Context: an optimization exercise on an open-source flow, tuned for small area. The choices shown serve that exercise and are no tape-out recipe.
Only simulation tests tie the RTL to the original design; equivalence was not proved.
Not every run is shown, and edits may drop behaviour that the tests do not exercise.

## flow/design.v in outline (module list and top-level ports)
// module Cordic: 1785 lines
module Cordic(input clk, input signed [15:0] Xin, input signed [15:0] Yin, output signed [15:0] norm, output signed [15:0] inclination);
  // ...
==> flow/run.sh <==
#!/bin/bash
# synth_recipe.tcl (not shown) runs the flow's synth.tcl, then flattens the netlist and writes it again
# the make line also repeats each setting of config.mk as NAME=value (left out here)
make -C /OpenROAD-flow-scripts/flow DESIGN_CONFIG=/design/flow/config.mk WORK_HOME=/design/flow/orfs CLKGATE_MAP_FILE= SYNTH_SCRIPT=/design/flow/synth_recipe.tcl finish
==> flow/config.mk <==
export PLATFORM = sky130hd
export DESIGN_NAME = Cordic
export DESIGN_NICKNAME = Cordic
export VERILOG_FILES = /design/flow/design.v
export SDC_FILE = /design/flow/constraint.sdc
export NUM_CORES = 4
export LEC_CHECK = 0
export CAP_MARGIN = 20
export CORE_MARGIN = 2
export CORE_UTILIZATION = 40
export CTS_BUF_LIST = sky130_fd_sc_hd__clkbuf_8
export CTS_CLUSTER_SIZE = 30
export SLEW_MARGIN = 20
==> flow/constraint.sdc <==
create_clock -name core_clock -period 7.0 [get_ports {clk}]
set_input_delay 1.4000 -clock core_clock [delete_from_list [all_inputs] [get_ports {clk}]]
set_output_delay 1.4000 -clock core_clock [all_outputs]
set_load 0.01 [all_outputs]
==> run_1/cell_density.png <==
22 x 22 tiles, from dark purple (low) to yellow (high), 0 to 100% covered.
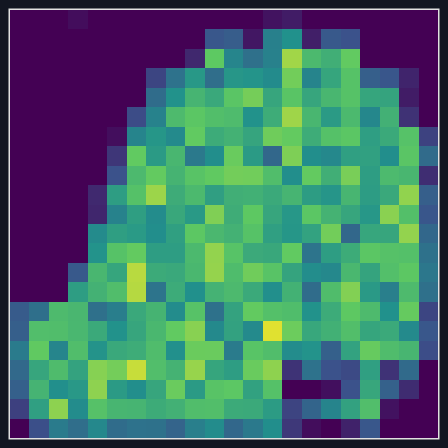
10% of the tiles are over 75% full. The emptiest ninth of the die: upper left. 24% of the tiles are nearly empty. The mean over all tiles is 42%.
effective utilization at floorplan: 40.7%
final core utilization: 45.8%

==> run_1/clock_tree.png <==
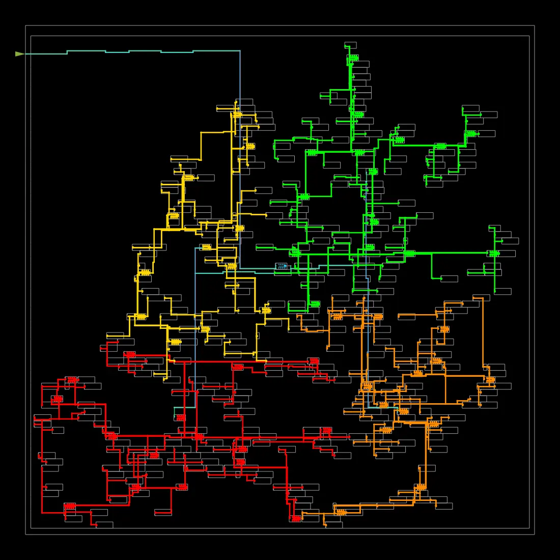
CTS Buf Count: 57
CTS H-tree lvls: 2
sequential cell count of the final layout: 331
Root Buffer Master: sky130_fd_sc_hd__clkbuf_8

==> run_1/layer_met2.png <==
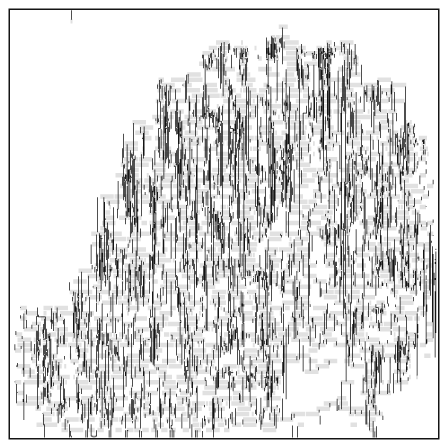
The layer carries 15200 um of wire. The longest straight run is 81.6 um. The wires run mostly vertical.
met2 track demand over resource in global routing: 24.6%
Post-Route WL: 30.8 mm
vias after detailed routing: 9472

==> summary.txt, run 1 <==
Status
The run finished with no timing, DRC or antenna violations.

Timing
The maximum operating frequency is 150 MHz. Setup violations remaining at the end of the flow were counted as 0. The transition time at the pin with the least slew margin is 797 ps. The portion of the clock cycle consumed by the worst path in the final layout is 95.0%. The number of failing hold endpoints at the final stage is 0. The post-layout minimum cycle time is 6650 ps. Setup repair after global routing left no endpoint under its margin. The max-slew violation count is 0.

Synth
The count of yosys warnings during synthesis is 1. After synthesis the cells add up to 0.0185 mm^2. Sorting the synthesized cells by area gives the leading types as sky130_fd_sc_hd__dfxtp_1 (36%), sky130_fd_sc_hd__fa_1 (26%), sky130_fd_sc_hd__ha_1 (9.9%). Counting every net in the synthesized netlist gives 1923. Of the synthesized area, sequential elements account for 35.7%. Each instance of the synthesized netlist takes up on average 12.3 um^2.

Synthesis produced a netlist whose cell count is 1505. The async set or reset register ratio after synthesis is 0%. After synthesis the netlist holds a flip-flop and latch count of 331. The most common cell in the netlist is sky130_fd_sc_hd__inv_1.

In this run the biggest area consumer among cell types represents 35.7% of the synthesized area. Yosys mapped a number of flops with a built-in enable equal to 0.

Clock network
The CTS tree is built. The longest clock path from root to sink contains 3 buffers. The post-CTS setup buffer count is 0. The total number of clock tree sinks is 331. The insertion delay of the later-clocked pin in the worst-skew pair is 650 ps. The number of buffers inserted by hold repair at cts is 0. Clock-pin slew was measured on the worst setup and hold paths at 60 ps.

Critical path
The worst setup path is captured at an output pin. The setup slack of the most critical reg-to-reg path is 1020 ps. The worst setup path is launched from a flip-flop. Walking the worst path, the cells encountered are inv_1 > ha_1 > fa_1 > fa_1 > fa_1 > inv_1 > ha_1 > inv_1 > fa_1 > fa_1 > inv_1 > ha_1 > ha_1 > ha_1 > fa_1 > xnor2_1 > clkdlybuf4s50_1. The delay contributed by the slowest stage of the critical path is 570 ps. STA puts the critical path data required time at 5600 ps. Counting cells, the worst reg-to-reg path comes to 16. Among all stages on the critical path, the largest delay is contributed by sky130_fd_sc_hd__clkdlybuf4s50_1.

Final layout
The final net count is 1991. Compared with the post-synthesis result, the final layout area differs by 12.6%. The number of fill cells is 4130. In the final layout, the multi-input gates occupy 0.0102 mm^2. The number of antenna diodes in the final layout is 0. The final cell area excluding filler cells is 0.0209 mm^2.

GRT
After global routing, the most crowded layer is met2. The global-route wire length before repair is 52.9 mm. For this run, global-route usage on met1 was measured as 17.1%. The pin count of the biggest net entering global routing is 21.

Placed design
The HPWL after detailed placement is 25.3 mm. The congestion estimate from routability-driven global placement came to 0.783. The placed instances occupy a cell area of 0.0196 mm^2.

Routing
The first TritonRoute pass finished after 4 iterations. The residual DRC count is 0. The detail route stage leaves a number of antenna-violating nets equal to 0. In this run, the number of DRC markers left after iteration 0 of detailed routing was 290.

Floorplanning
The die is 219 um tall. The initialized floorplan defines 78 standard-cell rows. The count of boundary I/O pins is 65.

Hold path
The class of the worst hold path is flip-flop to flip-flop.

Job
The number of maximum-capacitance violations is 0.
run 1: metrics by stage:
step                      setup slack [ps]  cells  utilization, %  hold slack (ps)
after floorplan                       1100   1505               -              310
after global placement                 949   2114            43.0              310
after detailed placement               940   2114            43.0              312
after CTS                              220   2218            45.8              322
after global routing                  18.3   2218            45.8              331
final                                  349   2218            45.8              319
run 1: final cells by class:
class / instances / share of cell area [%]
clock inverters: 24 / 0.845
clock buffers: 80 / 5.27
well taps: 600 / 3.59
repair buffers: 70 / 3.27
multi-input cells: 759 / 48.9
inverters: 354 / 6.40
flip-flops and latches: 331 / 31.7
run 1: layer usage:
metal	vias up	part of all wire [%]
li1	4624	-
met5	-	0
met2	143	49
met4	0	2.0
met1	4666	44
met3	39	4.6
run 1: logic make-up (layout without fill, tap and decap cells):
| logic type | count (synthesis) | after routing | synth area share (%) |
|---|---|---|---|
| mux | 2 | 2 | 0.115 |
| other cells | 1 | 1 | 0.0202 |
| flops | 331 | 331 | 35.7 |
| simple gates | 58 | 58 | 1.68 |
| compound gates | 74 | 74 | 3.09 |
| xor+xnor | 239 | 239 | 14.5 |
| fa+ha+maj | 385 | 385 | 35.6 |
| buf+inv | 415 | 528 | 9.25 |
run 1: critical path: cells and delay by family, from the launching register on:
| kind | cells | cell delay (ps) |
|---|---|---|
| adder cells (fa/ha/maj) | 11 | 3180 |
| buffers and inverters | 5 | 820 |
| XOR/XNOR | 1 | 210 |
| flip-flops | 1 | 420 |
run 1: placed cells by master, fill, tap and decap left out, drive strengths merged, types with 3 or more instances in the layout:
master / synthesis / routed
inv: 353 / 365
dfxtp: 331 / 331
fa: 238 / 238
ha: 147 / 147
xnor2: 100 / 100
xor2: 97 / 97
clkbuf: 14 / 80
clkdlybuf4s50: 0 / 63
xnor3: 39 / 39
nor2: 13 / 13
a21oi: 12 / 12
o21a: 11 / 11
a21o: 10 / 10
nand2: 10 / 10
nor2b: 9 / 9
o21ai: 9 / 9
clkinv: 1 / 9
buf: 47 / 7
nor3: 6 / 6
a2111oi: 6 / 6
or2: 5 / 5
o211ai: 5 / 5
o2111ai: 3 / 3
or3: 3 / 3
xor3: 3 / 3
a221oi: 3 / 3
a221o: 3 / 3
o221ai: 3 / 3
--- run 2 (diff from run 1) ---
--- a/flow/config.mk
+++ b/flow/config.mk
@@ -8,6 +8,4 @@
 export CAP_MARGIN = 20
 export CORE_MARGIN = 2
 export CORE_UTILIZATION = 40
-export CTS_BUF_LIST = sky130_fd_sc_hd__clkbuf_8
-export CTS_CLUSTER_SIZE = 30
 export SLEW_MARGIN = 20
==> run_2/detail.png <==
Bar = 10 um. Region (90, 90) to (130, 130) um. Cells in gray, sequential cells in the stronger gray; small squares are vias.
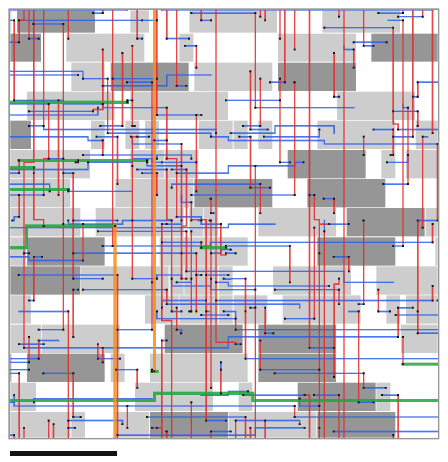
Blue is metal 1. Orange is metal 4. Red is metal 2. Green is metal 3.
Sequential cells in the window: 18. Most frequent: dfxtp_1 (18), inv_1 (15), fa_1 (14). 73 logic cells have their middle in the window.

==> run 2 against run 1 <==
  * Critical path depth unchanged
  * Sequential share of layout area decreased by 0.13 points
  * Die area unchanged
  * Cell area increased by 0.41%
  * Flip-flop and latch count unchanged
  * Register-to-register slack got worse by 20 ps
  * Utilization increased by 0.19 points
  * Still clean
  * Critical path type unchanged
  * First-iteration DRC count increased by 4.8%
==> summary.txt, run 2 <==
GRT
The global-route total usage across every layer is 14.0%. The pin count of the biggest net entering global routing is 21 (unchanged). The number of global-route vias before repair was 10.7k. The initial antenna violation count is 0.

Summed over all layers, the global routing overflow is 0. The global-route wire length before repair came to 52.4 mm (-0.93%).

Placed design
The global placer's final weighted congestion is 0.783 (unchanged). The post-placement worst setup slack was 940 ps (unchanged). The count of buffers added on input and output ports is 63. The placed wire-length estimate is 25.3 mm (unchanged).

Routing
The final antenna-violating net count was 0 (unchanged). The wire length per cell is 14.0 um. The total vias in the final route is 9374 (-1.0%). The total routed wirelength is 30.6 mm (-0.62%). The residual DRC count is 0 (unchanged). The DRC violation total after the first TritonRoute iteration is 304 (+4.8%). The first-pass iteration count of the detailed router is 4 (unchanged). The via count normalized by instance count is 4.30.

Floorplanning
The number of rows created at floorplan is 78 (unchanged). The die covers 0.0481 mm^2. The height of the chip is 219 um (unchanged). The die is 219 um wide. The effective utilization at floorplan is 40.7% (unchanged). The count of boundary I/O pins is 65 (unchanged).

Synth
The instance count of the mapped netlist is 1505 (unchanged). The number of storage elements in the synthesis netlist was 331 (unchanged). The commonest cells after synthesis are sky130_fd_sc_hd__inv_1 (352), sky130_fd_sc_hd__dfxtp_1 (331), sky130_fd_sc_hd__fa_1 (238). By area the synthesized netlist is led by sky130_fd_sc_hd__dfxtp_1 (36%), sky130_fd_sc_hd__fa_1 (26%), sky130_fd_sc_hd__ha_1 (9.9%). The portion of synthesized cell area occupied by the leading cell type was 35.7% (unchanged). The cell area after technology mapping is 0.0185 mm^2 (unchanged).

The most used flip-flop cell after synthesis is sky130_fd_sc_hd__dfxtp_1. The most common cell in the synthesized netlist is sky130_fd_sc_hd__inv_1. sky130_fd_sc_hd__dfxtp_1 takes more of the synthesized area than any other cell. The count of yosys warnings during synthesis was 1 (unchanged). The count of flip-flops with a built-in enable after synthesis is 0 (unchanged). The part of the Yosys area used for sequential elements is 35.7% (unchanged). The total nets after synthesis was 1923 (unchanged).

The synthesized netlist contains 56 unique library cells. The average cell area after synthesis is 12.3 um^2 (unchanged). The async set or reset register ratio after synthesis is 0% (unchanged).

Critical path
The class of the most critical setup path is flip-flop to output pin. The slowest stage of the critical path belongs to the cell sky130_fd_sc_hd__clkdlybuf4s50_1. The type of destination of the critical path is an output pin.

The setup slack of the most critical reg-to-reg path is 1000 ps (-20 ps). The delay contributed by the slowest stage of the critical path is 570 ps (about the same). The maximum fanout encountered on the critical timing path is 4. The kind of cell with the highest combined delay on the critical path is adder cells. The number of gates on the worst path with buffers counted was 17 (unchanged). The data required time at the worst endpoint came to 5600 ps (about the same). The cell count of the worst reg-to-reg path is 16 (unchanged). The combined buffer and inverter count along the critical path came to 5 (unchanged). Traced cell by cell, the critical path runs through inv_1 > ha_1 > fa_1 > fa_1 > fa_1 > inv_1 > ha_1 > inv_1 > fa_1 > fa_1 > inv_1 > ha_1 > ha_1 > ha_1 > fa_1 > xnor2_1 > clkdlybuf4s50_1. The data arrival time at the worst-slack endpoint is 5200 ps. The most repeated library cell on the critical path is sky130_fd_sc_hd__fa_1.

The worst setup path is launched from a flip-flop.

Timing
The largest clock skew in the final design is 9.93 ps. The normalized max-slew margin is 47.2%. Setup repair after global routing left no endpoint under its margin. The final worst-path setup slack came to 399 ps (+50.1 ps). The portion of the clock cycle consumed by the worst path in the final layout is 94.3% (-0.72 points). The max-slew violation count is 0 (unchanged).

The setup violation total in the final timing report came to 0 (unchanged). The maximum operating frequency is 152 MHz (+0.76%). The post-route setup TNS is 0 ps. The number of failing hold endpoints at the final stage is 0 (unchanged). The post-layout minimum cycle time is 6600 ps (-50.1 ps). The transition time at the pin with the least slew margin is 787 ps (-10.7 ps).

Clock network
The total number of clock tree sinks is 331 (unchanged). The insertion delay of the later-clocked pin in the worst-skew pair is 540 ps (-110 ps). The maximum buffer depth of the clock tree is 3 (unchanged). The number of buffers inserted by hold repair at cts is 0 (unchanged). The CTS tree is built. The buffer type at the clock tree root is sky130_fd_sc_hd__clkbuf_16. The post-CTS setup buffer count is 0 (unchanged).

The clock transition at the register clock pins on the worst setup and hold paths after CTS came to 50 ps (about the same). The CTS H-tree depth is 2 (unchanged). The number of buffers created by CTS was 39 (-32%). The total of cells resized after clock tree synthesis is 0.

Final layout
The leading cell type in the layout, fill and taps excluded is sky130_fd_sc_hd__inv_1. The final net count is 1973 (-0.90%). The growth of design area from synthesis to finish is 13.1%. The number of diodes is 0 (unchanged). In the layout the commonest cells are sky130_fd_sc_hd__inv_1 (352), sky130_fd_sc_hd__dfxtp_1 (331), sky130_fd_sc_hd__fa_1 (238). The share of final-layout standard cells stronger than drive strength 1 is 5.44%.

Status
The flow ran to the end and the layout has no timing, DRC or antenna violations.

Hold path
Along the worst hold path, the cell count comes to 0. The min-delay analysis places its worst path in the category flip-flop to flip-flop.

Job
The number of maximum-capacitance violations is 0 (unchanged).
==> run_2/cell_density.png <==
22 x 22 tiles, from dark purple (low) to yellow (high), 0 to 100% covered.
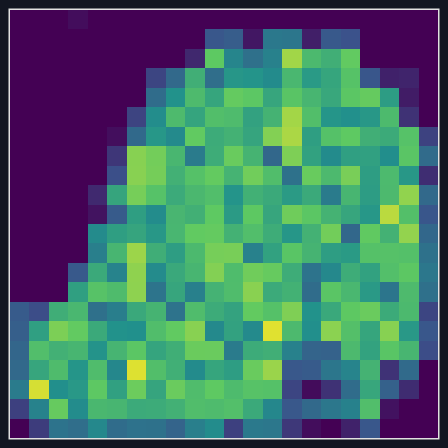
11% of the tiles are over 75% full. The densest ninth of the die: center. 24% of the tiles are nearly empty. The fullest tile reaches 95%. The emptiest ninth of the die: upper left. The mean over all tiles is 42%.
core area: 0.0456 mm^2
final core utilization: 46.0%

[run 2: cell counts after synthesis]
No cell type changed its count.
[run 2: logic make-up after synthesis]
group	Yosys count	synth area share, %
other cells	1	0.0202
mux	2	0.115
flops	331	35.7
compound gates	74	3.09
fa+ha+maj	385	35.6
simple gates	58	1.68
buf+inv	415	9.25
xor+xnor	239	14.5
[run 2: routing by layer]
| metal | wire length (um) | track usage, % | vias to the layer above |
|---|---|---|---|
| li1 | - | - | 4572 |
| met1 | 13500 | 17.1 | 4639 |
| met2 | 15200 | 24.6 | 124 |
| met3 | 1200 | 2.47 | 39 |
| met4 | 693 | 4.82 | 0 |
| met5 | 0 | 0 | - |
[run 2: area by class of cell]
cell class | count | area [um^2]
Multi-Input combinational cell | 759 | 10200
Fill cell | 4100 | 24600
Clock inverter | 15 | 239
Timing Repair Buffer | 70 | 683
Clock buffer | 51 | 1120
Inverter | 354 | 1340
Tap cell | 600 | 751
Sequential cell | 331 | 6630
[run 2: metrics by stage]
stage | hold WS, ps | std cells | area [um^2] | utilization, %
floorplan | 310 | 1505 | 18500 | -
global placement | 310 | 2114 | 19600 | 43.0
detailed placement | 312 | 2114 | 19600 | 43.0
CTS | 326 | 2180 | 21000 | 46.0
global route | 331 | 2180 | 21000 | 46.0
finish | 324 | 2180 | 21000 | 46.0
==> run_2/layer_met2.png <==
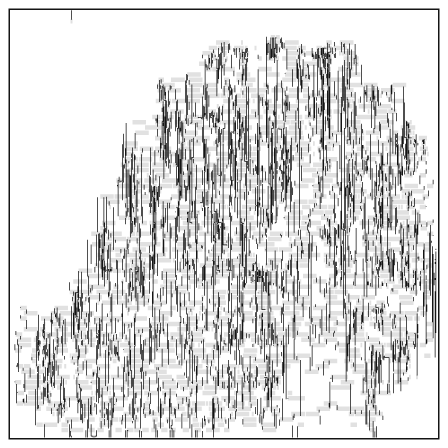

--- run 3 (diff from run 2) ---
--- a/flow/config.mk
+++ b/flow/config.mk
@@ -8,4 +8,5 @@
 export CAP_MARGIN = 20
 export CORE_MARGIN = 2
 export CORE_UTILIZATION = 40
+export CTS_BUF_LIST = sky130_fd_sc_hd__clkbuf_4
 export SLEW_MARGIN = 20
==> run_3/layer_met2.png <==
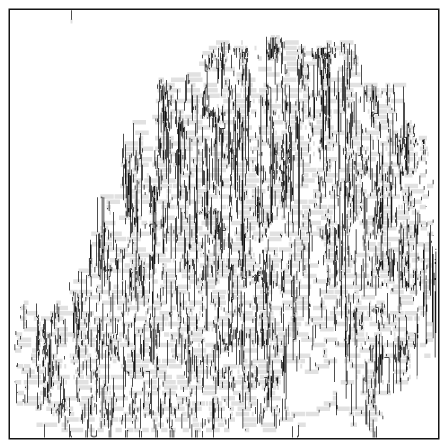
1741 nets have wire on it. The wires run mostly vertical. The layer holds 50% of the routed length.
vias after detailed routing: 9667
Post-Route WL: 30.8 mm

==> run_3/detail.png <==
Bar = 10 um. Region (90, 90) to (130, 130) um. Cells in gray, sequential cells in the stronger gray; small squares are vias.
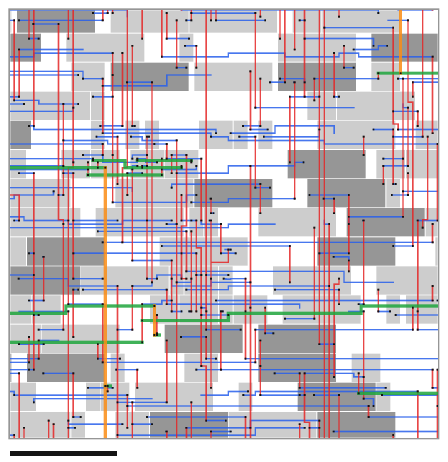
Orange is metal 4. Red is metal 2. Blue is metal 1. Green is metal 3.
82 logic cells have their middle in the window. Most frequent: dfxtp_1 (18), inv_1 (15), fa_1 (15). Sequential cells in the window: 18.

==> run 3 against run 2 <==
  * Still clean
  * Via count is 3.1% higher
  * Register-to-register slack worse by 20 ps
  * Die area stayed put
  * Area after synthesis stayed put
  * Synthesized cell count stayed put
  * Global-route usage is 0.17 points higher
  * Largest cell class unchanged
==> summary.txt, run 3 <==
Clock network
The CTS H-tree depth is 3 (+1). The maximum buffer depth of the clock tree came to 3 (unchanged). The number of buffers created by CTS is 87 (+120%). The insertion delay of the later-clocked pin in the worst-skew pair came to 770 ps (+230 ps). The total number of clock tree sinks is 331 (unchanged). The post-CTS setup buffer count is 0 (unchanged).

Synth
The async set or reset register ratio after synthesis is 0% (unchanged). The total nets after synthesis is 1923 (unchanged). Among all flip-flop cells after synthesis, the most frequent one is sky130_fd_sc_hd__dfxtp_1. The instance count of the mapped netlist was 1505 (unchanged). The count of flip-flops with a built-in enable after synthesis is 0 (unchanged).

The count of yosys warnings during synthesis is 1 (unchanged). Yosys instantiated no cell more often than sky130_fd_sc_hd__inv_1. The portion of synthesized cell area occupied by the leading cell type is 35.7% (unchanged). After synthesis, the most frequently instantiated cells are sky130_fd_sc_hd__inv_1 (352), sky130_fd_sc_hd__dfxtp_1 (331), sky130_fd_sc_hd__fa_1 (238). The count of different cell masters after synthesis is 56 (unchanged).

Yosys attributes the largest share of cell area to sky130_fd_sc_hd__dfxtp_1 (36%), sky130_fd_sc_hd__fa_1 (26%), sky130_fd_sc_hd__ha_1 (9.9%). The leading area contributor after synthesis is sky130_fd_sc_hd__dfxtp_1. The part of the Yosys area used for sequential elements was 35.7% (unchanged).

Timing
The post-layout minimum cycle time is 6650 ps (+53.2 ps). The transition time at the pin with the least slew margin is 782 ps (-4.39 ps). The normalized max-slew margin is 47.5% (+0.30 points).

The max-slew violation count is 0 (unchanged). Setup repair after global routing left no endpoint under its margin.

Job
The number of maximum-capacitance violations came to 0 (unchanged).

Status
The run finished with no timing, DRC or antenna violations.

GRT
The global-route total usage across every layer is 14.1% (+0.17 points). The pin count of the biggest net entering global routing is 21 (unchanged). The aggregate global routing overflow is 0 (unchanged). The global-route wire length before repair is 52.9 mm (+0.91%).

The initial antenna violation count is 1 (+1).

Hold path
The min-delay analysis places its worst path in the category flip-flop to flip-flop.

Routing
The residual DRC count was 0 (unchanged). The final antenna-violating net count is 0 (unchanged). The DRC violation total after the first TritonRoute iteration is 292 (-3.9%). The via count normalized by instance count is 4.27 (-0.70%).

Floorplanning
The area of the placeable core was 0.0456 mm^2 (unchanged). The number of rows created at floorplan is 78 (unchanged). The height of the chip is 219 um (unchanged). The count of boundary I/O pins is 65 (unchanged).

Critical path
The data required time at the worst endpoint is 5600 ps (about the same). The setup slack of the most critical reg-to-reg path was 980 ps (-20 ps). The kind of start point of the critical path is a flip-flop. The maximum fanout encountered on the critical timing path is 2 (-2).

Final layout
The library cell used most frequently in the layout, excluding fill and tap cells, is sky130_fd_sc_hd__inv_1.

Placed design
The placed wire-length estimate was 25.3 mm (unchanged).
## run 3: logic make-up after synthesis
logic type | after synthesis | share of synthesized area (%)
other cells | 1 | 0.0202
buf+inv | 415 | 9.25
mux | 2 | 0.115
fa+ha+maj | 385 | 35.6
flops | 331 | 35.7
compound gates | 74 | 3.09
simple gates | 58 | 1.68
xor+xnor | 239 | 14.5
## run 3: critical path, stage by stage, from the launching register on
cell and delay [ps]:
sky130_fd_sc_hd__dfxtp_1 310, sky130_fd_sc_hd__inv_1 70, sky130_fd_sc_hd__ha_1 290, sky130_fd_sc_hd__fa_1 410, sky130_fd_sc_hd__fa_1 430, sky130_fd_sc_hd__fa_1 430
sky130_fd_sc_hd__fa_1 510, sky130_fd_sc_hd__inv_1 50, sky130_fd_sc_hd__ha_1 190, sky130_fd_sc_hd__fa_1 390, sky130_fd_sc_hd__ha_1 210, sky130_fd_sc_hd__ha_1 200
sky130_fd_sc_hd__ha_1 200, sky130_fd_sc_hd__xor2_1 160, sky130_fd_sc_hd__xnor2_1 140, sky130_fd_sc_hd__clkdlybuf4s50_1 550
## run 3: through the flow
step / cells / cell area [um^2] / hold slack (ps) / worst slack, ps / util, %
6_report: 2264 / 20700 / 320 / 346 / 45.4
5_1_grt: 2264 / 20700 / 324 / 6.61 / 45.4
4_1_cts: 2263 / 20700 / 309 / 55.6 / 45.4
3_5_place_dp: 2114 / 19600 / 312 / 940 / 43.0
3_3_place_gp: 2114 / 19600 / 310 / 949 / 43.0
2_1_floorplan: 1505 / 18500 / 310 / 1100 / -
## run 3: final cells by class
class	instances	area, um^2
timing repair buffer	70	688
multi-input combinational	759	10200
inverter	354	1340
clock buffer	120	901
tap	600	751
fill	4181	24900
sequential	331	6630
antenna	1	2.50
clock inverter	29	168
## run 3: routing by layer
metal / wire (um) / track usage, % / vias to the layer above
met5: 0 / 0 / -
met1: 13600 / 16.9 / 4756
met3: 1110 / 3.22 / 50
li1: - / - / 4720
met4: 648 / 5.50 / 0
met2: 15400 / 24.6 / 141
## run 3: repair_timing
item                                   4_1_cts  5_1_grt
setup endpoints to repair                    0        2
endpoints found under the hold margin        0        0
gates resized for setup                      0        4
hold buffers                                 0        0
--- run 4: outline of the changes from run 3 ---
flow/design.v: 1785 -> 1801 lines; modules unchanged: 0
  Cordic: edited, 1785 -> 1801 lines
==> flow/flow/run.sh (new file) <==
#!/bin/bash
# The standard layout, except that Yosys's generic "abc -fast" step before
# full-adder extraction is skipped (SYNTH_ARGS=-noabc), so the ripple-carry
# adders written in the RTL map straight onto sky130 fa/ha cells.
set -euo pipefail
export SYNTH_ARGS=-noabc
bash standard.sh > standard.log 2>&1
==> flow/standard.sh (new file) <==
#!/bin/bash
# synth_recipe.tcl (not shown) runs the flow's synth.tcl, then flattens the netlist and writes it again
# the make line also repeats each setting of config.mk as NAME=value (left out here)
make -C /OpenROAD-flow-scripts/flow DESIGN_CONFIG=/design/flow/config.mk WORK_HOME=/design/flow/orfs CLKGATE_MAP_FILE= SYNTH_SCRIPT=/design/flow/synth_recipe.tcl "${@:-finish}"
--- a/flow/config.mk
+++ b/flow/config.mk
@@ -9,4 +9,6 @@
 export CORE_MARGIN = 2
 export CORE_UTILIZATION = 40
-export CTS_BUF_LIST = sky130_fd_sc_hd__clkbuf_4
+export CTS_BUF_LIST = sky130_fd_sc_hd__clkbuf_16
+export CTS_CLUSTER_DIAMETER = 100
+export CTS_CLUSTER_SIZE = 25
 export SLEW_MARGIN = 20
removed: flow/run.sh
==> run_4/clock_tree.png <==
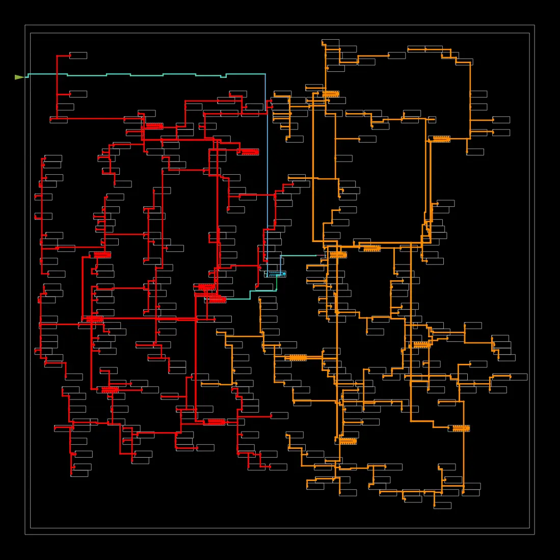
number of sinks on the clock net: 330
Root Buffer Master: sky130_fd_sc_hd__clkbuf_16
sequential cell count of the final layout: 330
CTS H-tree lvls: 1
CTS Buf Count: 17

==> run 4 against run 3 <==
  * Critical path depth down 1
  * Synthesized cell count fell by 14%
  * Clock-buffer cell count is 103 lower
  * Worst setup slack improved by 170 ps
  * Clock skew down 41 ps
  * Global-route usage fell by 1.2 points
  * Area after synthesis decreased by 3.5%
  * Largest cell class unchanged
  * Flip-flop and latch count decreased by 1
  * Worst hold slack better by 6.9 ps
  * Utilization down 1.1 points
==> summary.txt, run 4 <==
Critical path
The maximum fanout encountered on the critical timing path is 2 (unchanged). The combined buffer and inverter count along the critical path was 2 (-1). STA classifies the critical path startpoint as a flip-flop.

The kind of cell with the highest combined delay on the critical path is adder cells. The type of destination of the critical path is an output pin. The setup slack of the most critical reg-to-reg path was 670 ps (-310 ps). The slowest cell on the critical path is sky130_fd_sc_hd__clkdlybuf4s50_1. The data required time at the worst endpoint is 5600 ps (about the same). The number of gates on the worst path with buffers counted is 14 (-1).

By startpoint and endpoint, the worst setup path is classified as flip-flop to output pin. The most repeated library cell on the critical path is sky130_fd_sc_hd__ha_1. The delay contributed by the slowest stage of the critical path was 520 ps (-30 ps). Traced cell by cell, the critical path runs through inv_1 > fa_1 > fa_1 > fa_1 > ha_1 > fa_1 > ha_1 > ha_1 > ha_1 > fa_1 > ha_1 > ha_1 > ha_1 > clkdlybuf4s50_1.

Floorplanning
The height of the chip is 216 um (-1.7%). The effective utilization at floorplan is 40.5%. The number of rows created at floorplan was 77 (-1.3%). The count of boundary I/O pins is 65 (unchanged).

The die covers 0.0465 mm^2. The area of the placeable core is 0.0442 mm^2 (-3.0%).

Routing
The residual DRC count was 0 (unchanged). The total routed wirelength came to 27.8 mm (-9.6%). The wire length per cell is 14.3 um. The via count normalized by instance count is 4.31 (+0.98%). The DRC violation total after the first TritonRoute iteration came to 144 (-51%). The final antenna-violating net count is 0 (unchanged). The total vias in the final route came to 8369 (-13%).

GRT
The aggregate global routing overflow was 0 (unchanged). The met3 track utilization from global routing is 1.30% (-1.9 points). The global-route total usage across every layer is 12.9% (-1.2 points). The global-route met2 utilization came to 25.8% (+1.2 points). The pin count of the biggest net entering global routing is 26 (+24%).

After global routing, the most crowded layer is met2. The initial antenna violation count was 0 (-1). The number of global-route vias before repair came to 9824. The global-route wire length before repair is 48.7 mm (-8.0%).

The met1 track demand over resource in global routing is 14.4% (-2.5 points).

Timing
The number of failing hold endpoints at the final stage is 0. The post-route setup TNS is 0 ps. Setup repair after global routing left no endpoint under its margin. The normalized max-slew margin was 49.2% (+1.8 points). The transition time at the pin with the least slew margin was 756 ps (-26.4 ps).

The post-layout minimum cycle time is 6480 ps (-171 ps). The maximum operating frequency is 154 MHz. The max-slew violation count is 0 (unchanged). For the final database, setup skew stands at 15.9 ps.

Synth
The instance count of the mapped netlist is 1299 (-14%). The number of storage elements in the synthesis netlist is 330. The count of yosys warnings during synthesis is 1 (unchanged). The async set or reset register ratio after synthesis is 0% (unchanged).

Among all cell types in the netlist, the one instantiated most often is sky130_fd_sc_hd__dfxtp_1. The count of flip-flops with a built-in enable after synthesis was 0 (unchanged). The leading area contributor after synthesis is sky130_fd_sc_hd__dfxtp_1. The prevailing post-synth register cell is sky130_fd_sc_hd__dfxtp_1.

The average cell area after synthesis is 13.8 um^2. The total nets after synthesis was 1742 (-9.4%). Ranked by instance count, the synthesized netlist is headed by sky130_fd_sc_hd__dfxtp_1 (330), sky130_fd_sc_hd__fa_1 (254), sky130_fd_sc_hd__ha_1 (156). In the post-synthesis netlist, the biggest area contributors are sky130_fd_sc_hd__dfxtp_1 (37%), sky130_fd_sc_hd__fa_1 (28%), sky130_fd_sc_hd__ha_1 (11%).

The portion of synthesized cell area occupied by the leading cell type is 36.9% (+1.2 points). The count of different cell masters after synthesis is 44 (-21%). The part of the Yosys area used for sequential elements is 36.9% (+1.2 points).

Job
The number of maximum-capacitance violations is 0 (unchanged).

Final layout
The number of diodes came to 0 (-1). The leading cell type in the layout, fill and taps excluded is sky130_fd_sc_hd__dfxtp_1. The final cell area excluding filler cells was 0.0196 mm^2 (-5.4%). The share of final-layout standard cells stronger than drive strength 1 is 3.85%.

Placed design
The area after detailed placement is 0.0191 mm^2 (-2.5%). Buffers placed on the I/O ports in this run total 63. The placed wire-length estimate came to 23.7 mm (-6.2%).

Hold path
The class of the worst hold path is flip-flop to flip-flop.

Clock network
The CTS tree is built. The clock transition at the register clock pins on the worst setup and hold paths after CTS is 90 ps. The insertion delay of the later-clocked pin in the worst-skew pair is 510 ps (-260 ps). The maximum buffer depth of the clock tree came to 3 (unchanged). The post-CTS setup buffer count is 0 (unchanged).

Status
The run finished with no timing, DRC or antenna violations.
==> run_4/detail.png <==
Bar = 10 um. Region (88, 88) to (128, 128) um. Cells in gray, sequential cells in the stronger gray; small squares are vias.
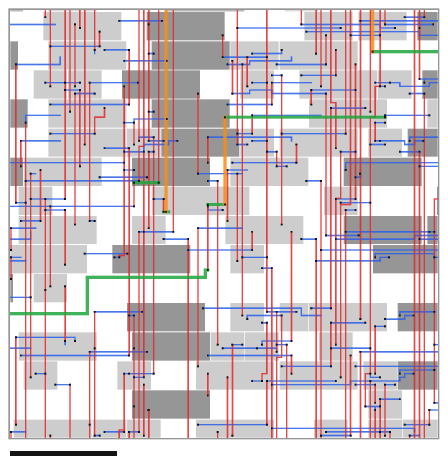
Red is metal 2. Green is metal 3. Orange is metal 4. Blue is metal 1.
Most frequent: fa_1 (19), dfxtp_1 (15), xnor2_1 (14). 63 logic cells have their middle in the window. Sequential cells in the window: 15.

-- run 4: cell families after synthesis --
family | count (synthesis) | synth area share [%]
other | 1 | 0.0209
adders and majority gates | 410 | 39.3
AOI/OAI and AO/OA | 60 | 2.45
buffers and inverters | 160 | 3.98
DFF | 330 | 36.9
and+or+nand+nor | 33 | 1.12
xor gates and xnor gates | 305 | 16.2
-- run 4: stage by stage --
stage	worst slack [ps]	hold slack, ps	instances	util (%)
4_1_cts	187	322	1941	44.2
2_1_floorplan	190	310	1299	-
6_report	517	327	1941	44.2
5_1_grt	255	337	1941	44.2
3_3_place_gp	822	314	1920	43.2
3_5_place_dp	697	312	1920	43.2
-- run 4: layout make-up --
| type | count | area [um^2] |
|---|---|---|
| Clock buffer | 17 | 425 |
| Timing Repair Buffer | 82 | 776 |
| Fill cell | 4030 | 24700 |
| Multi-Input combinational cell | 809 | 10600 |
| Tap cell | 592 | 741 |
| Sequential cell | 330 | 6610 |
| Clock inverter | 4 | 27.5 |
| Inverter | 107 | 407 |
-- run 4: timing repair --
action | 4_1_cts | 5_1_grt
gates resized for setup | 0 | 1
hold buffers | 0 | 0
setup endpoints to repair | 0 | 1
-- run 4: routing by layer --
layer | up-vias | share of wire, %
met3 | 34 | 1.7
met2 | 69 | 56
met5 | - | 0
met1 | 4148 | 40
li1 | 4118 | -
met4 | 0 | 2.4
--- run 5 (diff from run 4) ---
--- a/flow/config.mk
+++ b/flow/config.mk
@@ -8,7 +8,4 @@
 export CAP_MARGIN = 20
 export CORE_MARGIN = 2
 export CORE_UTILIZATION = 40
-export CTS_BUF_LIST = sky130_fd_sc_hd__clkbuf_16
-export CTS_CLUSTER_DIAMETER = 100
-export CTS_CLUSTER_SIZE = 25
 export SLEW_MARGIN = 20
==> run_5/cell_density.png <==
22 x 22 tiles, from dark purple (low) to yellow (high), 0 to 100% covered.
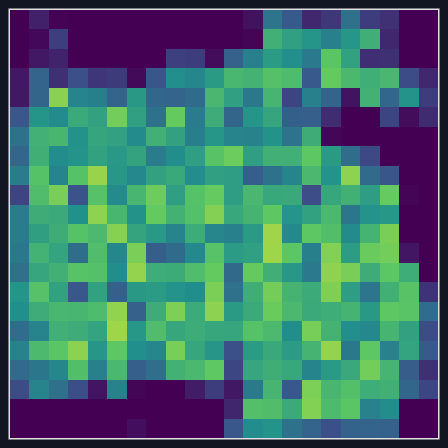
8.9% of the tiles are over 75% full. 17% of the tiles are nearly empty. The fullest tile reaches 85%. The mean over all tiles is 43%.
core area: 0.0442 mm^2
final core utilization: 46.3%
effective utilization at floorplan: 40.5%

==> run_5/detail.png <==
Bar = 10 um. Region (88, 88) to (128, 128) um. Cells in gray, sequential cells in the stronger gray; small squares are vias.
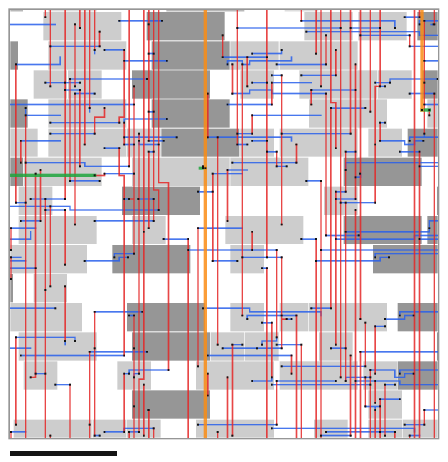
Green is metal 3. Red is metal 2. Orange is metal 4. Blue is metal 1.
Most frequent: fa_1 (19), dfxtp_1 (15), xnor2_1 (14). Sequential cells in the window: 15. 65 logic cells have their middle in the window.

==> run 5 against run 4 <==
  * Still clean on timing, DRC and antenna
  * Maximum frequency about the same
  * Critical path depth unchanged
  * Final cell count up 2.4%
  * Critical endpoint unchanged
  * Largest cell class unchanged
==> summary.txt, run 5 <==
Synth
The count of yosys warnings during synthesis is 1 (unchanged). The most used flip-flop cell after synthesis is sky130_fd_sc_hd__dfxtp_1. The count of different cell masters after synthesis came to 44 (unchanged). The part of the Yosys area used for sequential elements was 36.9% (unchanged). Counting instances in the post-synthesis netlist gives the leading cell types as sky130_fd_sc_hd__dfxtp_1 (330), sky130_fd_sc_hd__fa_1 (254), sky130_fd_sc_hd__ha_1 (156). The synthesized design spends more area on one cell type than any other, namely sky130_fd_sc_hd__dfxtp_1. Among all cell types in the netlist, the one instantiated most often is sky130_fd_sc_hd__dfxtp_1. The instance count of the mapped netlist came to 1299 (unchanged).

The total nets after synthesis is 1742 (unchanged). The count of flip-flops with a built-in enable after synthesis is 0 (unchanged). Ranked by total cell area, the synthesized netlist is headed by sky130_fd_sc_hd__dfxtp_1 (37%), sky130_fd_sc_hd__fa_1 (28%), sky130_fd_sc_hd__ha_1 (11%). The number of storage elements in the synthesis netlist is 330 (unchanged). The async set or reset register ratio after synthesis came to 0% (unchanged). The average cell area after synthesis is 13.8 um^2 (unchanged).

Placed design
The count of input and output buffers is 63 (unchanged). The number of placed cells counting well taps is 1920 (unchanged).

Critical path
The combined buffer and inverter count along the critical path is 2 (unchanged). The worst setup path is captured at an output pin. Walking the worst path, the cells encountered are inv_1 > fa_1 > fa_1 > fa_1 > ha_1 > fa_1 > ha_1 > ha_1 > ha_1 > fa_1 > ha_1 > ha_1 > ha_1 > clkdlybuf4s50_1. The maximum fanout encountered on the critical timing path is 2 (unchanged). On the critical path, the stage with the largest delay is an instance of sky130_fd_sc_hd__clkdlybuf4s50_1.

The most repeated library cell on the critical path is sky130_fd_sc_hd__ha_1. The number of gates on the worst path with buffers counted is 14 (unchanged). The delay contributed by the slowest stage of the critical path is 520 ps (about the same). The class of the most critical setup path is flip-flop to output pin. The data required time at the worst endpoint is 5600 ps (about the same).

Clock network
The total of cells resized after clock tree synthesis is 0 (unchanged). The CTS H-tree depth is 2 (+1). The clock transition at the register clock pins on the worst setup and hold paths after CTS is 60 ps (-30 ps). The total number of clock tree sinks is 330 (unchanged). The number of buffers inserted by hold repair at cts is 0 (unchanged). The insertion delay of the later-clocked pin in the worst-skew pair is 540 ps (+30 ps). The maximum buffer depth of the clock tree is 3 (unchanged). The number of buffers created by CTS came to 39 (+22).

Routing
The total routed wirelength is 28.5 mm (+2.5%). The DRC violation total after the first TritonRoute iteration is 160 (+11%). The residual DRC count is 0 (unchanged). The via count normalized by instance count is 4.29 (-0.45%). The wire length per cell is 14.3 um (about the same). The final antenna-violating net count is 0 (unchanged).

Timing
The post-route setup TNS is 0 ps (unchanged). The worst hold slack is 324 ps (-2.88 ps). The transition time at the pin with the least slew margin came to 756 ps (+0.194 ps).

Setup repair after global routing left no endpoint under its margin. The max-slew violation count came to 0 (unchanged). The largest clock skew in the final design was 8.54 ps (-7.40 ps). The maximum operating frequency is 154 MHz (about the same). The post-layout minimum cycle time came to 6490 ps (+3.81 ps).

Status
The run finished with no timing, DRC or antenna violations.

GRT
The number of global-route vias before repair was 10.0k (+2.2%). The aggregate global routing overflow came to 0 (unchanged). The pin count of the biggest net entering global routing is 23 (-12%).

Final layout
Leaving out fill and tap cells, the most frequent cell in the layout is sky130_fd_sc_hd__dfxtp_1. The number of diodes is 0 (unchanged). The count of non-filler cells in the finished layout is 1988 (+2.4%).

Floorplanning
The area of the die was 0.0465 mm^2 (unchanged). The height of the chip came to 216 um (unchanged). The number of rows created at floorplan is 77 (unchanged). The count of boundary I/O pins is 65 (unchanged).

Job
The number of maximum-capacitance violations was 0 (unchanged).

Hold path
The class of the worst hold path is flip-flop to flip-flop.
-- run 5: cell type report --
class	instances	area, um^2
Clock inverter	16	239
Clock buffer	52	1120
Fill cell	3954	23800
Tap cell	592	741
Inverter	107	407
Sequential cell	330	6610
Timing Repair Buffer	82	776
Multi-Input combinational cell	809	10600
-- run 5: logic make-up (layout without fill, tap and decap cells) --
| family | after synthesis | count (layout) | synth area share (%) |
|---|---|---|---|
| adder cells (fa/ha/maj) | 410 | 410 | 39.3 |
| flip-flops | 330 | 330 | 36.9 |
| XOR/XNOR | 305 | 305 | 16.2 |
| buffers and inverters | 160 | 257 | 3.98 |
| AO/OA/AOI/OAI | 60 | 60 | 2.45 |
| AND/OR/NAND/NOR | 33 | 33 | 1.12 |
| other | 1 | 1 | 0.0209 |
-- run 5: metrics by stage --
| step | util [%] | worst slack, ps |
|---|---|---|
| after CTS | 46.3 | 182 |
| after detailed placement | 43.2 | 697 |
| final | 46.3 | 514 |
| after floorplan | - | 190 |
| after global routing | 46.3 | 255 |
| after global placement | 43.2 | 822 |
-- run 5: layer usage --
layer  global-route usage, %  part of all wire (%)  vias up
met3                    2.76                   3.3       49
met2                    25.8                    55       90
li1                        -                     -     4179
met4                    4.09                   2.4        0
met5                       0                     0        -
met1                    14.5                    39     4215
--- run 6: outline of the changes from run 5 ---
flow/design.v: 1801 -> 1794 lines; modules unchanged: 0
  Cordic: edited, 1801 -> 1794 lines
==> flow/flow/run.sh (replaced) <==
#!/bin/bash
# Layout flow: the standard ORFS flow (same config.mk, same synth_recipe.tcl,
# same registers), except that
#  - flow/premap.py first maps the RTL's explicit full/half adders (wires fs/fc,
#    hs/hc) onto sky130 fa_1/ha_1 cells, and
#  - Yosys's generic "abc -fast" pass before adder extraction is skipped
#    (SYNTH_ARGS=-noabc).
# Each tool's output goes to a log file in this folder (and ORFS's own logs
# under orfs/logs).
set -euo pipefail
W=$(pwd)
python3 flow/premap.py design.v premapped.v > premap.log 2>&1
export SYNTH_ARGS=-noabc
export BUFFER_PORTS_ARGS="-buffer_cell sky130_fd_sc_hd__buf_1"
make -C "$FLOW_HOME" DESIGN_CONFIG="$W/config.mk" WORK_HOME="$W/orfs" CLKGATE_MAP_FILE= \
  SYNTH_SCRIPT="$W/synth_recipe.tcl" VERILOG_FILES="$W/premapped.v" finish > make.log 2>&1
R="$W/orfs/results/$FLOW_PLATFORM/Cordic/base"
: # left out here: write the final layout as DEF
==> flow/flow/premap.py (new file) <==
#!/usr/bin/env python3
"""Replace the full/half adders of the generated RTL (wires fs<n>/fc<n> and
hs<n>/hc<n> with the same operands) by sky130 fa_1/ha_1 cell instances, so that
synthesis keeps them as written.  Everything else, including every register, is
left as it is.  Usage: premap.py design.v out.v"""
import re, sys
src = open(sys.argv[1]).read()
pat = re.compile(r'^\s*wire\s+(f[sc]|h[sc])(\d+)\s*=\s*(.*?);\s*$', re.M)
fa_s, fa_c, ha_s, ha_c = {}, {}, {}, {}
for m in pat.finditer(src):
    kind, num, e = m.group(1), m.group(2), m.group(3)
    name = kind + num
    if kind == 'fs':
        ops = [x.strip() for x in e.split('^')]
        assert len(ops) == 3, e
        fa_s[tuple(sorted(ops))] = (name, ops)
    elif kind == 'fc':
        mm = re.match(r'\((\S+) & (\S+)\) \| \((\S+) & \((\S+) \^ (\S+)\)\)$', e)
        assert mm, e
        ops = [mm.group(1), mm.group(2), mm.group(3)]
        fa_c[tuple(sorted(ops))] = (name, ops)
    elif kind == 'hs':
        ops = [x.strip() for x in e.split('^')]
        ha_s[tuple(sorted(ops))] = (name, ops)
    else:
        ops = [x.strip() for x in e.split('&')]
        ha_c[tuple(sorted(ops))] = (name, ops)
mapped = set(); cells = []
k = 0
for key, (sn, ops) in fa_s.items():
    if key in fa_c:
        cn = fa_c[key][0]
        mapped |= {sn, cn}
        cells.append('  sky130_fd_sc_hd__fa_1 pfa%d (.A(%s), .B(%s), .CIN(%s), .SUM(%s), .COUT(%s));' % (k, ops[0], ops[1], ops[2], sn, cn))
        k += 1
for key, (sn, ops) in ha_s.items():
    if key in ha_c:
        cn = ha_c[key][0]
        mapped |= {sn, cn}
        cells.append('  sky130_fd_sc_hd__ha_1 pha%d (.A(%s), .B(%s), .SUM(%s), .COUT(%s));' % (k, ops[0], ops[1], sn, cn))
        k += 1
def repl(m):
    name = m.group(1) + m.group(2)
    if name in mapped: return '  wire %s;' % name
    return m.group(0)
out = pat.sub(repl, src)
out = out.replace('endmodule', '\n'.join(cells) + '\nendmodule', 1)
open(sys.argv[2], 'w').write(out)
print('premap: %d cells, %d wires' % (k, len(mapped)))
--- a/flow/config.mk
+++ b/flow/config.mk
@@ -6,6 +6,10 @@
 export NUM_CORES = 4
 export LEC_CHECK = 0
+export ABC_AREA = 1
 export CAP_MARGIN = 20
 export CORE_MARGIN = 2
 export CORE_UTILIZATION = 40
+export CTS_BUF_LIST = sky130_fd_sc_hd__clkbuf_16
+export CTS_CLUSTER_DIAMETER = 100
+export CTS_CLUSTER_SIZE = 25
 export SLEW_MARGIN = 20
==> run 6 against run 5 <==
  * Register-to-register slack gained 20 ps
  * Worst setup slack gained 190 ps
  * Non-clock buffer count shrank 11
  * Die area shrank 10%
  * Sequential share of layout area grew 5.7 points
  * First-iteration DRC count grew 15%
  * Area after synthesis shrank 11%
  * Synthesized cell count shrank 9.3%
==> summary.txt, run 6 <==
Final layout
The number of diodes is 0 (unchanged).

Floorplanning
The count of boundary I/O pins is 65 (unchanged). The number of rows created at floorplan came to 73 (-5.2%). The height of the chip is 204 um (-5.4%). The area of the die is 0.0416 mm^2 (-10%).

Synth
The count of yosys warnings during synthesis came to 1 (unchanged). The instance count of the mapped netlist is 1178 (-9.3%). The count of different cell masters after synthesis is 24 (-45%). Sorting the synthesized cells by how often they occur yields sky130_fd_sc_hd__dfxtp_1 (326), sky130_fd_sc_hd__fa_1 (249), sky130_fd_sc_hd__inv_1 (188).

For this run, the leading register cell type out of synthesis is sky130_fd_sc_hd__dfxtp_1. The total nets after synthesis was 1588 (-8.8%). The number of storage elements in the synthesis netlist is 326 (-1.2%). The average cell area after synthesis was 13.6 um^2 (-1.5%). The simple-gate portion of the synthesized area is 1.10% (-0.015 points). The leading area contributor after synthesis is sky130_fd_sc_hd__dfxtp_1. Yosys attributes the largest share of cell area to sky130_fd_sc_hd__dfxtp_1 (41%), sky130_fd_sc_hd__fa_1 (31%), sky130_fd_sc_hd__ha_1 (10%). The synthesized-area fraction occupied by ao, oa, aoi and oai cells is 1.33% (-1.1 points).

Routing
The via count normalized by instance count is 4.13 (-3.9%). The total routed wirelength was 22.3 mm (-22%). The wire length per cell is 12.7 um (-12%). The residual DRC count is 0 (unchanged). The DRC violation total after the first TritonRoute iteration is 184 (+15%).

Clock network
The number of buffers inserted by hold repair at cts is 0 (unchanged). The number of buffers created by CTS is 17 (-56%). The insertion delay of the later-clocked pin in the worst-skew pair is 510 ps (-30 ps). The maximum buffer depth of the clock tree was 3 (unchanged).

Timing
The largest clock skew in the final design is 23.6 ps (+15.1 ps). The transition time at the pin with the least slew margin came to 741 ps (-14.6 ps).

Critical path
The data required time at the worst endpoint is 5600 ps (about the same). The maximum fanout encountered on the critical timing path is 2 (unchanged).

Placed design
The count of input and output buffers was 63 (unchanged). The post-placement worst setup slack is 683 ps (-14.3 ps).

Status
The run finished with no timing, DRC or antenna violations.

GRT
The pin count of the biggest net entering global routing is 26 (+13%).
==> run 6: cell count changes in the layout (fill, tap and decap cells not counted), sizes merged, moves of 28 or more <==
cell	before	now
xnor2	157	56
inv	106	192
clkdlybuf4s50	62	0
buf	19	71
clkbuf	52	17
ha	156	128
==> run 6: cell type report <==
class	count	area, um^2
Multi-Input combinational cell	630	8530
Clock buffer	17	425
Inverter	190	713
Clock inverter	4	32.5
Sequential cell	326	6530
Tap cell	525	657
Fill cell	3720	22500
Timing Repair Buffer	71	297
==> run 6: layer usage <==
metal  vias up  wire (um)  GRT usage, %
li1       3618          -             -
met1      3557       8340          12.3
met4         0        435          2.95
met3        28        639          1.59
met5         -          0             0
met2        70      12900          24.3
==> run 6: metrics by stage <==
step                hold slack, ps  std cells  area (um^2)  utilization, %
floorplan                      310       1178        16000               -
global placement               313       1742        16700            42.2
detailed placement             312       1742        16700            42.2
CTS                            332       1763        17200            43.3
global route                   337       1763        17200            43.3
finish                         330       1763        17200            43.3
==> run 6: cell families (layout without fill, tap and decap cells) <==
group,Yosys count,after routing
adder cells (fa/ha/maj),377,377
flip-flops,326,326
buffers and inverters,222,282
XOR/XNOR,173,173
AND/OR/NAND/NOR,44,44
AO/OA/AOI/OAI,35,35
other,1,1
==> run 6: worst max-delay path: stages (launching register included) <==
cell and delay, ps:
sky130_fd_sc_hd__dfxtp_1 380, sky130_fd_sc_hd__inv_1 100, sky130_fd_sc_hd__fa_1 400, sky130_fd_sc_hd__fa_1 470
sky130_fd_sc_hd__fa_1 470, sky130_fd_sc_hd__ha_1 210, sky130_fd_sc_hd__fa_1 390, sky130_fd_sc_hd__ha_1 210
sky130_fd_sc_hd__ha_1 200, sky130_fd_sc_hd__ha_1 210, sky130_fd_sc_hd__fa_1 400, sky130_fd_sc_hd__ha_1 210
sky130_fd_sc_hd__ha_1 190, sky130_fd_sc_hd__ha_1 200, sky130_fd_sc_hd__xor2_1 150, sky130_fd_sc_hd__inv_1 50
sky130_fd_sc_hd__buf_1 140
==> run_6/cell_density.png <==
20 x 20 tiles, from dark purple (low) to yellow (high), 0 to 100% covered.
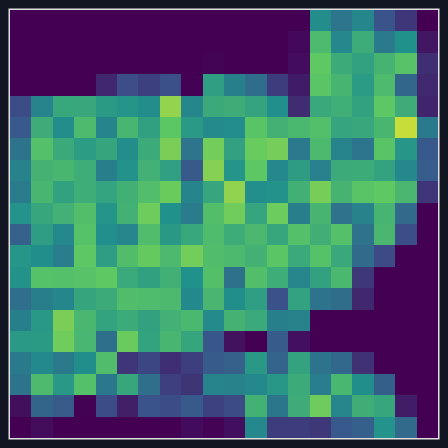
The mean over all tiles is 40%. The fullest tile reaches 91%. 21% of the tiles are nearly empty. 4.8% of the tiles are over 75% full.
effective utilization at floorplan: 40.4%
core area: 0.0396 mm^2

==> run_6/clock_tree.png <==
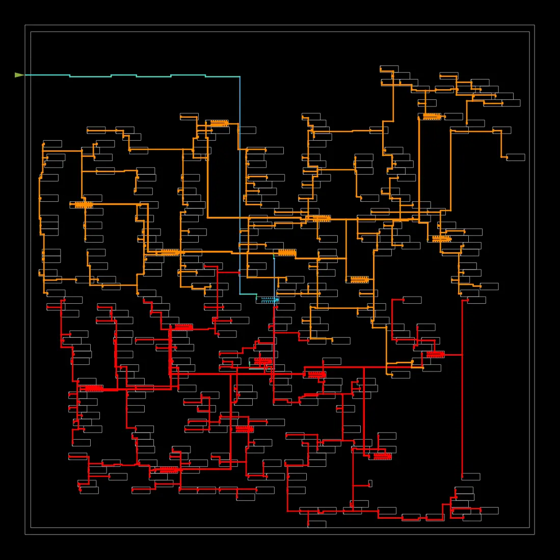
number of sinks on the clock net: 326
sequential cell count of the final layout: 326

--- run 7 (diff from run 6) ---
--- a/flow/flow/run.sh
+++ b/flow/flow/run.sh
@@ -11,7 +11,6 @@
 W=$(pwd)
 python3 flow/premap.py design.v premapped.v > premap.log 2>&1
 export SYNTH_ARGS=-noabc
-export BUFFER_PORTS_ARGS="-buffer_cell sky130_fd_sc_hd__buf_1"
 make -C "$FLOW_HOME" DESIGN_CONFIG="$W/config.mk" WORK_HOME="$W/orfs" CLKGATE_MAP_FILE= \
   SYNTH_SCRIPT="$W/synth_recipe.tcl" VERILOG_FILES="$W/premapped.v" finish > make.log 2>&1
 R="$W/orfs/results/$FLOW_PLATFORM/Cordic/base"
==> run_7/cell_density.png <==
20 x 20 tiles, from dark purple (low) to yellow (high), 0 to 100% covered.
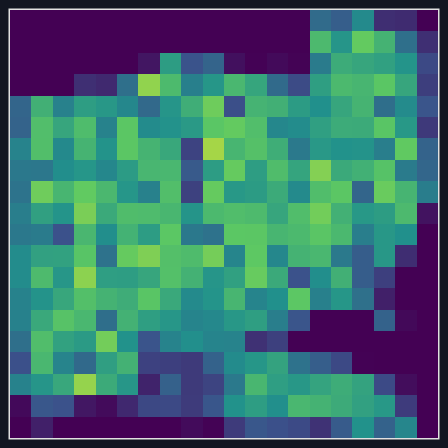
18% of the tiles are nearly empty. The fullest tile reaches 86%. 5.2% of the tiles are over 75% full. The mean over all tiles is 41%.
final core utilization: 44.4%

==> run_7/wires.png <==
Bar = 50 um. Only two layers are drawn.
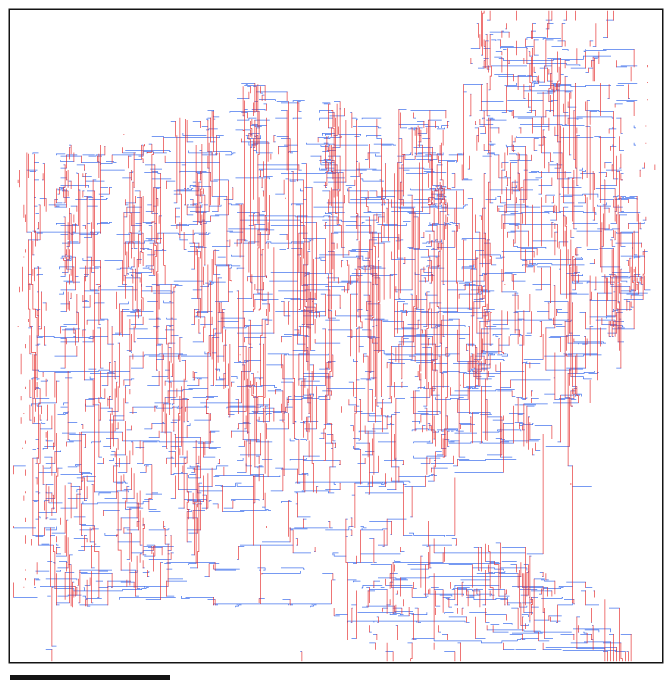
Red is metal 2, wire length 12900 um. Blue is metal 1, wire length 8150 um.
Post-Route WL: 22.1 mm
average wire per cell in the routed design: 12.5 um
vias after detailed routing: 7293
gr usage total: 11.3%

==> run 7 against run 6 <==
  * Still clean
  * Worst hold slack lost 2.0 ps
  * Cell area rose by 2.3%
  * Non-clock buffer count increased by 1
  * First-iteration DRC count fell by 44%
  * Synthesized cell count is the same
  * Utilization grew 1.0 points
  * Global-route usage decreased by 0.45 points
  * Highest routed layer unchanged
==> summary.txt, run 7 <==
Status
The run finished with no timing, DRC or antenna violations.

Floorplanning
The count of boundary I/O pins is 65 (unchanged). From left edge to right edge, the die measures 204 um. The height of the chip is 204 um (unchanged). The number of rows created at floorplan is 73 (unchanged).

The area of the die came to 0.0416 mm^2 (unchanged). The area of the placeable core is 0.0396 mm^2 (unchanged). The effective utilization at floorplan is 40.4% (unchanged).

Synth
The count of yosys warnings during synthesis is 1 (unchanged). The average cell area after synthesis is 13.6 um^2 (unchanged). Sequential elements use 40.8% of the synthesized area.

The async set or reset register ratio after synthesis is 0%. The number of storage elements in the synthesis netlist came to 326 (unchanged). The count of different cell masters after synthesis came to 24 (unchanged). The instance count of the mapped netlist is 1178 (unchanged). The total nets after synthesis was 1588 (unchanged). The commonest cells after synthesis are sky130_fd_sc_hd__dfxtp_1 (326), sky130_fd_sc_hd__fa_1 (249), sky130_fd_sc_hd__inv_1 (188). By area the synthesized netlist is led by sky130_fd_sc_hd__dfxtp_1 (41%), sky130_fd_sc_hd__fa_1 (31%), sky130_fd_sc_hd__ha_1 (10%). The most used flip-flop cell after synthesis is sky130_fd_sc_hd__dfxtp_1. The synthesized design devotes to its leading area cell type 40.8% of total area. The most common cell in the netlist is sky130_fd_sc_hd__dfxtp_1. The leading area contributor after synthesis is sky130_fd_sc_hd__dfxtp_1.

Timing
The transition time at the pin with the least slew margin came to 754 ps (+12.9 ps). The maximum operating frequency is 151 MHz. The worst hold slack is 328 ps (-2.00 ps).

The max-slew violation count is 0. The largest clock skew in the final design is 11.2 ps (-12.4 ps). Setup repair after global routing left no endpoint under its margin.

The number of failing hold endpoints at the final stage is 0. Setup violations remaining at the end of the flow were counted as 0. The post-route setup TNS is 0 ps.

Clock network
The maximum buffer depth of the clock tree is 3 (unchanged). In this run the post-CTS setup repair buffer count came out at 0. The number of buffers created by CTS is 17 (unchanged). The total of cells resized after clock tree synthesis is 0. Clock-pin slew was measured on the worst setup and hold paths at 90 ps. The number of buffers inserted by hold repair at cts is 0 (unchanged). The CTS H-tree depth is 1. The total number of clock tree sinks is 326 (unchanged). The insertion delay of the later-clocked pin in the worst-skew pair was 500 ps (about the same).

Critical path
The delay contributed by the slowest stage of the critical path is 520 ps (+50 ps). The combined buffer and inverter count along the critical path is 3 (unchanged). The most repeated library cell on the critical path is sky130_fd_sc_hd__ha_1.

By startpoint and endpoint, the worst setup path is classified as flip-flop to output pin. Traced cell by cell, the critical path runs through inv_1 > fa_1 > fa_1 > fa_1 > ha_1 > fa_1 > ha_1 > ha_1 > ha_1 > fa_1 > ha_1 > ha_1 > ha_1 > xor2_1 > inv_1 > clkdlybuf4s50_1. The number of gates on the worst path with buffers counted is 16 (unchanged). The slowest cell on the critical path is sky130_fd_sc_hd__clkdlybuf4s50_1. The maximum fanout encountered on the critical timing path was 2 (unchanged).

On the critical path the largest part of the delay comes from adder cells. The setup slack of the most critical reg-to-reg path is 670 ps. The data required time at the worst endpoint came to 5600 ps (about the same).

Routing
The wire length on met1 was 8.15 mm (-2.2%). Once detail routing completed, the nets flagged for antenna violations numbered 0. The via count normalized by instance count was 4.13 (+0.22%). Signal routing reaches up to met4. The total length of routed met3 wires came to 582 um (-8.9%). The residual DRC count is 0 (unchanged). The first-pass iteration count of the detailed router is 5.

The total met2 wirelength after detailed routing was 12.9 mm (-0.43%). The DRC violation total after the first TritonRoute iteration came to 103 (-44%).

Placed design
The number of placed cells counting well taps is 1743 (+0.057%). The global placer's final weighted congestion is 0.778. The count of input and output buffers came to 63 (unchanged).

GRT
The global-route wire length before repair is 37.8 mm. The pin count of the biggest net entering global routing is 26 (unchanged). The number of global-route vias before repair is 8360.

Final layout
The share of final-layout standard cells stronger than drive strength 1 is 2.99%. The number of diodes is 0 (unchanged). The number of fill cells is 3688 (-0.86%).

The count of non-filler cells in the finished layout is 1764 (+0.057%). Compared with the post-synthesis result, the final layout area differs by 9.94%.

Hold path
The tightest min-delay check is of the flip-flop to flip-flop type.

Job
Max-cap violations in this run came to 0.
[run 7: logic make-up (layout without fill, tap and decap cells)]
kind of cell,Yosys count,in the layout,share of synthesized area [%]
fa+ha+maj,377,377,41.2
flops,326,326,40.8
buf+inv,222,283,5.86
xor+xnor,173,173,9.71
simple gates,44,44,1.10
compound gates,35,35,1.33
other cells,1,1,0.0234
[run 7: area by class of cell]
type	instances	area [um^2]	area share [%]
repair buffers	72	698	3.97
multi-input cells	630	8530	48.5
well taps	525	657	3.74
clock buffers	17	425	2.42
inverters	190	713	4.06
flip-flops and latches	326	6530	37.1
clock inverters	4	33.8	0.192
[run 7: metal layers]
layer  track usage [%]  vias to the layer above
met1              10.8                     3572
met5                 0                        -
met4              2.67                        0
met2              24.6                       69
li1                  -                     3624
met3              1.66                       28
[run 7: metrics by stage]
stage	setup WS [ps]	instance area (um^2)
2_1_floorplan	947	16000
6_report	356	17600
4_1_cts	270	17600
3_5_place_dp	666	17100
5_1_grt	52.3	17600
3_3_place_gp	777	17100
--- run 8 (diff from run 7) ---
==> flow/flow/run.sh (replaced) <==
#!/bin/bash
# Layout flow: the standard ORFS flow (same config.mk, same synth_recipe.tcl,
# same registers), except that
#  - flow/premap.py first maps the RTL's explicit full/half adders (wires fs/fc,
#    hs/hc) onto sky130 fa_1/ha_1 cells, so Yosys's adder extraction and its
#    generic "abc -fast" pass are not needed (ADDER_MAP_FILE empty,
#    SYNTH_ARGS=-noabc); ABC still maps all the other logic;
#  - the port buffers that ORFS puts on every input and output are buf_1.
# Each tool's output goes to a log file in this folder (and ORFS's own logs
# under orfs/logs).
set -euo pipefail
W=$(pwd)
python3 flow/premap.py design.v premapped.v > premap.log 2>&1
export SYNTH_ARGS=-noabc
export BUFFER_PORTS_ARGS="-buffer_cell sky130_fd_sc_hd__buf_1"
make -C "$FLOW_HOME" DESIGN_CONFIG="$W/config.mk" WORK_HOME="$W/orfs" CLKGATE_MAP_FILE= \
  SYNTH_SCRIPT="$W/synth_recipe.tcl" VERILOG_FILES="$W/premapped.v" ADDER_MAP_FILE= \
  finish > make.log 2>&1
R="$W/orfs/results/$FLOW_PLATFORM/Cordic/base"
: # left out here: write the final layout as DEF
--- a/flow/config.mk
+++ b/flow/config.mk
@@ -5,11 +5,10 @@
 export SDC_FILE = /design/flow/constraint.sdc
 export NUM_CORES = 4
 export LEC_CHECK = 0
-export ABC_AREA = 1
 export CAP_MARGIN = 20
 export CORE_MARGIN = 2
 export CORE_UTILIZATION = 40
 export CTS_BUF_LIST = sky130_fd_sc_hd__clkbuf_16
 export CTS_CLUSTER_DIAMETER = 100
-export CTS_CLUSTER_SIZE = 25
+export CTS_CLUSTER_SIZE = 32
 export SLEW_MARGIN = 20
==> run_8/layer_met2.png <==
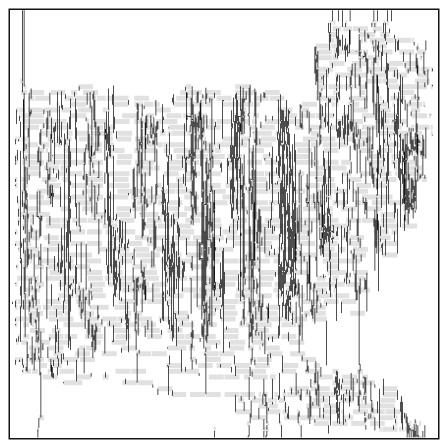
1226 nets have wire on it. The wires run mostly vertical.
vias after detailed routing: 7053
met2 track demand over resource in global routing: 23.8%
Post-Route WL: 21.6 mm

==> run 8 against run 7 <==
  * Highest routed layer unchanged
  * First-iteration DRC count grew 80%
  * Routed wire length is 2.2% lower
  * Still clean
==> summary.txt, run 8 <==
Clock network
The insertion delay of the later-clocked pin in the worst-skew pair is 500 ps (about the same). The total number of clock tree sinks came to 326 (unchanged). The CTS H-tree depth is 1 (unchanged).

The total of cells resized after clock tree synthesis was 0 (unchanged). The clock transition at the register clock pins on the worst setup and hold paths after CTS is 110 ps (+20 ps). The maximum buffer depth of the clock tree is 3 (unchanged). The buffer type at the clock tree root is sky130_fd_sc_hd__clkbuf_16. The number of buffers inserted by hold repair at cts came to 0 (unchanged). The post-CTS setup buffer count is 0 (unchanged).

Routing
The total met2 wirelength after detailed routing is 12.3 mm (-4.5%). The DRC violation total after the first TritonRoute iteration is 185 (+80%). The total length of routed met3 wires is 532 um (-8.6%). The wire length on met1 is 8.03 mm (-1.6%). The residual DRC count was 0 (unchanged).

The via count normalized by instance count was 4.20 (+1.6%). The wire length per cell is 12.9 um (+2.7%). The top routing layer in use is met4. The first-pass iteration count of the detailed router is 4 (-1). The final antenna-violating net count came to 0 (unchanged).

GRT
The global-route total usage across every layer came to 11.6% (+0.30 points). The initial antenna violation count is 0. The global-route wire length before repair is 38.3 mm (+1.3%).

The number of global-route vias before repair is 8268 (-1.1%). The pin count of the biggest net entering global routing is 33 (+27%).

Hold path
The class of the worst hold path is flip-flop to flip-flop.

Final layout
The final cell area excluding filler cells was 0.0166 mm^2 (-5.4%). In the layout the commonest cells are sky130_fd_sc_hd__dfxtp_1 (326), sky130_fd_sc_hd__fa_1 (249), sky130_fd_sc_hd__inv_1 (116). After the last flow step, the layout net total stands at 1507. The growth of design area from synthesis to finish is 7.69%. The share of final-layout standard cells stronger than drive strength 1 came to 3.60% (+0.61 points). The number of diodes came to 0 (unchanged).

Critical path
The data arrival time at the worst-slack endpoint is 5080 ps. The maximum fanout encountered on the critical timing path was 3 (+1). The worst setup path is launched from a flip-flop.

The class of the most critical setup path is flip-flop to output pin. The data required time at the worst endpoint is 5600 ps (about the same). The setup slack of the most critical reg-to-reg path is 590 ps (-80 ps). The worst register-to-register path has a depth of 16.

The type of destination of the critical path is an output pin.

Synth
The prevailing post-synth register cell is sky130_fd_sc_hd__dfxtp_1. Ranked by total cell area, the synthesized netlist is headed by sky130_fd_sc_hd__dfxtp_1 (42%), sky130_fd_sc_hd__fa_1 (32%), sky130_fd_sc_hd__xor2_1 (6.5%). The portion of synthesized cell area occupied by the leading cell type is 42.3% (+1.5 points). The synthesized design spends more area on one cell type than any other, namely sky130_fd_sc_hd__dfxtp_1. The cell area after technology mapping is 0.0154 mm^2. By count the netlist is led by sky130_fd_sc_hd__dfxtp_1 (326), sky130_fd_sc_hd__fa_1 (249), sky130_fd_sc_hd__inv_1 (116). The total nets after synthesis is 1450 (-8.7%). The average cell area after synthesis was 14.0 um^2 (+2.8%). The count of yosys warnings during synthesis is 1 (unchanged). The instance count of the mapped netlist is 1107 (-6.0%). The part of the Yosys area used for sequential elements is 42.3% (+1.5 points). The count of different cell masters after synthesis was 50 (+110%). The number of storage elements in the synthesis netlist is 326 (unchanged). The async set or reset register ratio after synthesis came to 0% (unchanged). The most common cell in the netlist is sky130_fd_sc_hd__dfxtp_1.

Timing
The maximum operating frequency is 154 MHz (+2.5%). The setup violation total in the final timing report is 0 (unchanged). The number of failing hold endpoints at the final stage is 0 (unchanged). The max-slew violation count is 0 (unchanged).

The largest clock skew in the final design is 23.1 ps (+11.9 ps). The transition time at the pin with the least slew margin is 818 ps (+63.6 ps). The post-route setup TNS is 0 ps (unchanged). Setup repair after global routing left no endpoint under its margin.

Placed design
The area after detailed placement came to 0.0162 mm^2 (-5.5%). The global placer's final weighted congestion is 0.791 (+1.6%). The count of input and output buffers is 63 (unchanged).

Status
The flow ran to the end and the layout has no timing, DRC or antenna violations.

Floorplanning
The effective utilization at floorplan is 40.8% (+0.46 points). The number of rows created at floorplan is 71 (-2.7%). The area of the die is 0.0402 mm^2 (-3.4%).

The height of the chip is 201 um (-1.7%). The width of the chip is 201 um (-1.7%). The count of boundary I/O pins was 65 (unchanged). The area of the placeable core is 0.0378 mm^2 (-4.5%).

Job
The number of maximum-capacitance violations was 0 (unchanged).
==> run_8/clock_tree.png <==
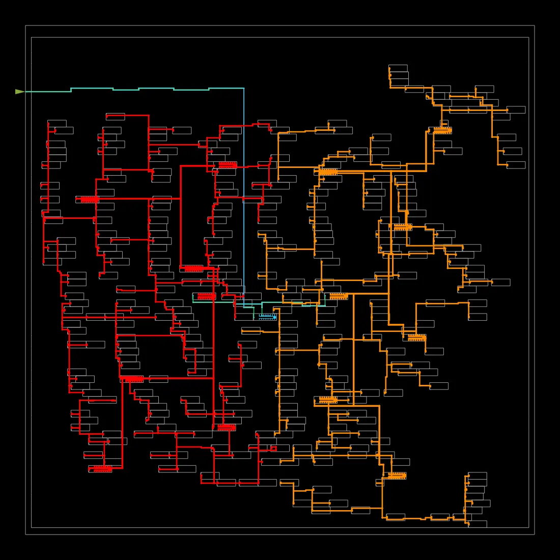
CTS Buf Count: 15

-- run 8: cell families (layout without fill, tap and decap cells) --
| family | count (synthesis) | after routing | share of synthesized area (%) |
|---|---|---|---|
| compound gates | 36 | 36 | 1.79 |
| xor+xnor | 193 | 193 | 10.9 |
| fa+ha+maj | 321 | 321 | 37.9 |
| buf+inv | 151 | 212 | 4.26 |
| flops | 326 | 326 | 42.3 |
| mux | 4 | 4 | 0.340 |
| other cells | 1 | 1 | 0.0243 |
| simple gates | 75 | 75 | 2.45 |
-- run 8: worst max-delay path, stage by stage, from the launching register on --
cell                      delay (ps)
sky130_fd_sc_hd__dfxtp_1         420
sky130_fd_sc_hd__inv_1           120
sky130_fd_sc_hd__fa_1            400
sky130_fd_sc_hd__fa_1            450
sky130_fd_sc_hd__fa_1            460
sky130_fd_sc_hd__ha_1            210
sky130_fd_sc_hd__fa_1            390
sky130_fd_sc_hd__ha_1            200
sky130_fd_sc_hd__ha_1            190
sky130_fd_sc_hd__ha_1            210
sky130_fd_sc_hd__fa_1            390
sky130_fd_sc_hd__ha_1            220
sky130_fd_sc_hd__ha_1            200
sky130_fd_sc_hd__ha_1            210
sky130_fd_sc_hd__xor2_1          200
sky130_fd_sc_hd__xnor2_1         130
sky130_fd_sc_hd__buf_1           160
-- run 8: layout make-up --
class	instances	area (um^2)
clock inverters	6	72.6
clock buffers	15	375
multi-input cells	630	8260
fillers	3530	21200
well taps	511	639
inverters	118	443
flip-flops and latches	326	6530
repair buffers	73	312
-- run 8: metrics by stage --
| stage | setup slack, ps | instances | utilization [%] | hold slack [ps] |
|---|---|---|---|---|
| 5_1_grt | 221 | 1679 | 43.9 | 336 |
| 6_report | 519 | 1679 | 43.9 | 336 |
| 4_1_cts | 424 | 1679 | 43.9 | 339 |
| 3_5_place_dp | 566 | 1658 | 42.8 | 312 |
| 2_1_floorplan | 784 | 1107 | - | 310 |
| 3_3_place_gp | 680 | 1658 | 42.8 | 313 |
-- run 8: per-layer routing --
layer,global-route usage (%),vias up
met5,0,-
met1,11.7,3437
li1,-,3487
met2,23.8,85
met3,1.62,44
met4,4.26,0
--- run 9 (diff from run 8) ---
--- a/flow/config.mk
+++ b/flow/config.mk
@@ -10,5 +10,5 @@
 export CORE_UTILIZATION = 40
 export CTS_BUF_LIST = sky130_fd_sc_hd__clkbuf_16
 export CTS_CLUSTER_DIAMETER = 100
-export CTS_CLUSTER_SIZE = 32
+export CTS_CLUSTER_SIZE = 25
 export SLEW_MARGIN = 20
==> run_9/clock_tree.png <==
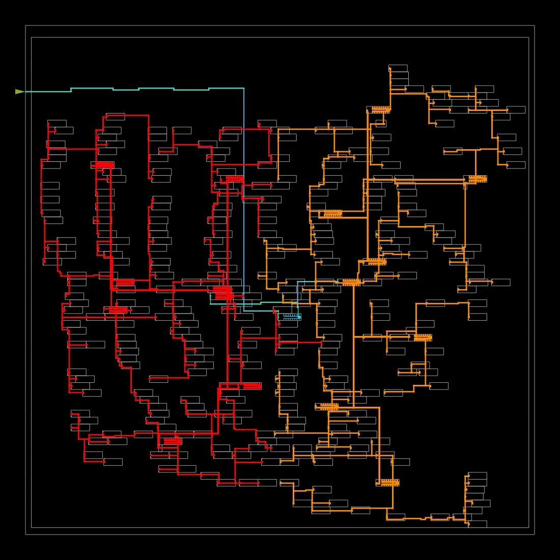
CTS Buf Count: 17

==> run 9 against run 8 <==
  * Critical path depth unchanged
  * Cell area about the same
  * Via count hardly changed
  * Global-route usage about the same
  * First-iteration DRC count decreased by 9.2%
  * Area after synthesis unchanged
  * Clock skew fell by 10 ps
  * Worst hold slack got worse by 9.0 ps
==> summary.txt, run 9 <==
Status
The flow ran to the end and the layout has no timing, DRC or antenna violations.

Timing
The final worst-path setup slack came to 540 ps (+20.9 ps). The worst hold slack came to 327 ps (-8.99 ps). Setup repair after global routing left no endpoint under its margin. The post-route setup TNS came to 0 ps (unchanged). The normalized max-slew margin is 44.4%. The largest clock skew in the final design is 13.0 ps (-10.1 ps).

The setup violation total in the final timing report was 0 (unchanged). The post-layout minimum cycle time is 6460 ps. The max-slew violation count is 0 (unchanged). The final critical path takes up 92.3% of the cycle. The maximum operating frequency is 155 MHz (+0.32%).

The transition time at the pin with the least slew margin came to 828 ps (+9.60 ps). The number of failing hold endpoints at the final stage is 0 (unchanged).

Critical path
The signal on the critical path passes through inv_1 > fa_1 > fa_1 > fa_1 > ha_1 > fa_1 > ha_1 > ha_1 > ha_1 > fa_1 > ha_1 > ha_1 > ha_1 > xor2_1 > xnor2_1 > buf_1. The cell count of the worst reg-to-reg path was 17 (+1). The kind of start point of the critical path is a flip-flop. The cell that appears most often on the critical path is sky130_fd_sc_hd__ha_1.

The combined buffer and inverter count along the critical path is 2 (unchanged). The number of gates on the worst path with buffers counted is 16 (unchanged). The delay contributed by the slowest stage of the critical path is 460 ps (about the same). The setup slack of the most critical reg-to-reg path is 610 ps (+20 ps). The critical path is of the flip-flop to output pin type.

The data arrival time at the worst-slack endpoint was 5060 ps (-20 ps). STA classifies the critical path endpoint as an output pin. On the critical path, the stage with the largest delay is an instance of sky130_fd_sc_hd__fa_1. Grouping stages by cell kind, the critical path spends the most delay in adder cells. The data required time at the worst endpoint came to 5600 ps (about the same). The maximum fanout encountered on the critical timing path was 3 (unchanged).

Synth
Yosys instantiated no cell more often than sky130_fd_sc_hd__dfxtp_1. The total nets after synthesis is 1450 (unchanged). The biggest area contributor in the post-synthesis netlist is sky130_fd_sc_hd__dfxtp_1. By area the synthesized netlist is led by sky130_fd_sc_hd__dfxtp_1 (42%), sky130_fd_sc_hd__fa_1 (32%), sky130_fd_sc_hd__xor2_1 (6.5%). The instance count of the mapped netlist is 1107 (unchanged). The commonest cells after synthesis are sky130_fd_sc_hd__dfxtp_1 (326), sky130_fd_sc_hd__fa_1 (249), sky130_fd_sc_hd__inv_1 (116).

The part of the Yosys area used for sequential elements was 42.3% (unchanged). The count of different cell masters after synthesis is 50 (unchanged). The count of flip-flops with a built-in enable after synthesis is 0.

The async set or reset register ratio after synthesis was 0% (unchanged). The portion of synthesized cell area occupied by the leading cell type is 42.3% (unchanged). The average cell area after synthesis is 14.0 um^2 (unchanged). The prevailing post-synth register cell is sky130_fd_sc_hd__dfxtp_1. The number of storage elements in the synthesis netlist is 326 (unchanged).

The cell area after technology mapping is 0.0154 mm^2 (unchanged). The count of yosys warnings during synthesis is 1 (unchanged).

Routing
The total vias in the final route is 7046 (-0.099%). The total routed wirelength was 21.6 mm (about the same). The final antenna-violating net count is 0 (unchanged). The via count normalized by instance count is 4.20 (about the same). The wire length per cell is 12.9 um (about the same). The first-pass iteration count of the detailed router is 4 (unchanged). The residual DRC count is 0 (unchanged). The DRC violation total after the first TritonRoute iteration is 168 (-9.2%).

Floorplanning
The effective utilization at floorplan is 40.8% (unchanged). The number of rows created at floorplan is 71 (unchanged). The count of boundary I/O pins is 65 (unchanged). The area of the placeable core is 0.0378 mm^2 (unchanged). The area of the die is 0.0402 mm^2 (unchanged). The height of the chip is 201 um (unchanged).

The width of the chip was 201 um (unchanged).

Final layout
The growth of design area from synthesis to finish is 7.74% (about the same). The share of final-layout standard cells stronger than drive strength 1 came to 3.51% (-0.086 points). The number of diodes is 0 (unchanged). The top cell types in the final layout, fill and taps aside, are sky130_fd_sc_hd__dfxtp_1 (326), sky130_fd_sc_hd__fa_1 (249), sky130_fd_sc_hd__inv_1 (116). The count of non-filler cells in the finished layout was 1679 (unchanged). The final cell area excluding filler cells is 0.0166 mm^2 (about the same). The final net count came to 1509 (+0.13%). Leaving out fill and tap cells, the most frequent cell in the layout is sky130_fd_sc_hd__dfxtp_1.

Clock network
Clock tree synthesis selected as its root buffer the cell sky130_fd_sc_hd__clkbuf_16. The total number of clock tree sinks is 326 (unchanged). The clock transition at the register clock pins on the worst setup and hold paths after CTS is 90 ps (-20 ps). The number of buffers inserted by hold repair at cts is 0 (unchanged). TritonCTS built the clock tree. The insertion delay of the later-clocked pin in the worst-skew pair is 500 ps (about the same). The maximum buffer depth of the clock tree is 3 (unchanged).

The post-CTS setup buffer count is 0 (unchanged). The CTS H-tree depth came to 1 (unchanged). The total of cells resized after clock tree synthesis came to 0 (unchanged).

GRT
The initial antenna violation count came to 0 (unchanged). The global-route total usage across every layer is 11.6% (-0.022 points). The number of global-route vias before repair is 8295 (+0.33%). The pin count of the biggest net entering global routing is 26 (-21%). The global-route wire length before repair is 38.3 mm (-0.16%).

Placed design
The count of input and output buffers is 63 (unchanged). The number of placed cells counting well taps is 1658 (unchanged). The area after detailed placement is 0.0162 mm^2 (unchanged). The global placer's final weighted congestion is 0.791 (unchanged). The post-placement worst setup slack was 566 ps (unchanged).

Hold path
The number of cells on the worst hold path is 0. The class of the worst hold path is flip-flop to flip-flop.

Job
The number of maximum-capacitance violations is 0 (unchanged).
==> run_9/detail.png <==
Bar = 10 um. Region (80, 80) to (120, 120) um. Cells in gray, sequential cells in the stronger gray; small squares are vias.
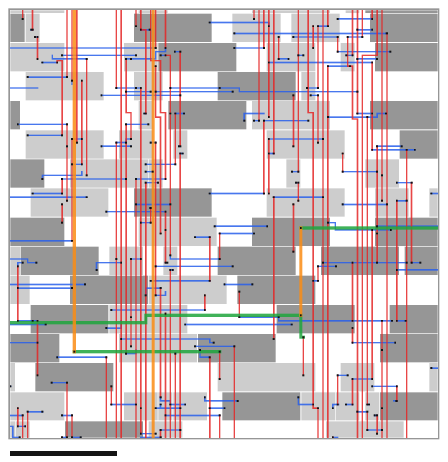
Green is metal 3. Red is metal 2. Blue is metal 1. Orange is metal 4.
Most frequent: dfxtp_1 (26), fa_1 (14), inv_1 (10). 67 logic cells have their middle in the window. Sequential cells in the window: 26.

[run 9: layout make-up]
| class | instances | area [um^2] |
|---|---|---|
| clock buffer | 17 | 425 |
| inverter | 118 | 443 |
| tap | 511 | 639 |
| multi-input combinational | 630 | 8260 |
| sequential | 326 | 6530 |
| timing repair buffer | 73 | 312 |
| fill | 3525 | 21200 |
| clock inverter | 4 | 30.0 |
[run 9: layer usage]
metal  GRT usage (%)  wire length [um]  vias to the layer above
li1                -                 -                     3486
met1            11.6              8010                     3431
met2            23.8             12300                       84
met3            1.61               518                       45
met4            4.52               803                        0
met5               0                 0                        -
[run 9: per-stage QoR]
| step | util [%] |
|---|---|
| 2_1_floorplan | - |
| 3_3_place_gp | 42.8 |
| 3_5_place_dp | 42.8 |
| 4_1_cts | 44.0 |
| 5_1_grt | 44.0 |
| 6_report | 44.0 |
[run 9: logic make-up after synthesis]
logic type,Yosys count,synth area share (%)
multiplexers,4,0.340
AND/OR/NAND/NOR,75,2.45
XOR/XNOR,193,10.9
AO/OA/AOI/OAI,36,1.79
flip-flops,326,42.3
adder cells (fa/ha/maj),321,37.9
buffers and inverters,151,4.26
other,1,0.0243
==> run_9/cell_density.png <==
20 x 20 tiles, from dark purple (low) to yellow (high), 0 to 100% covered.
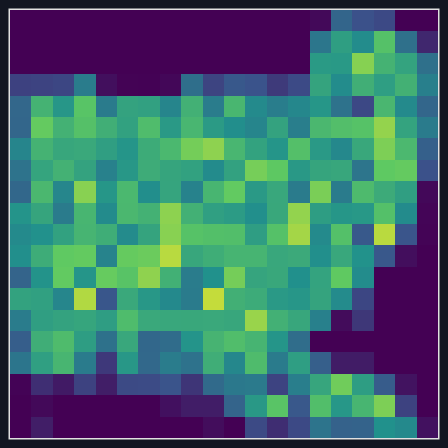

--- run 10 (diff from run 9) ---
--- a/flow/config.mk
+++ b/flow/config.mk
@@ -8,7 +8,7 @@
 export CAP_MARGIN = 20
 export CORE_MARGIN = 2
 export CORE_UTILIZATION = 40
-export CTS_BUF_LIST = sky130_fd_sc_hd__clkbuf_16
+export CTS_BUF_LIST = sky130_fd_sc_hd__clkbuf_8
 export CTS_CLUSTER_DIAMETER = 100
-export CTS_CLUSTER_SIZE = 25
+export CTS_CLUSTER_SIZE = 18
 export SLEW_MARGIN = 20
==> run_10/cell_density.png <==
20 x 20 tiles, from dark purple (low) to yellow (high), 0 to 100% covered.
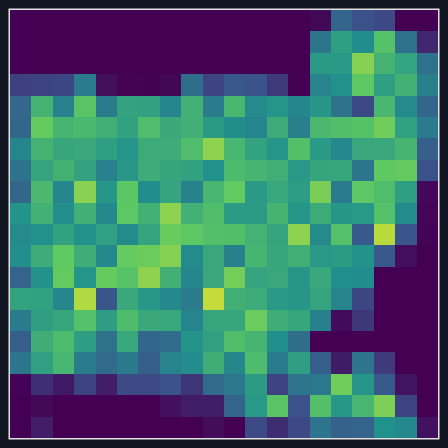
6.2% of the tiles are over 75% full. The fullest tile reaches 91%. The mean over all tiles is 40%. 22% of the tiles are nearly empty.
final core utilization: 43.7%
core area: 0.0378 mm^2
effective utilization at floorplan: 40.8%

==> run 10 against run 9 <==
  * Still clean on timing, DRC and antenna
  * First-iteration DRC count decreased by 16%
  * Utilization down 0.24 points
  * Area after synthesis is the same
  * Maximum frequency down 0.98%
  * Clock-buffer cell count is 6 higher
  * Critical path type unchanged
  * Largest cell class unchanged
==> summary.txt, run 10 <==
Final layout
The number of diodes came to 0 (unchanged). The final net count came to 1514 (+0.33%). The leading cell type in the layout, fill and taps excluded is sky130_fd_sc_hd__dfxtp_1. The number of fill cells came to 3538 (+0.37%). The library cells used most frequently in the layout, excluding fill and tap cells, are sky130_fd_sc_hd__dfxtp_1 (326), sky130_fd_sc_hd__fa_1 (249), sky130_fd_sc_hd__inv_1 (116).

Routing
The first-pass iteration count of the detailed router came to 5 (+1). The residual DRC count is 0 (unchanged). The final antenna-violating net count is 0 (unchanged).

The via count normalized by instance count was 4.23 (+0.70%). The DRC violation total after the first TritonRoute iteration came to 141 (-16%).

Synth
Summed over all instances, the cell type with the most area after synthesis is sky130_fd_sc_hd__dfxtp_1. The average cell area after synthesis is 14.0 um^2 (unchanged). Sorting the synthesized cells by area gives the leading types as sky130_fd_sc_hd__dfxtp_1 (42%), sky130_fd_sc_hd__fa_1 (32%), sky130_fd_sc_hd__xor2_1 (6.5%). The total nets after synthesis came to 1450 (unchanged). For this run, the leading register cell type out of synthesis is sky130_fd_sc_hd__dfxtp_1. The portion of synthesized cell area occupied by the leading cell type is 42.3% (unchanged). The count of flip-flops with a built-in enable after synthesis is 0 (unchanged). The instance count of the mapped netlist is 1107 (unchanged).

The number of storage elements in the synthesis netlist is 326 (unchanged).

Critical path
The maximum fanout encountered on the critical timing path is 3 (unchanged). The combined buffer and inverter count along the critical path is 2 (unchanged). The data arrival time at the worst-slack endpoint was 5120 ps (+60 ps). The data required time at the worst endpoint came to 5600 ps (about the same). The most repeated library cell on the critical path is sky130_fd_sc_hd__ha_1. Among all stages on the critical path, the largest delay is contributed by sky130_fd_sc_hd__fa_1. The number of gates on the worst path with buffers counted is 16 (unchanged).

Traced cell by cell, the critical path runs through inv_1 > fa_1 > fa_1 > fa_1 > ha_1 > fa_1 > ha_1 > ha_1 > ha_1 > fa_1 > ha_1 > ha_1 > ha_1 > xor2_1 > xnor2_1 > buf_1. The class of the most critical setup path is flip-flop to output pin. The setup slack of the most critical reg-to-reg path was 580 ps (-30 ps).

The kind of cell with the highest combined delay along the critical path is adder cells. The cell count of the worst reg-to-reg path is 17 (unchanged).

Timing
The post-layout minimum cycle time is 6520 ps (+64.2 ps). The max-slew violation count was 0 (unchanged). The post-route setup TNS is 0 ps (unchanged).

The largest clock skew in the final design is 22.6 ps (+9.56 ps). The transition time at the pin with the least slew margin came to 819 ps (-8.05 ps). The number of failing hold endpoints at the final stage came to 0 (unchanged). The setup violation total in the final timing report is 0 (unchanged). The portion of the clock cycle consumed by the worst path in the final layout is 93.2% (+0.92 points). The maximum operating frequency came to 153 MHz (-0.98%).

GRT
The global-route wire length before repair is 38.6 mm (+0.90%). The pin count of the biggest net entering global routing is 19 (-27%). The initial antenna violation count is 0 (unchanged).

Floorplanning
The width of the chip is 201 um (unchanged).

Clock network
The buffer type at the clock tree root is sky130_fd_sc_hd__clkbuf_8. The post-CTS setup buffer count is 0 (unchanged). The CTS H-tree depth is 1 (unchanged). The maximum buffer depth of the clock tree is 3 (unchanged). TritonCTS built the clock tree. The number of buffers inserted by hold repair at cts is 0 (unchanged). The total number of clock tree sinks was 326 (unchanged).

Status
The flow ran to the end and the layout has no timing, DRC or antenna violations.

Placed design
The number of placed cells counting well taps was 1658 (unchanged). The global placer's final weighted congestion was 0.791 (unchanged).

Hold path
The number of cells on the worst hold path came to 0 (unchanged).

Job
The number of maximum-capacitance violations is 0 (unchanged).
==> run_10/wires.png <==
Bar = 50 um. Only two layers are drawn.
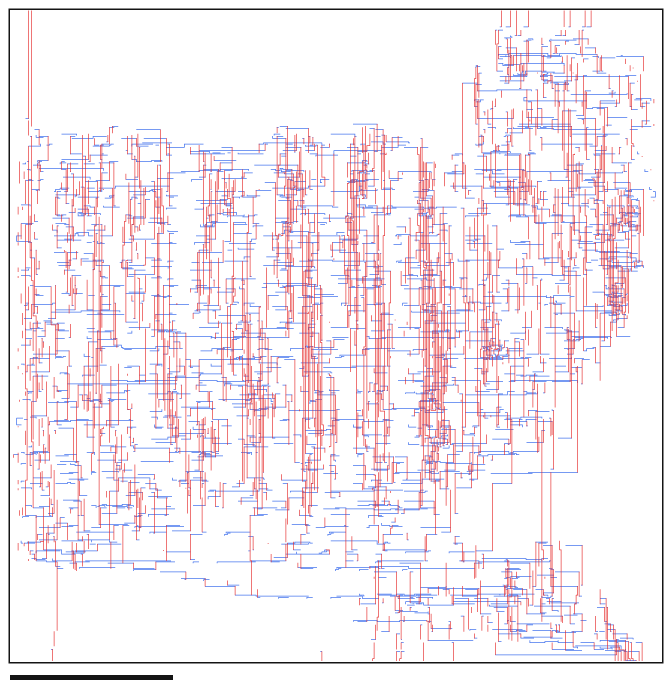
Blue is metal 1, wire length 8070 um. Red is metal 2, wire length 12300 um.
average wire per cell in the routed design: 13.0 um
Post-Route WL: 21.9 mm
vias after detailed routing: 7112
gr usage total: 11.7%

[run 10: worst register-to-register path, delay by kind of cell (launching register included)]
kind,cells,cell delay [ps]
and+or+nand+nor,2,740
xor gates and xnor gates,1,220
adders and majority gates,11,4410
AOI/OAI and AO/OA,1,440
buffers and inverters,2,140
DFF,1,360
[run 10: layout make-up]
type                            instances  area [um^2]  area share (%)
Multi-Input combinational cell        630         8260            49.9
Sequential cell                       326         6530            39.4
Tap cell                              511          639            3.86
Inverter                              118          443            2.68
Clock buffer                           23          317            1.91
Timing Repair Buffer                   73          312            1.88
Clock inverter                          2         46.3           0.280
[run 10: metrics by stage]
stage	setup slack, ps	hold slack (ps)	area (um^2)
5_1_grt	144	310	16500
6_report	476	315	16500
4_1_cts	356	313	16500
3_5_place_dp	566	312	16200
3_3_place_gp	680	313	16200
2_1_floorplan	784	310	15400
[run 10: cell families after synthesis]
logic type,share of synthesized area (%)
other cells,0.0243
buf+inv,4.26
xor+xnor,10.9
flops,42.3
mux,0.340
compound gates,1.79
fa+ha+maj,37.9
simple gates,2.45
[run 10: per-layer routing]
metal | share of wire [%] | track usage (%) | vias to the layer above | wire (um)
met5 | 0 | 0 | - | 0
met4 | 4.1 | 4.47 | 0 | 905
met3 | 2.7 | 1.69 | 53 | 593
met2 | 56 | 24.0 | 95 | 12300
met1 | 37 | 11.7 | 3475 | 8070
li1 | - | - | 3489 | -
==> run 11: too many edits to list; what changed since run 10 <==
flow/design.v: 1794 -> 1780 lines; modules unchanged: 0
  Cordic: edited, 1794 -> 1780 lines
--- a/flow/config.mk
+++ b/flow/config.mk
@@ -11,4 +11,4 @@
 export CTS_BUF_LIST = sky130_fd_sc_hd__clkbuf_8
 export CTS_CLUSTER_DIAMETER = 100
-export CTS_CLUSTER_SIZE = 18
+export CTS_CLUSTER_SIZE = 16
 export SLEW_MARGIN = 20
==> run_11/detail.png <==
Bar = 10 um. Region (80, 80) to (120, 120) um. Cells in gray, sequential cells in the stronger gray; small squares are vias.
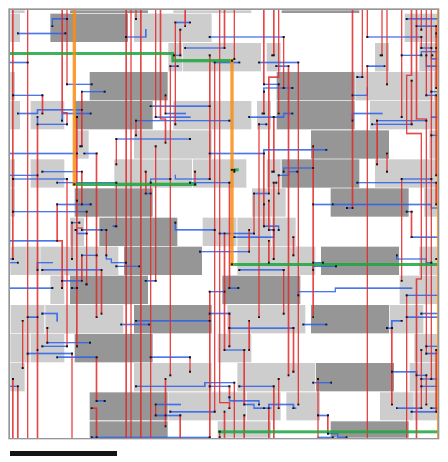
Red is metal 2. Blue is metal 1. Green is metal 3. Orange is metal 4.
Sequential cells in the window: 21. 66 logic cells have their middle in the window. Most frequent: dfxtp_1 (21), fa_1 (15), xnor2_1 (11).

==> run 11 against run 10 <==
  * Still clean
  * Register-to-register slack worse by 150 ps
  * Routed wire length shrank 3.5%
  * First-iteration DRC count up 9.9%
  * Clock-buffer cell count unchanged
  * Die area decreased by 0.80%
  * Global-route usage rose by 0.061 points
  * Flip-flop and latch count down 7
  * Worst setup slack lost 50 ps
==> summary.txt, run 11 <==
Final layout
The number of diodes is 0 (unchanged). The final net count came to 1519 (+0.33%). In the layout the commonest cells are sky130_fd_sc_hd__dfxtp_1 (319), sky130_fd_sc_hd__fa_1 (243), sky130_fd_sc_hd__inv_1 (130).

The final design utilization is 43.5% (-0.25 points). The share of final-layout standard cells stronger than drive strength 1 is 4.27%. The growth of design area from synthesis to finish is 6.91%.

For this run, the number of standard cells in the final layout without fillers is 1683. The leading cell type in the layout, fill and taps excluded is sky130_fd_sc_hd__dfxtp_1.

Synth
The cell area after technology mapping is 0.0153 mm^2. For this run, the number of Yosys warnings is 1. The prevailing post-synth register cell is sky130_fd_sc_hd__dfxtp_1. The total nets after synthesis is 1457 (+0.48%). Among all cell types in the netlist, the one instantiated most often is sky130_fd_sc_hd__dfxtp_1. The commonest cells after synthesis are sky130_fd_sc_hd__dfxtp_1 (319), sky130_fd_sc_hd__fa_1 (251), sky130_fd_sc_hd__inv_1 (129). The instance count of the mapped netlist is 1111 (+0.36%). The number of storage elements in the synthesis netlist is 319 (-2.1%).

The count of different cell masters after synthesis is 47. The synthesized design spends more area on one cell type than any other, namely sky130_fd_sc_hd__dfxtp_1. The count of flip-flops with a built-in enable after synthesis was 0 (unchanged). The async set or reset register ratio after synthesis is 0%. The average cell area after synthesis is 13.8 um^2 (-1.2%).

For this run, the register share of the synthesized area comes to 41.7%. Sorting the synthesized cells by area gives the leading types as sky130_fd_sc_hd__dfxtp_1 (42%), sky130_fd_sc_hd__fa_1 (33%), sky130_fd_sc_hd__xor2_1 (6.2%). The portion of synthesized cell area occupied by the leading cell type came to 41.7% (-0.57 points).

Floorplanning
The width of the chip is 200 um (-0.40%). From bottom edge to top edge, the die measures 200 um. In this run the core area contains 71 standard-cell rows. 65 I/O pins were placed. The area of the placeable core is 0.0377 mm^2 (-0.47%).

The effective utilization at floorplan came to 40.7% (-0.14 points). The area of the die is 0.0399 mm^2.

Placed design
The global placer's final weighted congestion is 0.789 (-0.18%). Summed over all nets, the half-perimeter wirelength after detailed placement is 17.6 mm. The count of input and output buffers is 63. The number of placed cells counting well taps came to 1659 (+0.060%).

Timing
The transition time at the pin with the least slew margin is 872 ps (+52.5 ps). The number of failing hold endpoints at the final stage is 0 (unchanged). The post-route setup TNS is 0 ps (unchanged). The portion of the clock cycle consumed by the worst path in the final layout is 93.9% (+0.71 points). The post-layout minimum cycle time is 6570 ps (+49.8 ps). The largest clock skew in the final design is 20.0 ps (-2.59 ps). The normalized max-slew margin is 41.9%. The max-slew violation count is 0 (unchanged). Setup repair after global routing left no endpoint under its margin. The setup violation total in the final timing report is 0 (unchanged). The maximum operating frequency came to 152 MHz (-0.76%).

Hold path
The number of cells on the worst hold path is 0 (unchanged). The min-delay analysis places its worst path in the category flip-flop to flip-flop.

Routing
The total routed wirelength is 21.2 mm (-3.5%). The via count normalized by instance count is 4.12 (-2.4%). The first-pass iteration count of the detailed router is 4 (-1). The total vias in the final route was 6942 (-2.4%). The residual DRC count is 0 (unchanged).

The wire length per cell is 12.6 um (-3.5%). The DRC violation total after the first TritonRoute iteration is 155 (+9.9%). The final antenna-violating net count was 0 (unchanged).

Clock network
The post-CTS setup buffer count was 0 (unchanged). The number of buffers created by CTS is 23. TritonCTS built the clock tree. The number of buffers inserted by hold repair at cts came to 0 (unchanged). The maximum buffer depth of the clock tree was 3 (unchanged).

The insertion delay of the later-clocked pin in the worst-skew pair is 560 ps. The clock transition at the register clock pins on the worst setup and hold paths after CTS is 100 ps. The CTS H-tree depth is 1 (unchanged).

The total of cells resized after clock tree synthesis is 0.

Critical path
The setup slack of the most critical reg-to-reg path is 430 ps (-150 ps). The maximum fanout encountered on the critical timing path is 5 (+2). STA classifies the critical path endpoint as a flip-flop. The worst setup path is launched from a flip-flop.

The data required time at the worst endpoint is 7440 ps (+1840 ps). The data arrival time at the worst-slack endpoint is 7010 ps (+1890 ps). The class of the most critical setup path is flip-flop to flip-flop. The cell count of the worst reg-to-reg path was 15 (-2).

GRT
The initial antenna violation count came to 0 (unchanged). The global-route wire length before repair is 37.6 mm (-2.7%). The pin count of the biggest net entering global routing is 17 (-2). The number of global-route vias before repair is 8040. For this run the aggregate overflow at the end of global routing stands at 0.

The global-route total usage across every layer is 11.8% (+0.061 points).

Job
The number of maximum-capacitance violations is 0 (unchanged).

Status
The flow ran to the end and the layout has no timing, DRC or antenna violations.
==> run_11/clock_tree.png <==
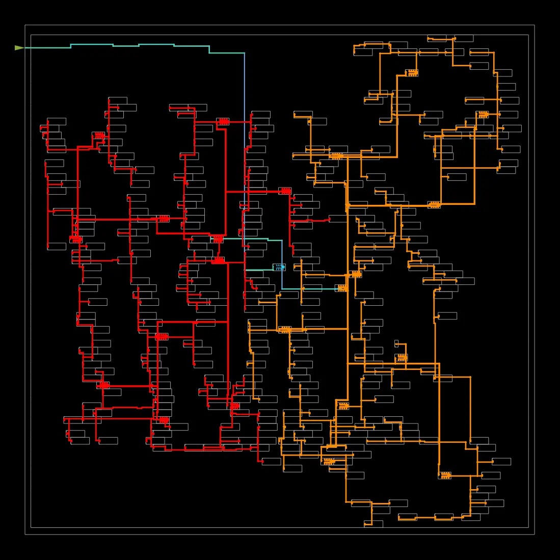
number of sinks on the clock net: 319
Root Buffer Master: sky130_fd_sc_hd__clkbuf_8

-- run 11: cell count changes after synthesis, sizes merged, moves of 6 or more --
cell / delta
inv: +11
xnor2: +9
buf: +7
dfxtp: -7
xor2: -6
-- run 11: cell families (layout without fill, tap and decap cells) --
| group | count (synthesis) | count (layout) | share of synthesized area (%) |
|---|---|---|---|
| AND/OR/NAND/NOR | 72 | 72 | 2.22 |
| XOR/XNOR | 196 | 196 | 11.3 |
| adder cells (fa/ha/maj) | 320 | 320 | 38.3 |
| other | 1 | 1 | 0.0245 |
| flip-flops | 319 | 319 | 41.7 |
| multiplexers | 2 | 2 | 0.131 |
| AO/OA/AOI/OAI | 35 | 35 | 1.55 |
| buffers and inverters | 166 | 227 | 4.78 |
-- run 11: area by class of cell --
class	instances	area, um^2
Timing Repair Buffer	74	319
Clock buffer	23	317
Fill cell	3519	21300
Sequential cell	319	6390
Multi-Input combinational cell	626	8230
Inverter	129	484
Clock inverter	1	3.75
Tap cell	511	639
-- run 11: worst max-delay path, cell delays in order (launching register included) --
cell and delay [ps]:
sky130_fd_sc_hd__dfxtp_1 390, sky130_fd_sc_hd__ha_1 230, sky130_fd_sc_hd__fa_1 380, sky130_fd_sc_hd__fa_1 370
sky130_fd_sc_hd__ha_1 220, sky130_fd_sc_hd__fa_1 420, sky130_fd_sc_hd__fa_1 420, sky130_fd_sc_hd__fa_1 430
sky130_fd_sc_hd__fa_1 430, sky130_fd_sc_hd__fa_1 420, sky130_fd_sc_hd__fa_1 420, sky130_fd_sc_hd__fa_1 420
sky130_fd_sc_hd__fa_1 430, sky130_fd_sc_hd__fa_1 550, sky130_fd_sc_hd__fa_1 450, sky130_fd_sc_hd__fa_1 470
-- run 11: per-stage QoR --
| stage | cell area, um^2 | hold WS [ps] | worst slack (ps) |
|---|---|---|---|
| finish | 16400 | 324 | 426 |
| global route | 16400 | 326 | 162 |
| CTS | 16400 | 326 | 358 |
| detailed placement | 16100 | 312 | -92.8 |
| global placement | 16100 | 312 | 21.5 |
| floorplan | 15400 | 310 | -14.1 |
-- run 11: metal layers --
layer	part of all wire, %	track usage, %	vias up
met4	3.0	3.73	0
met5	0	0	-
li1	-	-	3460
met2	56	23.7	70
met3	2.9	1.76	38
met1	38	12.4	3374
## Run 12: large edit since run 11, in outline
flow/design.v: 1780 -> 1764 lines; modules unchanged: 0
  Cordic: edited, 1780 -> 1764 lines
--- a/flow/config.mk
+++ b/flow/config.mk
@@ -8,7 +8,8 @@
 export CAP_MARGIN = 20
 export CORE_MARGIN = 2
-export CORE_UTILIZATION = 40
+export CORE_UTILIZATION = 60
 export CTS_BUF_LIST = sky130_fd_sc_hd__clkbuf_8
 export CTS_CLUSTER_DIAMETER = 100
 export CTS_CLUSTER_SIZE = 16
+export PLACE_DENSITY = 0.75
 export SLEW_MARGIN = 20
==> run 12 against run 11 <==
  * Critical path depth grew 1
  * Worst hold slack worse by 1.2 ps
  * Flip-flop and latch count decreased by 8
  * Non-clock buffer count grew 1
==> summary.txt, run 12 <==
Status
The flow ran to the end and the layout has no timing, DRC or antenna violations.

Timing
The maximum operating frequency was 149 MHz (-1.9%). The final worst-path setup slack came to 300 ps (-126 ps). The worst hold slack was 323 ps (-1.18 ps). The largest clock skew in the final design was 12.6 ps (-7.40 ps).

The setup violation total in the final timing report is 0 (unchanged). The post-layout minimum cycle time is 6700 ps (+126 ps). The number of failing hold endpoints at the final stage came to 0 (unchanged). The transition time at the pin with the least slew margin came to 712 ps (-160 ps).

The portion of the clock cycle consumed by the worst path in the final layout is 95.7% (+1.8 points). The normalized max-slew margin is 51.5% (+9.7 points). The max-slew violation count is 0 (unchanged).

Critical path
The worst setup path is captured at an output pin. The maximum fanout encountered on the critical timing path came to 2 (-3). The cell count of the worst reg-to-reg path is 17 (+2). The data arrival time at the worst-slack endpoint came to 5300 ps (-1710 ps).

The data required time at the worst endpoint came to 5600 ps (-1840 ps). The setup slack of the most critical reg-to-reg path was 400 ps (-30 ps). The kind of start point of the critical path is a flip-flop.

By startpoint and endpoint, the worst setup path is classified as flip-flop to output pin.

Final layout
Leaving out fill and tap cells, the most frequent cells in the layout are sky130_fd_sc_hd__dfxtp_1 (308), sky130_fd_sc_hd__fa_1 (247), sky130_fd_sc_hd__inv_1 (122). The final cell area excluding filler cells is 0.0161 mm^2 (-1.9%). The final net count is 1494 (-1.6%). The share of final-layout standard cells stronger than drive strength 1 is 5.66% (+1.4 points).

The number of diodes came to 0 (unchanged). From synthesis to final layout, the design area changed by 5.84%. Leaving out fill and tap cells, the most frequent cell in the layout is sky130_fd_sc_hd__dfxtp_1.

GRT
The global-route wire length before repair is 35.2 mm (-6.2%). The initial antenna violation count is 0 (unchanged). The number of global-route vias before repair is 7687 (-4.4%).

The aggregate global routing overflow is 0 (unchanged). The pin count of the biggest net entering global routing was 17 (unchanged).

Clock network
TritonCTS built the clock tree. The CTS H-tree depth is 1 (unchanged). The insertion delay of the later-clocked pin in the worst-skew pair is 550 ps (about the same).

The number of buffers inserted by hold repair at cts is 0 (unchanged). The maximum buffer depth of the clock tree is 3 (unchanged). The buffer type at the clock tree root is sky130_fd_sc_hd__clkbuf_8. The total number of clock tree sinks is 311 (-2.5%). The number of buffers created by CTS was 23 (unchanged).

The clock transition at the register clock pins on the worst setup and hold paths after CTS is 100 ps (about the same).

Synth
Yosys instantiated no cell more often than sky130_fd_sc_hd__dfxtp_1. The average cell area after synthesis is 14.0 um^2 (+1.8%). By area the synthesized netlist is led by sky130_fd_sc_hd__dfxtp_1 (41%), sky130_fd_sc_hd__fa_1 (33%), sky130_fd_sc_hd__xor2_1 (5.5%).

The commonest cells after synthesis are sky130_fd_sc_hd__dfxtp_1 (311), sky130_fd_sc_hd__fa_1 (251), sky130_fd_sc_hd__inv_1 (122). The count of yosys warnings during synthesis is 1 (unchanged). The prevailing post-synth register cell is sky130_fd_sc_hd__dfxtp_1. The portion of synthesized cell area occupied by the leading cell type is 41.0% (-0.66 points). The total nets after synthesis came to 1427 (-2.1%). The async set or reset register ratio after synthesis came to 0% (unchanged). The cell area after technology mapping is 0.0152 mm^2 (-0.94%). The instance count of the mapped netlist is 1081 (-2.7%).

The part of the Yosys area used for sequential elements is 41.0% (-0.66 points). The count of flip-flops with a built-in enable after synthesis is 0 (unchanged). The number of storage elements in the synthesis netlist came to 311 (-2.5%). The count of different cell masters after synthesis came to 51 (+8.5%). The largest total area in the synthesized netlist belongs to sky130_fd_sc_hd__dfxtp_1.

Floorplanning
The width of the chip was 163 um (-18%). The count of boundary I/O pins is 65 (unchanged). The height of the chip is 163 um (-18%). The area of the die was 0.0266 mm^2 (-33%). The number of rows created at floorplan was 58 (-18%).

Job
The number of maximum-capacitance violations is 0 (unchanged).

Placed design
The count of input and output buffers is 63 (unchanged). The placed wire-length estimate is 17.0 mm (-3.8%). The global placer's final weighted congestion is 0.821 (+4.0%).

The post-placement worst setup slack is -120 ps (-26.8 ps). The area after detailed placement was 0.0157 mm^2 (-2.2%).

Routing
The via count normalized by instance count is 4.67 (+13%). The first-pass iteration count of the detailed router is 4 (unchanged). The DRC violation total after the first TritonRoute iteration is 191 (+23%). The final antenna-violating net count is 0 (unchanged).

The residual DRC count is 0 (unchanged).

Hold path
The class of the worst hold path is flip-flop to flip-flop. The number of cells on the worst hold path came to 0 (unchanged).
## run 12: critical path: stages, from the launching register on
cell and delay [ps]:
sky130_fd_sc_hd__dfxtp_1 330, sky130_fd_sc_hd__nor2b_1 150, sky130_fd_sc_hd__fa_1 380, sky130_fd_sc_hd__fa_1 410, sky130_fd_sc_hd__fa_1 440, sky130_fd_sc_hd__fa_1 440
sky130_fd_sc_hd__fa_1 490, sky130_fd_sc_hd__nand2b_1 170, sky130_fd_sc_hd__fa_1 390, sky130_fd_sc_hd__fa_1 430, sky130_fd_sc_hd__nor2_1 120, sky130_fd_sc_hd__ha_1 160
sky130_fd_sc_hd__ha_1 140, sky130_fd_sc_hd__inv_1 50, sky130_fd_sc_hd__fa_1 360, sky130_fd_sc_hd__xor2_1 130, sky130_fd_sc_hd__buf_1 160
## run 12: routing by layer
layer	vias to the layer above	GRT usage [%]	part of all wire, %
li1	3395	-	-
met5	-	0	0
met4	0	4.59	2.5
met2	89	33.8	57
met1	3378	17.9	37
met3	34	2.39	3.1
## run 12: timing repair
action / CTS / global route
resized for setup: 0 / 7
setup endpoints to repair: 0 / 2
setup buffers: 0 / 1
## run 12: cell families (layout without fill, tap and decap cells)
logic type	Yosys count	in the layout	share of synthesized area, %
adder cells (fa/ha/maj)	319	319	38.6
XOR/XNOR	191	191	11.2
AO/OA/AOI/OAI	32	32	1.62
flip-flops	311	311	41.0
other	1	1	0.0247
AND/OR/NAND/NOR	67	67	2.32
buffers and inverters	156	223	4.67
multiplexers	4	4	0.511
## run 12: final cells by class
| cell class | instances | area (um^2) |
|---|---|---|
| Inverter | 123 | 462 |
| Clock buffer | 23 | 317 |
| Clock inverter | 2 | 18.8 |
| Timing Repair Buffer | 75 | 339 |
| Multi-Input combinational cell | 614 | 8280 |
| Fill cell | 1891 | 8980 |
| Sequential cell | 311 | 6230 |
| Tap cell | 330 | 413 |
## run 12: metrics by stage
stage                     TNS (ps)  instances
after global routing         -16.9       1478
final                            0       1478
after floorplan                  0       1081
after detailed placement      -364       1452
after CTS                        0       1477
after global placement       -95.1       1452
==> run_12/wires.png <==
Bar = 50 um. Only two layers are drawn.
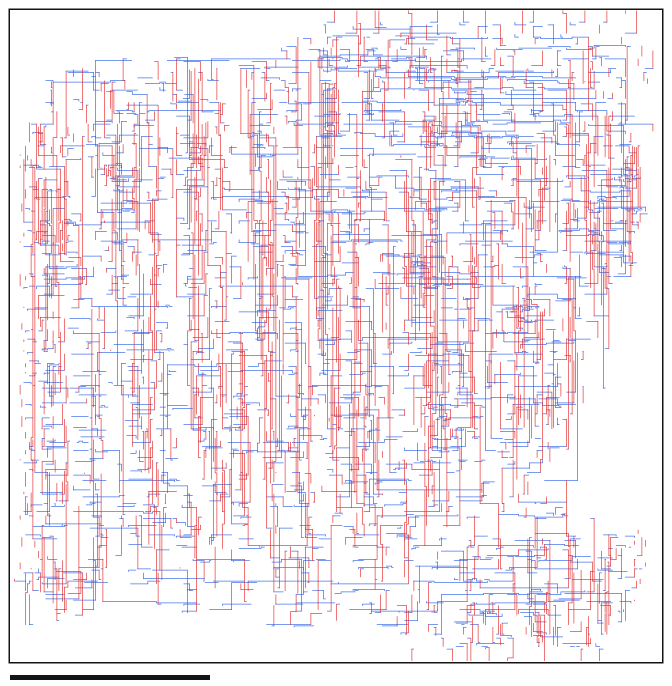
Blue is metal 1, wire length 7540 um. Red is metal 2, wire length 11500 um.
vias after detailed routing: 6896
Post-Route WL: 20.1 mm
average wire per cell in the routed design: 13.6 um
gr usage total: 16.7%

==> run_12/cell_density.png <==
16 x 16 tiles, from dark purple (low) to yellow (high), 0 to 100% covered.
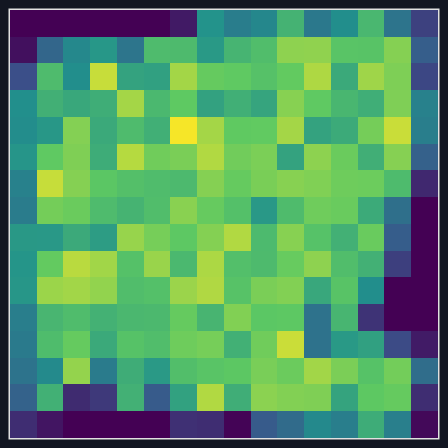
34% of the tiles are over 75% full. The fullest tile reaches 99%. 7.0% of the tiles are nearly empty.
core area: 0.0250 mm^2
final core utilization: 64.1%
effective utilization at floorplan: 60.6%

--- run 13 (diff from run 12) ---
--- a/flow/config.mk
+++ b/flow/config.mk
@@ -7,9 +7,8 @@
 export LEC_CHECK = 0
 export CAP_MARGIN = 20
 export CORE_MARGIN = 2
-export CORE_UTILIZATION = 60
+export CORE_UTILIZATION = 40
 export CTS_BUF_LIST = sky130_fd_sc_hd__clkbuf_8
 export CTS_CLUSTER_DIAMETER = 100
 export CTS_CLUSTER_SIZE = 16
-export PLACE_DENSITY = 0.75
 export SLEW_MARGIN = 20
==> run_13/detail.png <==
Bar = 10 um. Region (79, 79) to (119, 119) um. Cells in gray, sequential cells in the stronger gray; small squares are vias.
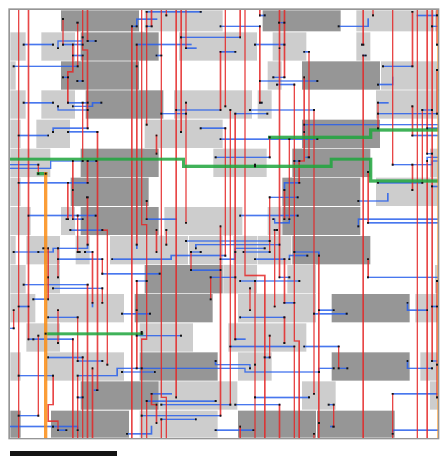
Red is metal 2. Green is metal 3. Blue is metal 1. Orange is metal 4.
65 logic cells have their middle in the window. Sequential cells in the window: 23. Most frequent: dfxtp_1 (23), fa_1 (16), xnor2_1 (9).

==> run 13 against run 12 <==
  * Cell area is 1.4% higher
  * Highest routed layer unchanged
  * Routed wire length up 3.0%
  * Maximum frequency up 0.59%
==> summary.txt, run 13 <==
Status
The flow ran to the end and the layout has no timing, DRC or antenna violations.

Clock network
The number of buffers inserted by hold repair at cts came to 0 (unchanged). The clock transition at the register clock pins on the worst setup and hold paths after CTS is 90 ps (about the same). TritonCTS built the clock tree.

The post-CTS setup buffer count is 0 (unchanged). The insertion delay of the later-clocked pin in the worst-skew pair is 550 ps (about the same). The buffer type at the clock tree root is sky130_fd_sc_hd__clkbuf_8. The CTS H-tree depth is 1 (unchanged).

Synth
Among all cell types in the netlist, the one instantiated most often is sky130_fd_sc_hd__dfxtp_1. The average cell area after synthesis was 14.0 um^2 (unchanged). The cell area after technology mapping came to 0.0152 mm^2 (unchanged).

The instance count of the mapped netlist is 1081 (unchanged). The commonest cells after synthesis are sky130_fd_sc_hd__dfxtp_1 (311), sky130_fd_sc_hd__fa_1 (251), sky130_fd_sc_hd__inv_1 (122). The count of flip-flops with a built-in enable after synthesis was 0 (unchanged). The number of storage elements in the synthesis netlist is 311 (unchanged). The total nets after synthesis is 1427 (unchanged).

The prevailing post-synth register cell is sky130_fd_sc_hd__dfxtp_1. The async set or reset register ratio after synthesis was 0% (unchanged). The count of different cell masters after synthesis is 51 (unchanged). The portion of synthesized cell area occupied by the leading cell type was 41.0% (unchanged). The largest total area in the synthesized netlist belongs to sky130_fd_sc_hd__dfxtp_1.

Placed design
The global placer's final weighted congestion was 0.785 (-4.4%). The count of input and output buffers is 63 (unchanged). The number of placed cells counting well taps was 1632 (+12%). The placed wire-length estimate came to 17.5 mm (+3.0%). The area after detailed placement is 0.0159 mm^2 (+1.4%).

Job
The number of maximum-capacitance violations is 0 (unchanged).

Critical path
The worst setup path is captured at an output pin. The kind of cell with the highest combined delay on the critical path is adder cells. The maximum fanout encountered on the critical timing path came to 3 (+1). The slowest cell on the critical path is sky130_fd_sc_hd__fa_1. Walking the worst path, the cells encountered are xor2_4 > inv_1 > fa_1 > or3_1 > fa_1 > fa_1 > nor2_2 > fa_2 > nand2b_1 > fa_1 > fa_2 > nor2_1 > ha_1 > ha_1 > inv_1 > fa_1 > xor2_1 > clkbuf_2. The combined buffer and inverter count along the critical path is 3 (+1). The delay contributed by the slowest stage of the critical path is 450 ps (-40 ps). The cell count of the worst reg-to-reg path is 17 (unchanged).

The data arrival time at the worst-slack endpoint came to 5260 ps (-40 ps). The worst setup path is launched from a flip-flop. The class of the most critical setup path is flip-flop to output pin. The number of gates on the worst path with buffers counted is 18 (+2). The setup slack of the most critical reg-to-reg path is 410 ps (about the same).

GRT
The global-route total usage across every layer is 11.5% (-5.2 points). The initial antenna violation count is 0 (unchanged). The number of global-route vias before repair is 7853 (+2.2%).

Timing
The post-layout minimum cycle time is 6660 ps (-39.3 ps). The normalized max-slew margin is 52.8% (+1.2 points). The maximum operating frequency is 150 MHz (+0.59%).

The portion of the clock cycle consumed by the worst path in the final layout is 95.2% (-0.56 points). The largest clock skew in the final design is 14.6 ps (+1.98 ps). The number of failing hold endpoints at the final stage was 0 (unchanged). The worst hold slack was 327 ps (+4.46 ps). The max-slew violation count is 0 (unchanged). The setup violation total in the final timing report is 0 (unchanged).

Routing
The first-pass iteration count of the detailed router was 4 (unchanged). The residual DRC count came to 0 (unchanged). The DRC violation total after the first TritonRoute iteration came to 129 (-32%).

The final antenna-violating net count is 0 (unchanged). The total routed wirelength is 20.7 mm (+3.0%). The total vias in the final route is 6824 (-1.0%).

The via count normalized by instance count was 4.12 (-12%). The wire length per cell is 12.5 um (-8.1%).

Hold path
The number of cells on the worst hold path was 0 (unchanged). The class of the worst hold path is flip-flop to flip-flop.

Final layout
The growth of design area from synthesis to finish is 7.29%. The final design utilization is 43.4% (-21 points). The final net count is 1492 (-0.13%). The final cell area excluding filler cells came to 0.0163 mm^2 (+1.4%). The count of non-filler cells in the finished layout is 1656 (+12%). The share of final-layout standard cells stronger than drive strength 1 is 5.68% (+0.015 points). The leading cell type in the layout, fill and taps excluded is sky130_fd_sc_hd__dfxtp_1.

Floorplanning
The count of boundary I/O pins is 65 (unchanged). The width of the chip is 199 um (+22%). The area of the placeable core is 0.0375 mm^2 (+50%). The effective utilization at floorplan is 40.5% (-20 points). The area of the die is 0.0395 mm^2 (+49%).
==> run_13/clock_tree.png <==
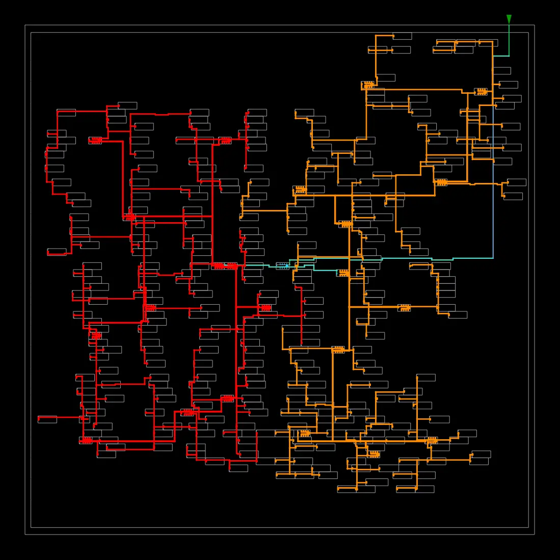
CTS Buf Count: 23
number of sinks on the clock net: 311

-- run 13: cell counts after synthesis --
Identical to the previous run, type by type.
-- run 13: final cells by class --
type	instances	area, um^2
clock inverter	1	11.3
tap	511	639
multi-input combinational	614	8290
fill	3545	21200
clock buffer	23	317
timing repair buffer	73	325
inverter	123	462
sequential	311	6230
-- run 13: logic make-up after synthesis --
| logic type | count (synthesis) | share of synthesized area, % |
|---|---|---|
| compound gates | 32 | 1.62 |
| xor+xnor | 191 | 11.2 |
| fa+ha+maj | 319 | 38.6 |
| buf+inv | 156 | 4.67 |
| flops | 311 | 41.0 |
| mux | 4 | 0.511 |
| other cells | 1 | 0.0247 |
| simple gates | 67 | 2.32 |
-- run 13: repair_timing --
action,4_1_cts,5_1_grt
gates resized for setup,1,10
pin swaps,0,1
endpoints found under the setup margin,1,2
-- run 13: layer usage --
| metal | GRT usage (%) | part of all wire, % | vias up | wire [um] |
|---|---|---|---|---|
| met1 | 12.5 | 39 | 3339 | 8060 |
| met3 | 1.71 | 2.8 | 30 | 574 |
| met4 | 3.10 | 2.4 | 0 | 490 |
| li1 | - | - | 3380 | - |
| met5 | 0 | 0 | - | 0 |
| met2 | 23.0 | 56 | 75 | 11600 |
-- run 13: through the flow --
step / setup TNS (ps) / setup slack, ps
after floorplan: 0 / 33.4
after global placement: -132 / -69.0
after detailed placement: -275 / -129
after CTS: 0 / 62.0
after global routing: -15.3 / -15.3
final: 0 / 339

==> notes/layouts.md <==
Pictures saved along the way, in no particular order.

Close-up of the layout.
(a)
Bar = 10 um. Region (90, 90) to (130, 130) um. Cells in gray, sequential cells in the stronger gray; small squares are vias.
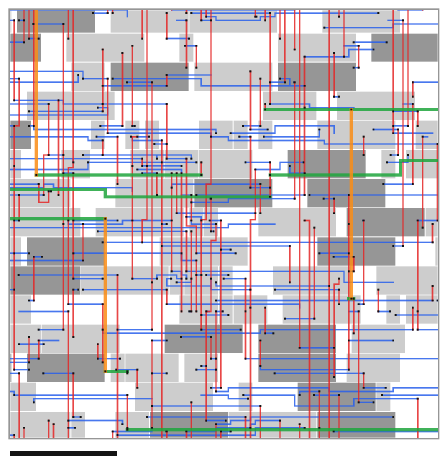
(b)
Bar = 10 um. Region (62, 62) to (102, 102) um. Cells in gray, sequential cells in the stronger gray; small squares are vias.
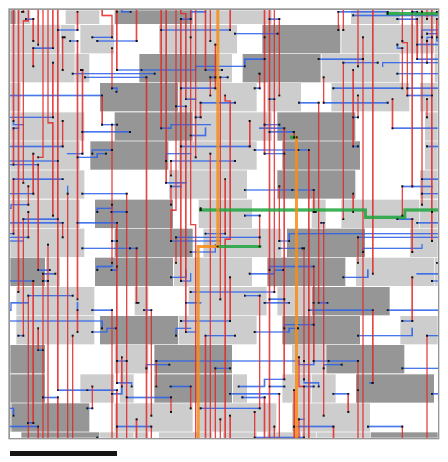
(c)
Bar = 10 um. Region (82, 82) to (122, 122) um. Cells in gray, sequential cells in the stronger gray; small squares are vias.
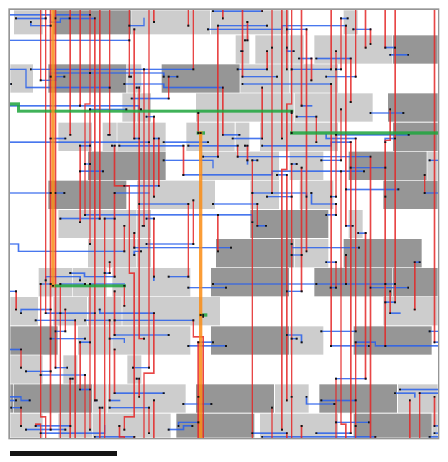
(d)
Bar = 10 um. Region (80, 80) to (120, 120) um. Cells in gray, sequential cells in the stronger gray; small squares are vias.
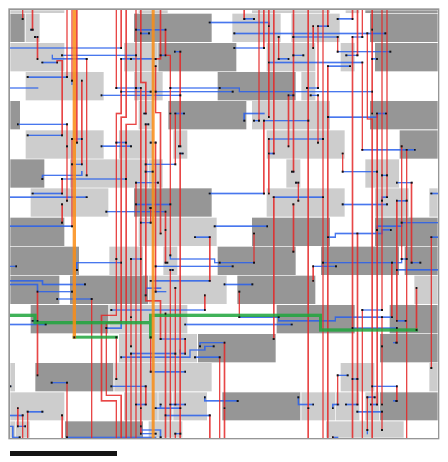
(e)
Bar = 10 um. Region (82, 82) to (122, 122) um. Cells in gray, sequential cells in the stronger gray; small squares are vias.
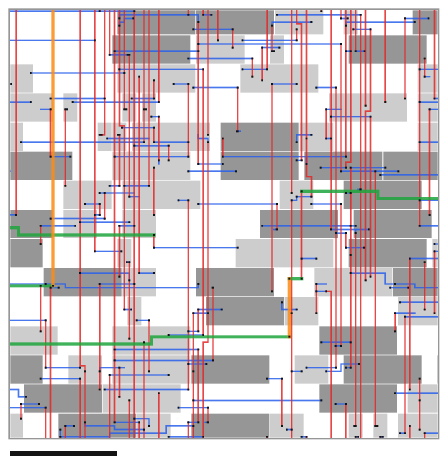
Run 12 is (b).
Run 7 is (e).
Run 8 is (d).
Run 6 is (c).
Run 1 is (a).
- largest die: (a)
- smallest die: (b)

Key to (b):
Red is metal 2. Blue is metal 1. Green is metal 3. Orange is metal 4.
67 logic cells have their middle in the window. Sequential cells in the window: 22. Most frequent: fa_1 (26), dfxtp_1 (22), inv_1 (7).


==> notes/layouts.md <==
Pictures saved along the way, in no particular order.

Routed metal, one color a layer.
Bar = 50 um. Only two layers are drawn.
panel A
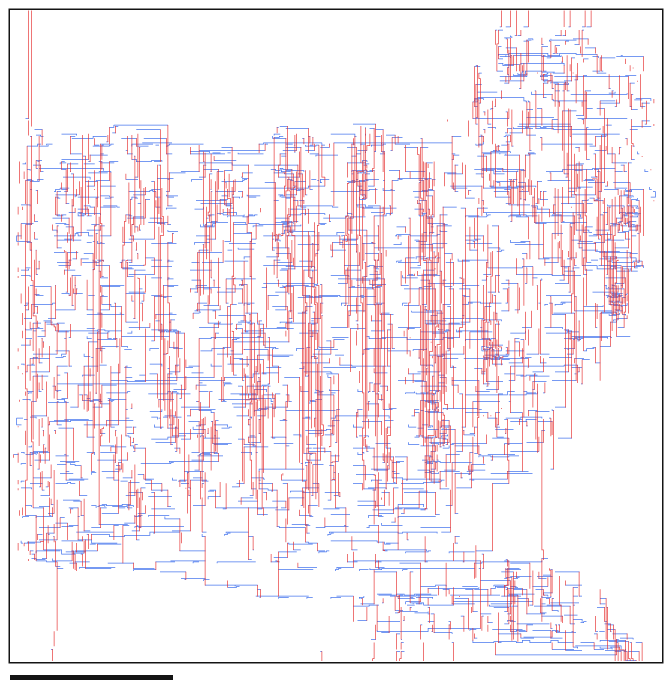
panel B
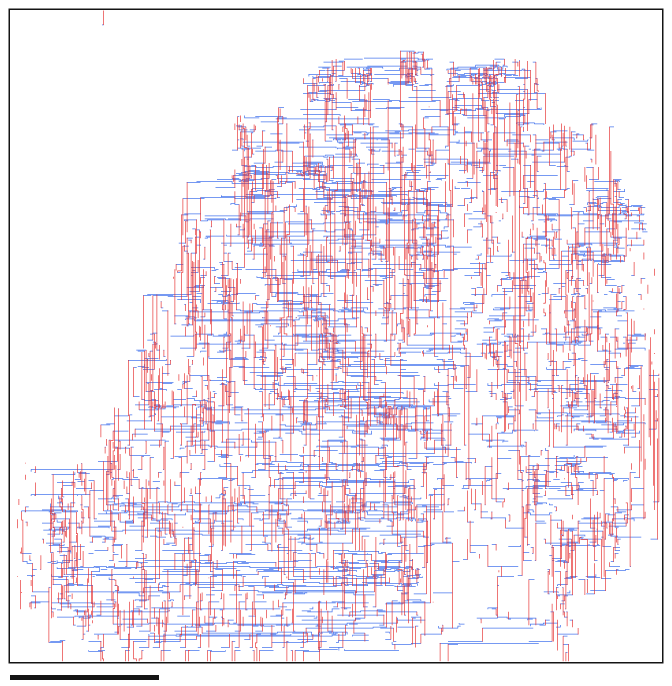
panel C
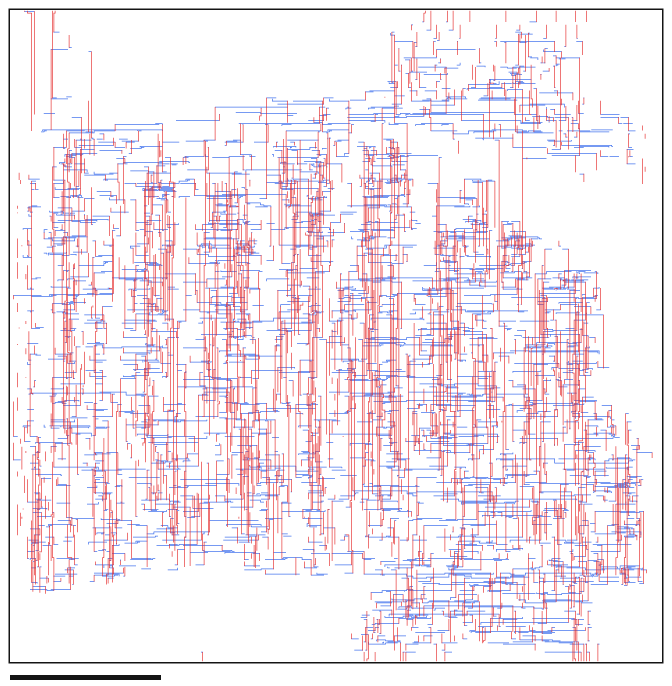
panel D
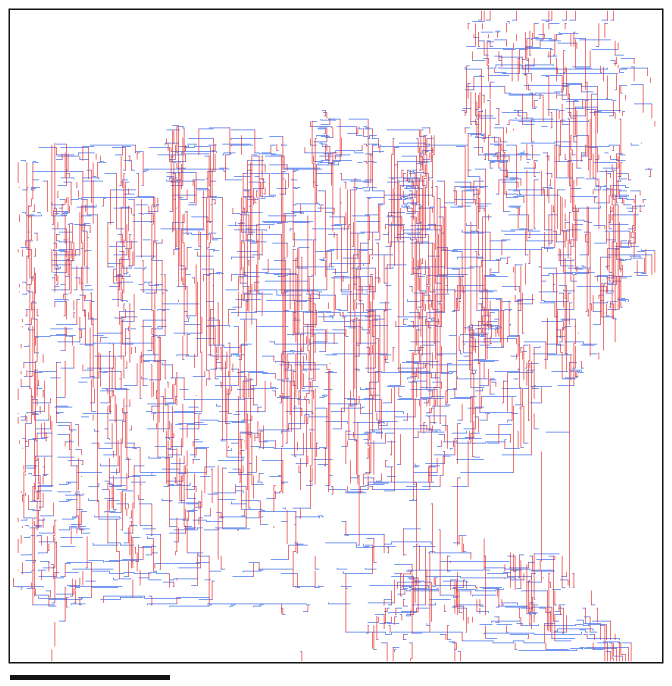
- panel B = run 2
- panel C = run 4
- panel D = run 6
- panel A = run 9

Key to panel A:
Blue is metal 1, wire length 8010 um. Red is metal 2, wire length 12300 um.

-- afterwards: timing with drivers on the ports --
In the flow no input, the clock included, has a driving cell. The finished layouts below were timed again as built, in two steps.
Step 1 assumes that a clkbuf_16 drives the clock port and a buf_2 every other input.
Step 2 times the ports against the registers' clock, not the clock port: input delays grow and output delays shrink by t, the midpoint of the rising clock arrivals with the driver on.
Slacks: no drivers / after step 1 / after step 2; pairs: no drivers / after step 1.
run | shift t [ns] | setup slack, ns | hold WS [ns]
run 1 | 0.671 | 0.349 / 0.301 / 0.972 | 0.319 / 0.319 / 0.319
run 2 | 0.593 | 0.399 / 0.343 / 0.936 | 0.324 / 0.324 / 0.324
run 3 | 0.783 | 0.346 / 0.301 / 0.983 | 0.320 / 0.320 / 0.320
run 4 | 0.556 | 0.517 / 0.464 / 0.672 | 0.327 / 0.327 / 0.327
run 5 | 0.581 | 0.514 / 0.463 / 0.688 | 0.324 / 0.324 / 0.324
run 6 | 0.548 | 0.704 / 0.652 / 0.710 | 0.330 / 0.330 / 0.330
run 7 | 0.550 | 0.356 / 0.303 / 0.674 | 0.328 / 0.328 / 0.328
run 8 | 0.540 | 0.519 / 0.468 / 0.591 | 0.336 / 0.336 / 0.336
run 9 | 0.544 | 0.540 / 0.487 / 0.611 | 0.327 / 0.327 / 0.327
run 10 | 0.589 | 0.476 / 0.431 / 0.582 | 0.315 / 0.315 / 0.315
run 11 | 0.601 | 0.426 / 0.426 / -0.082 | 0.324 / 0.324 / 0.324
run 12 | 0.590 | 0.300 / 0.256 / -0.110 | 0.323 / 0.323 / 0.323
run 13 | 0.591 | 0.339 / 0.291 / -0.125 | 0.327 / 0.327 / 0.327
Met with ideal ports but missed after step 2: setup timing in run 11, run 12 and run 13. For run 11, which loses most, drivers alone change the setup slack by 0.000 ns; drivers and shift together by -0.508 ns.
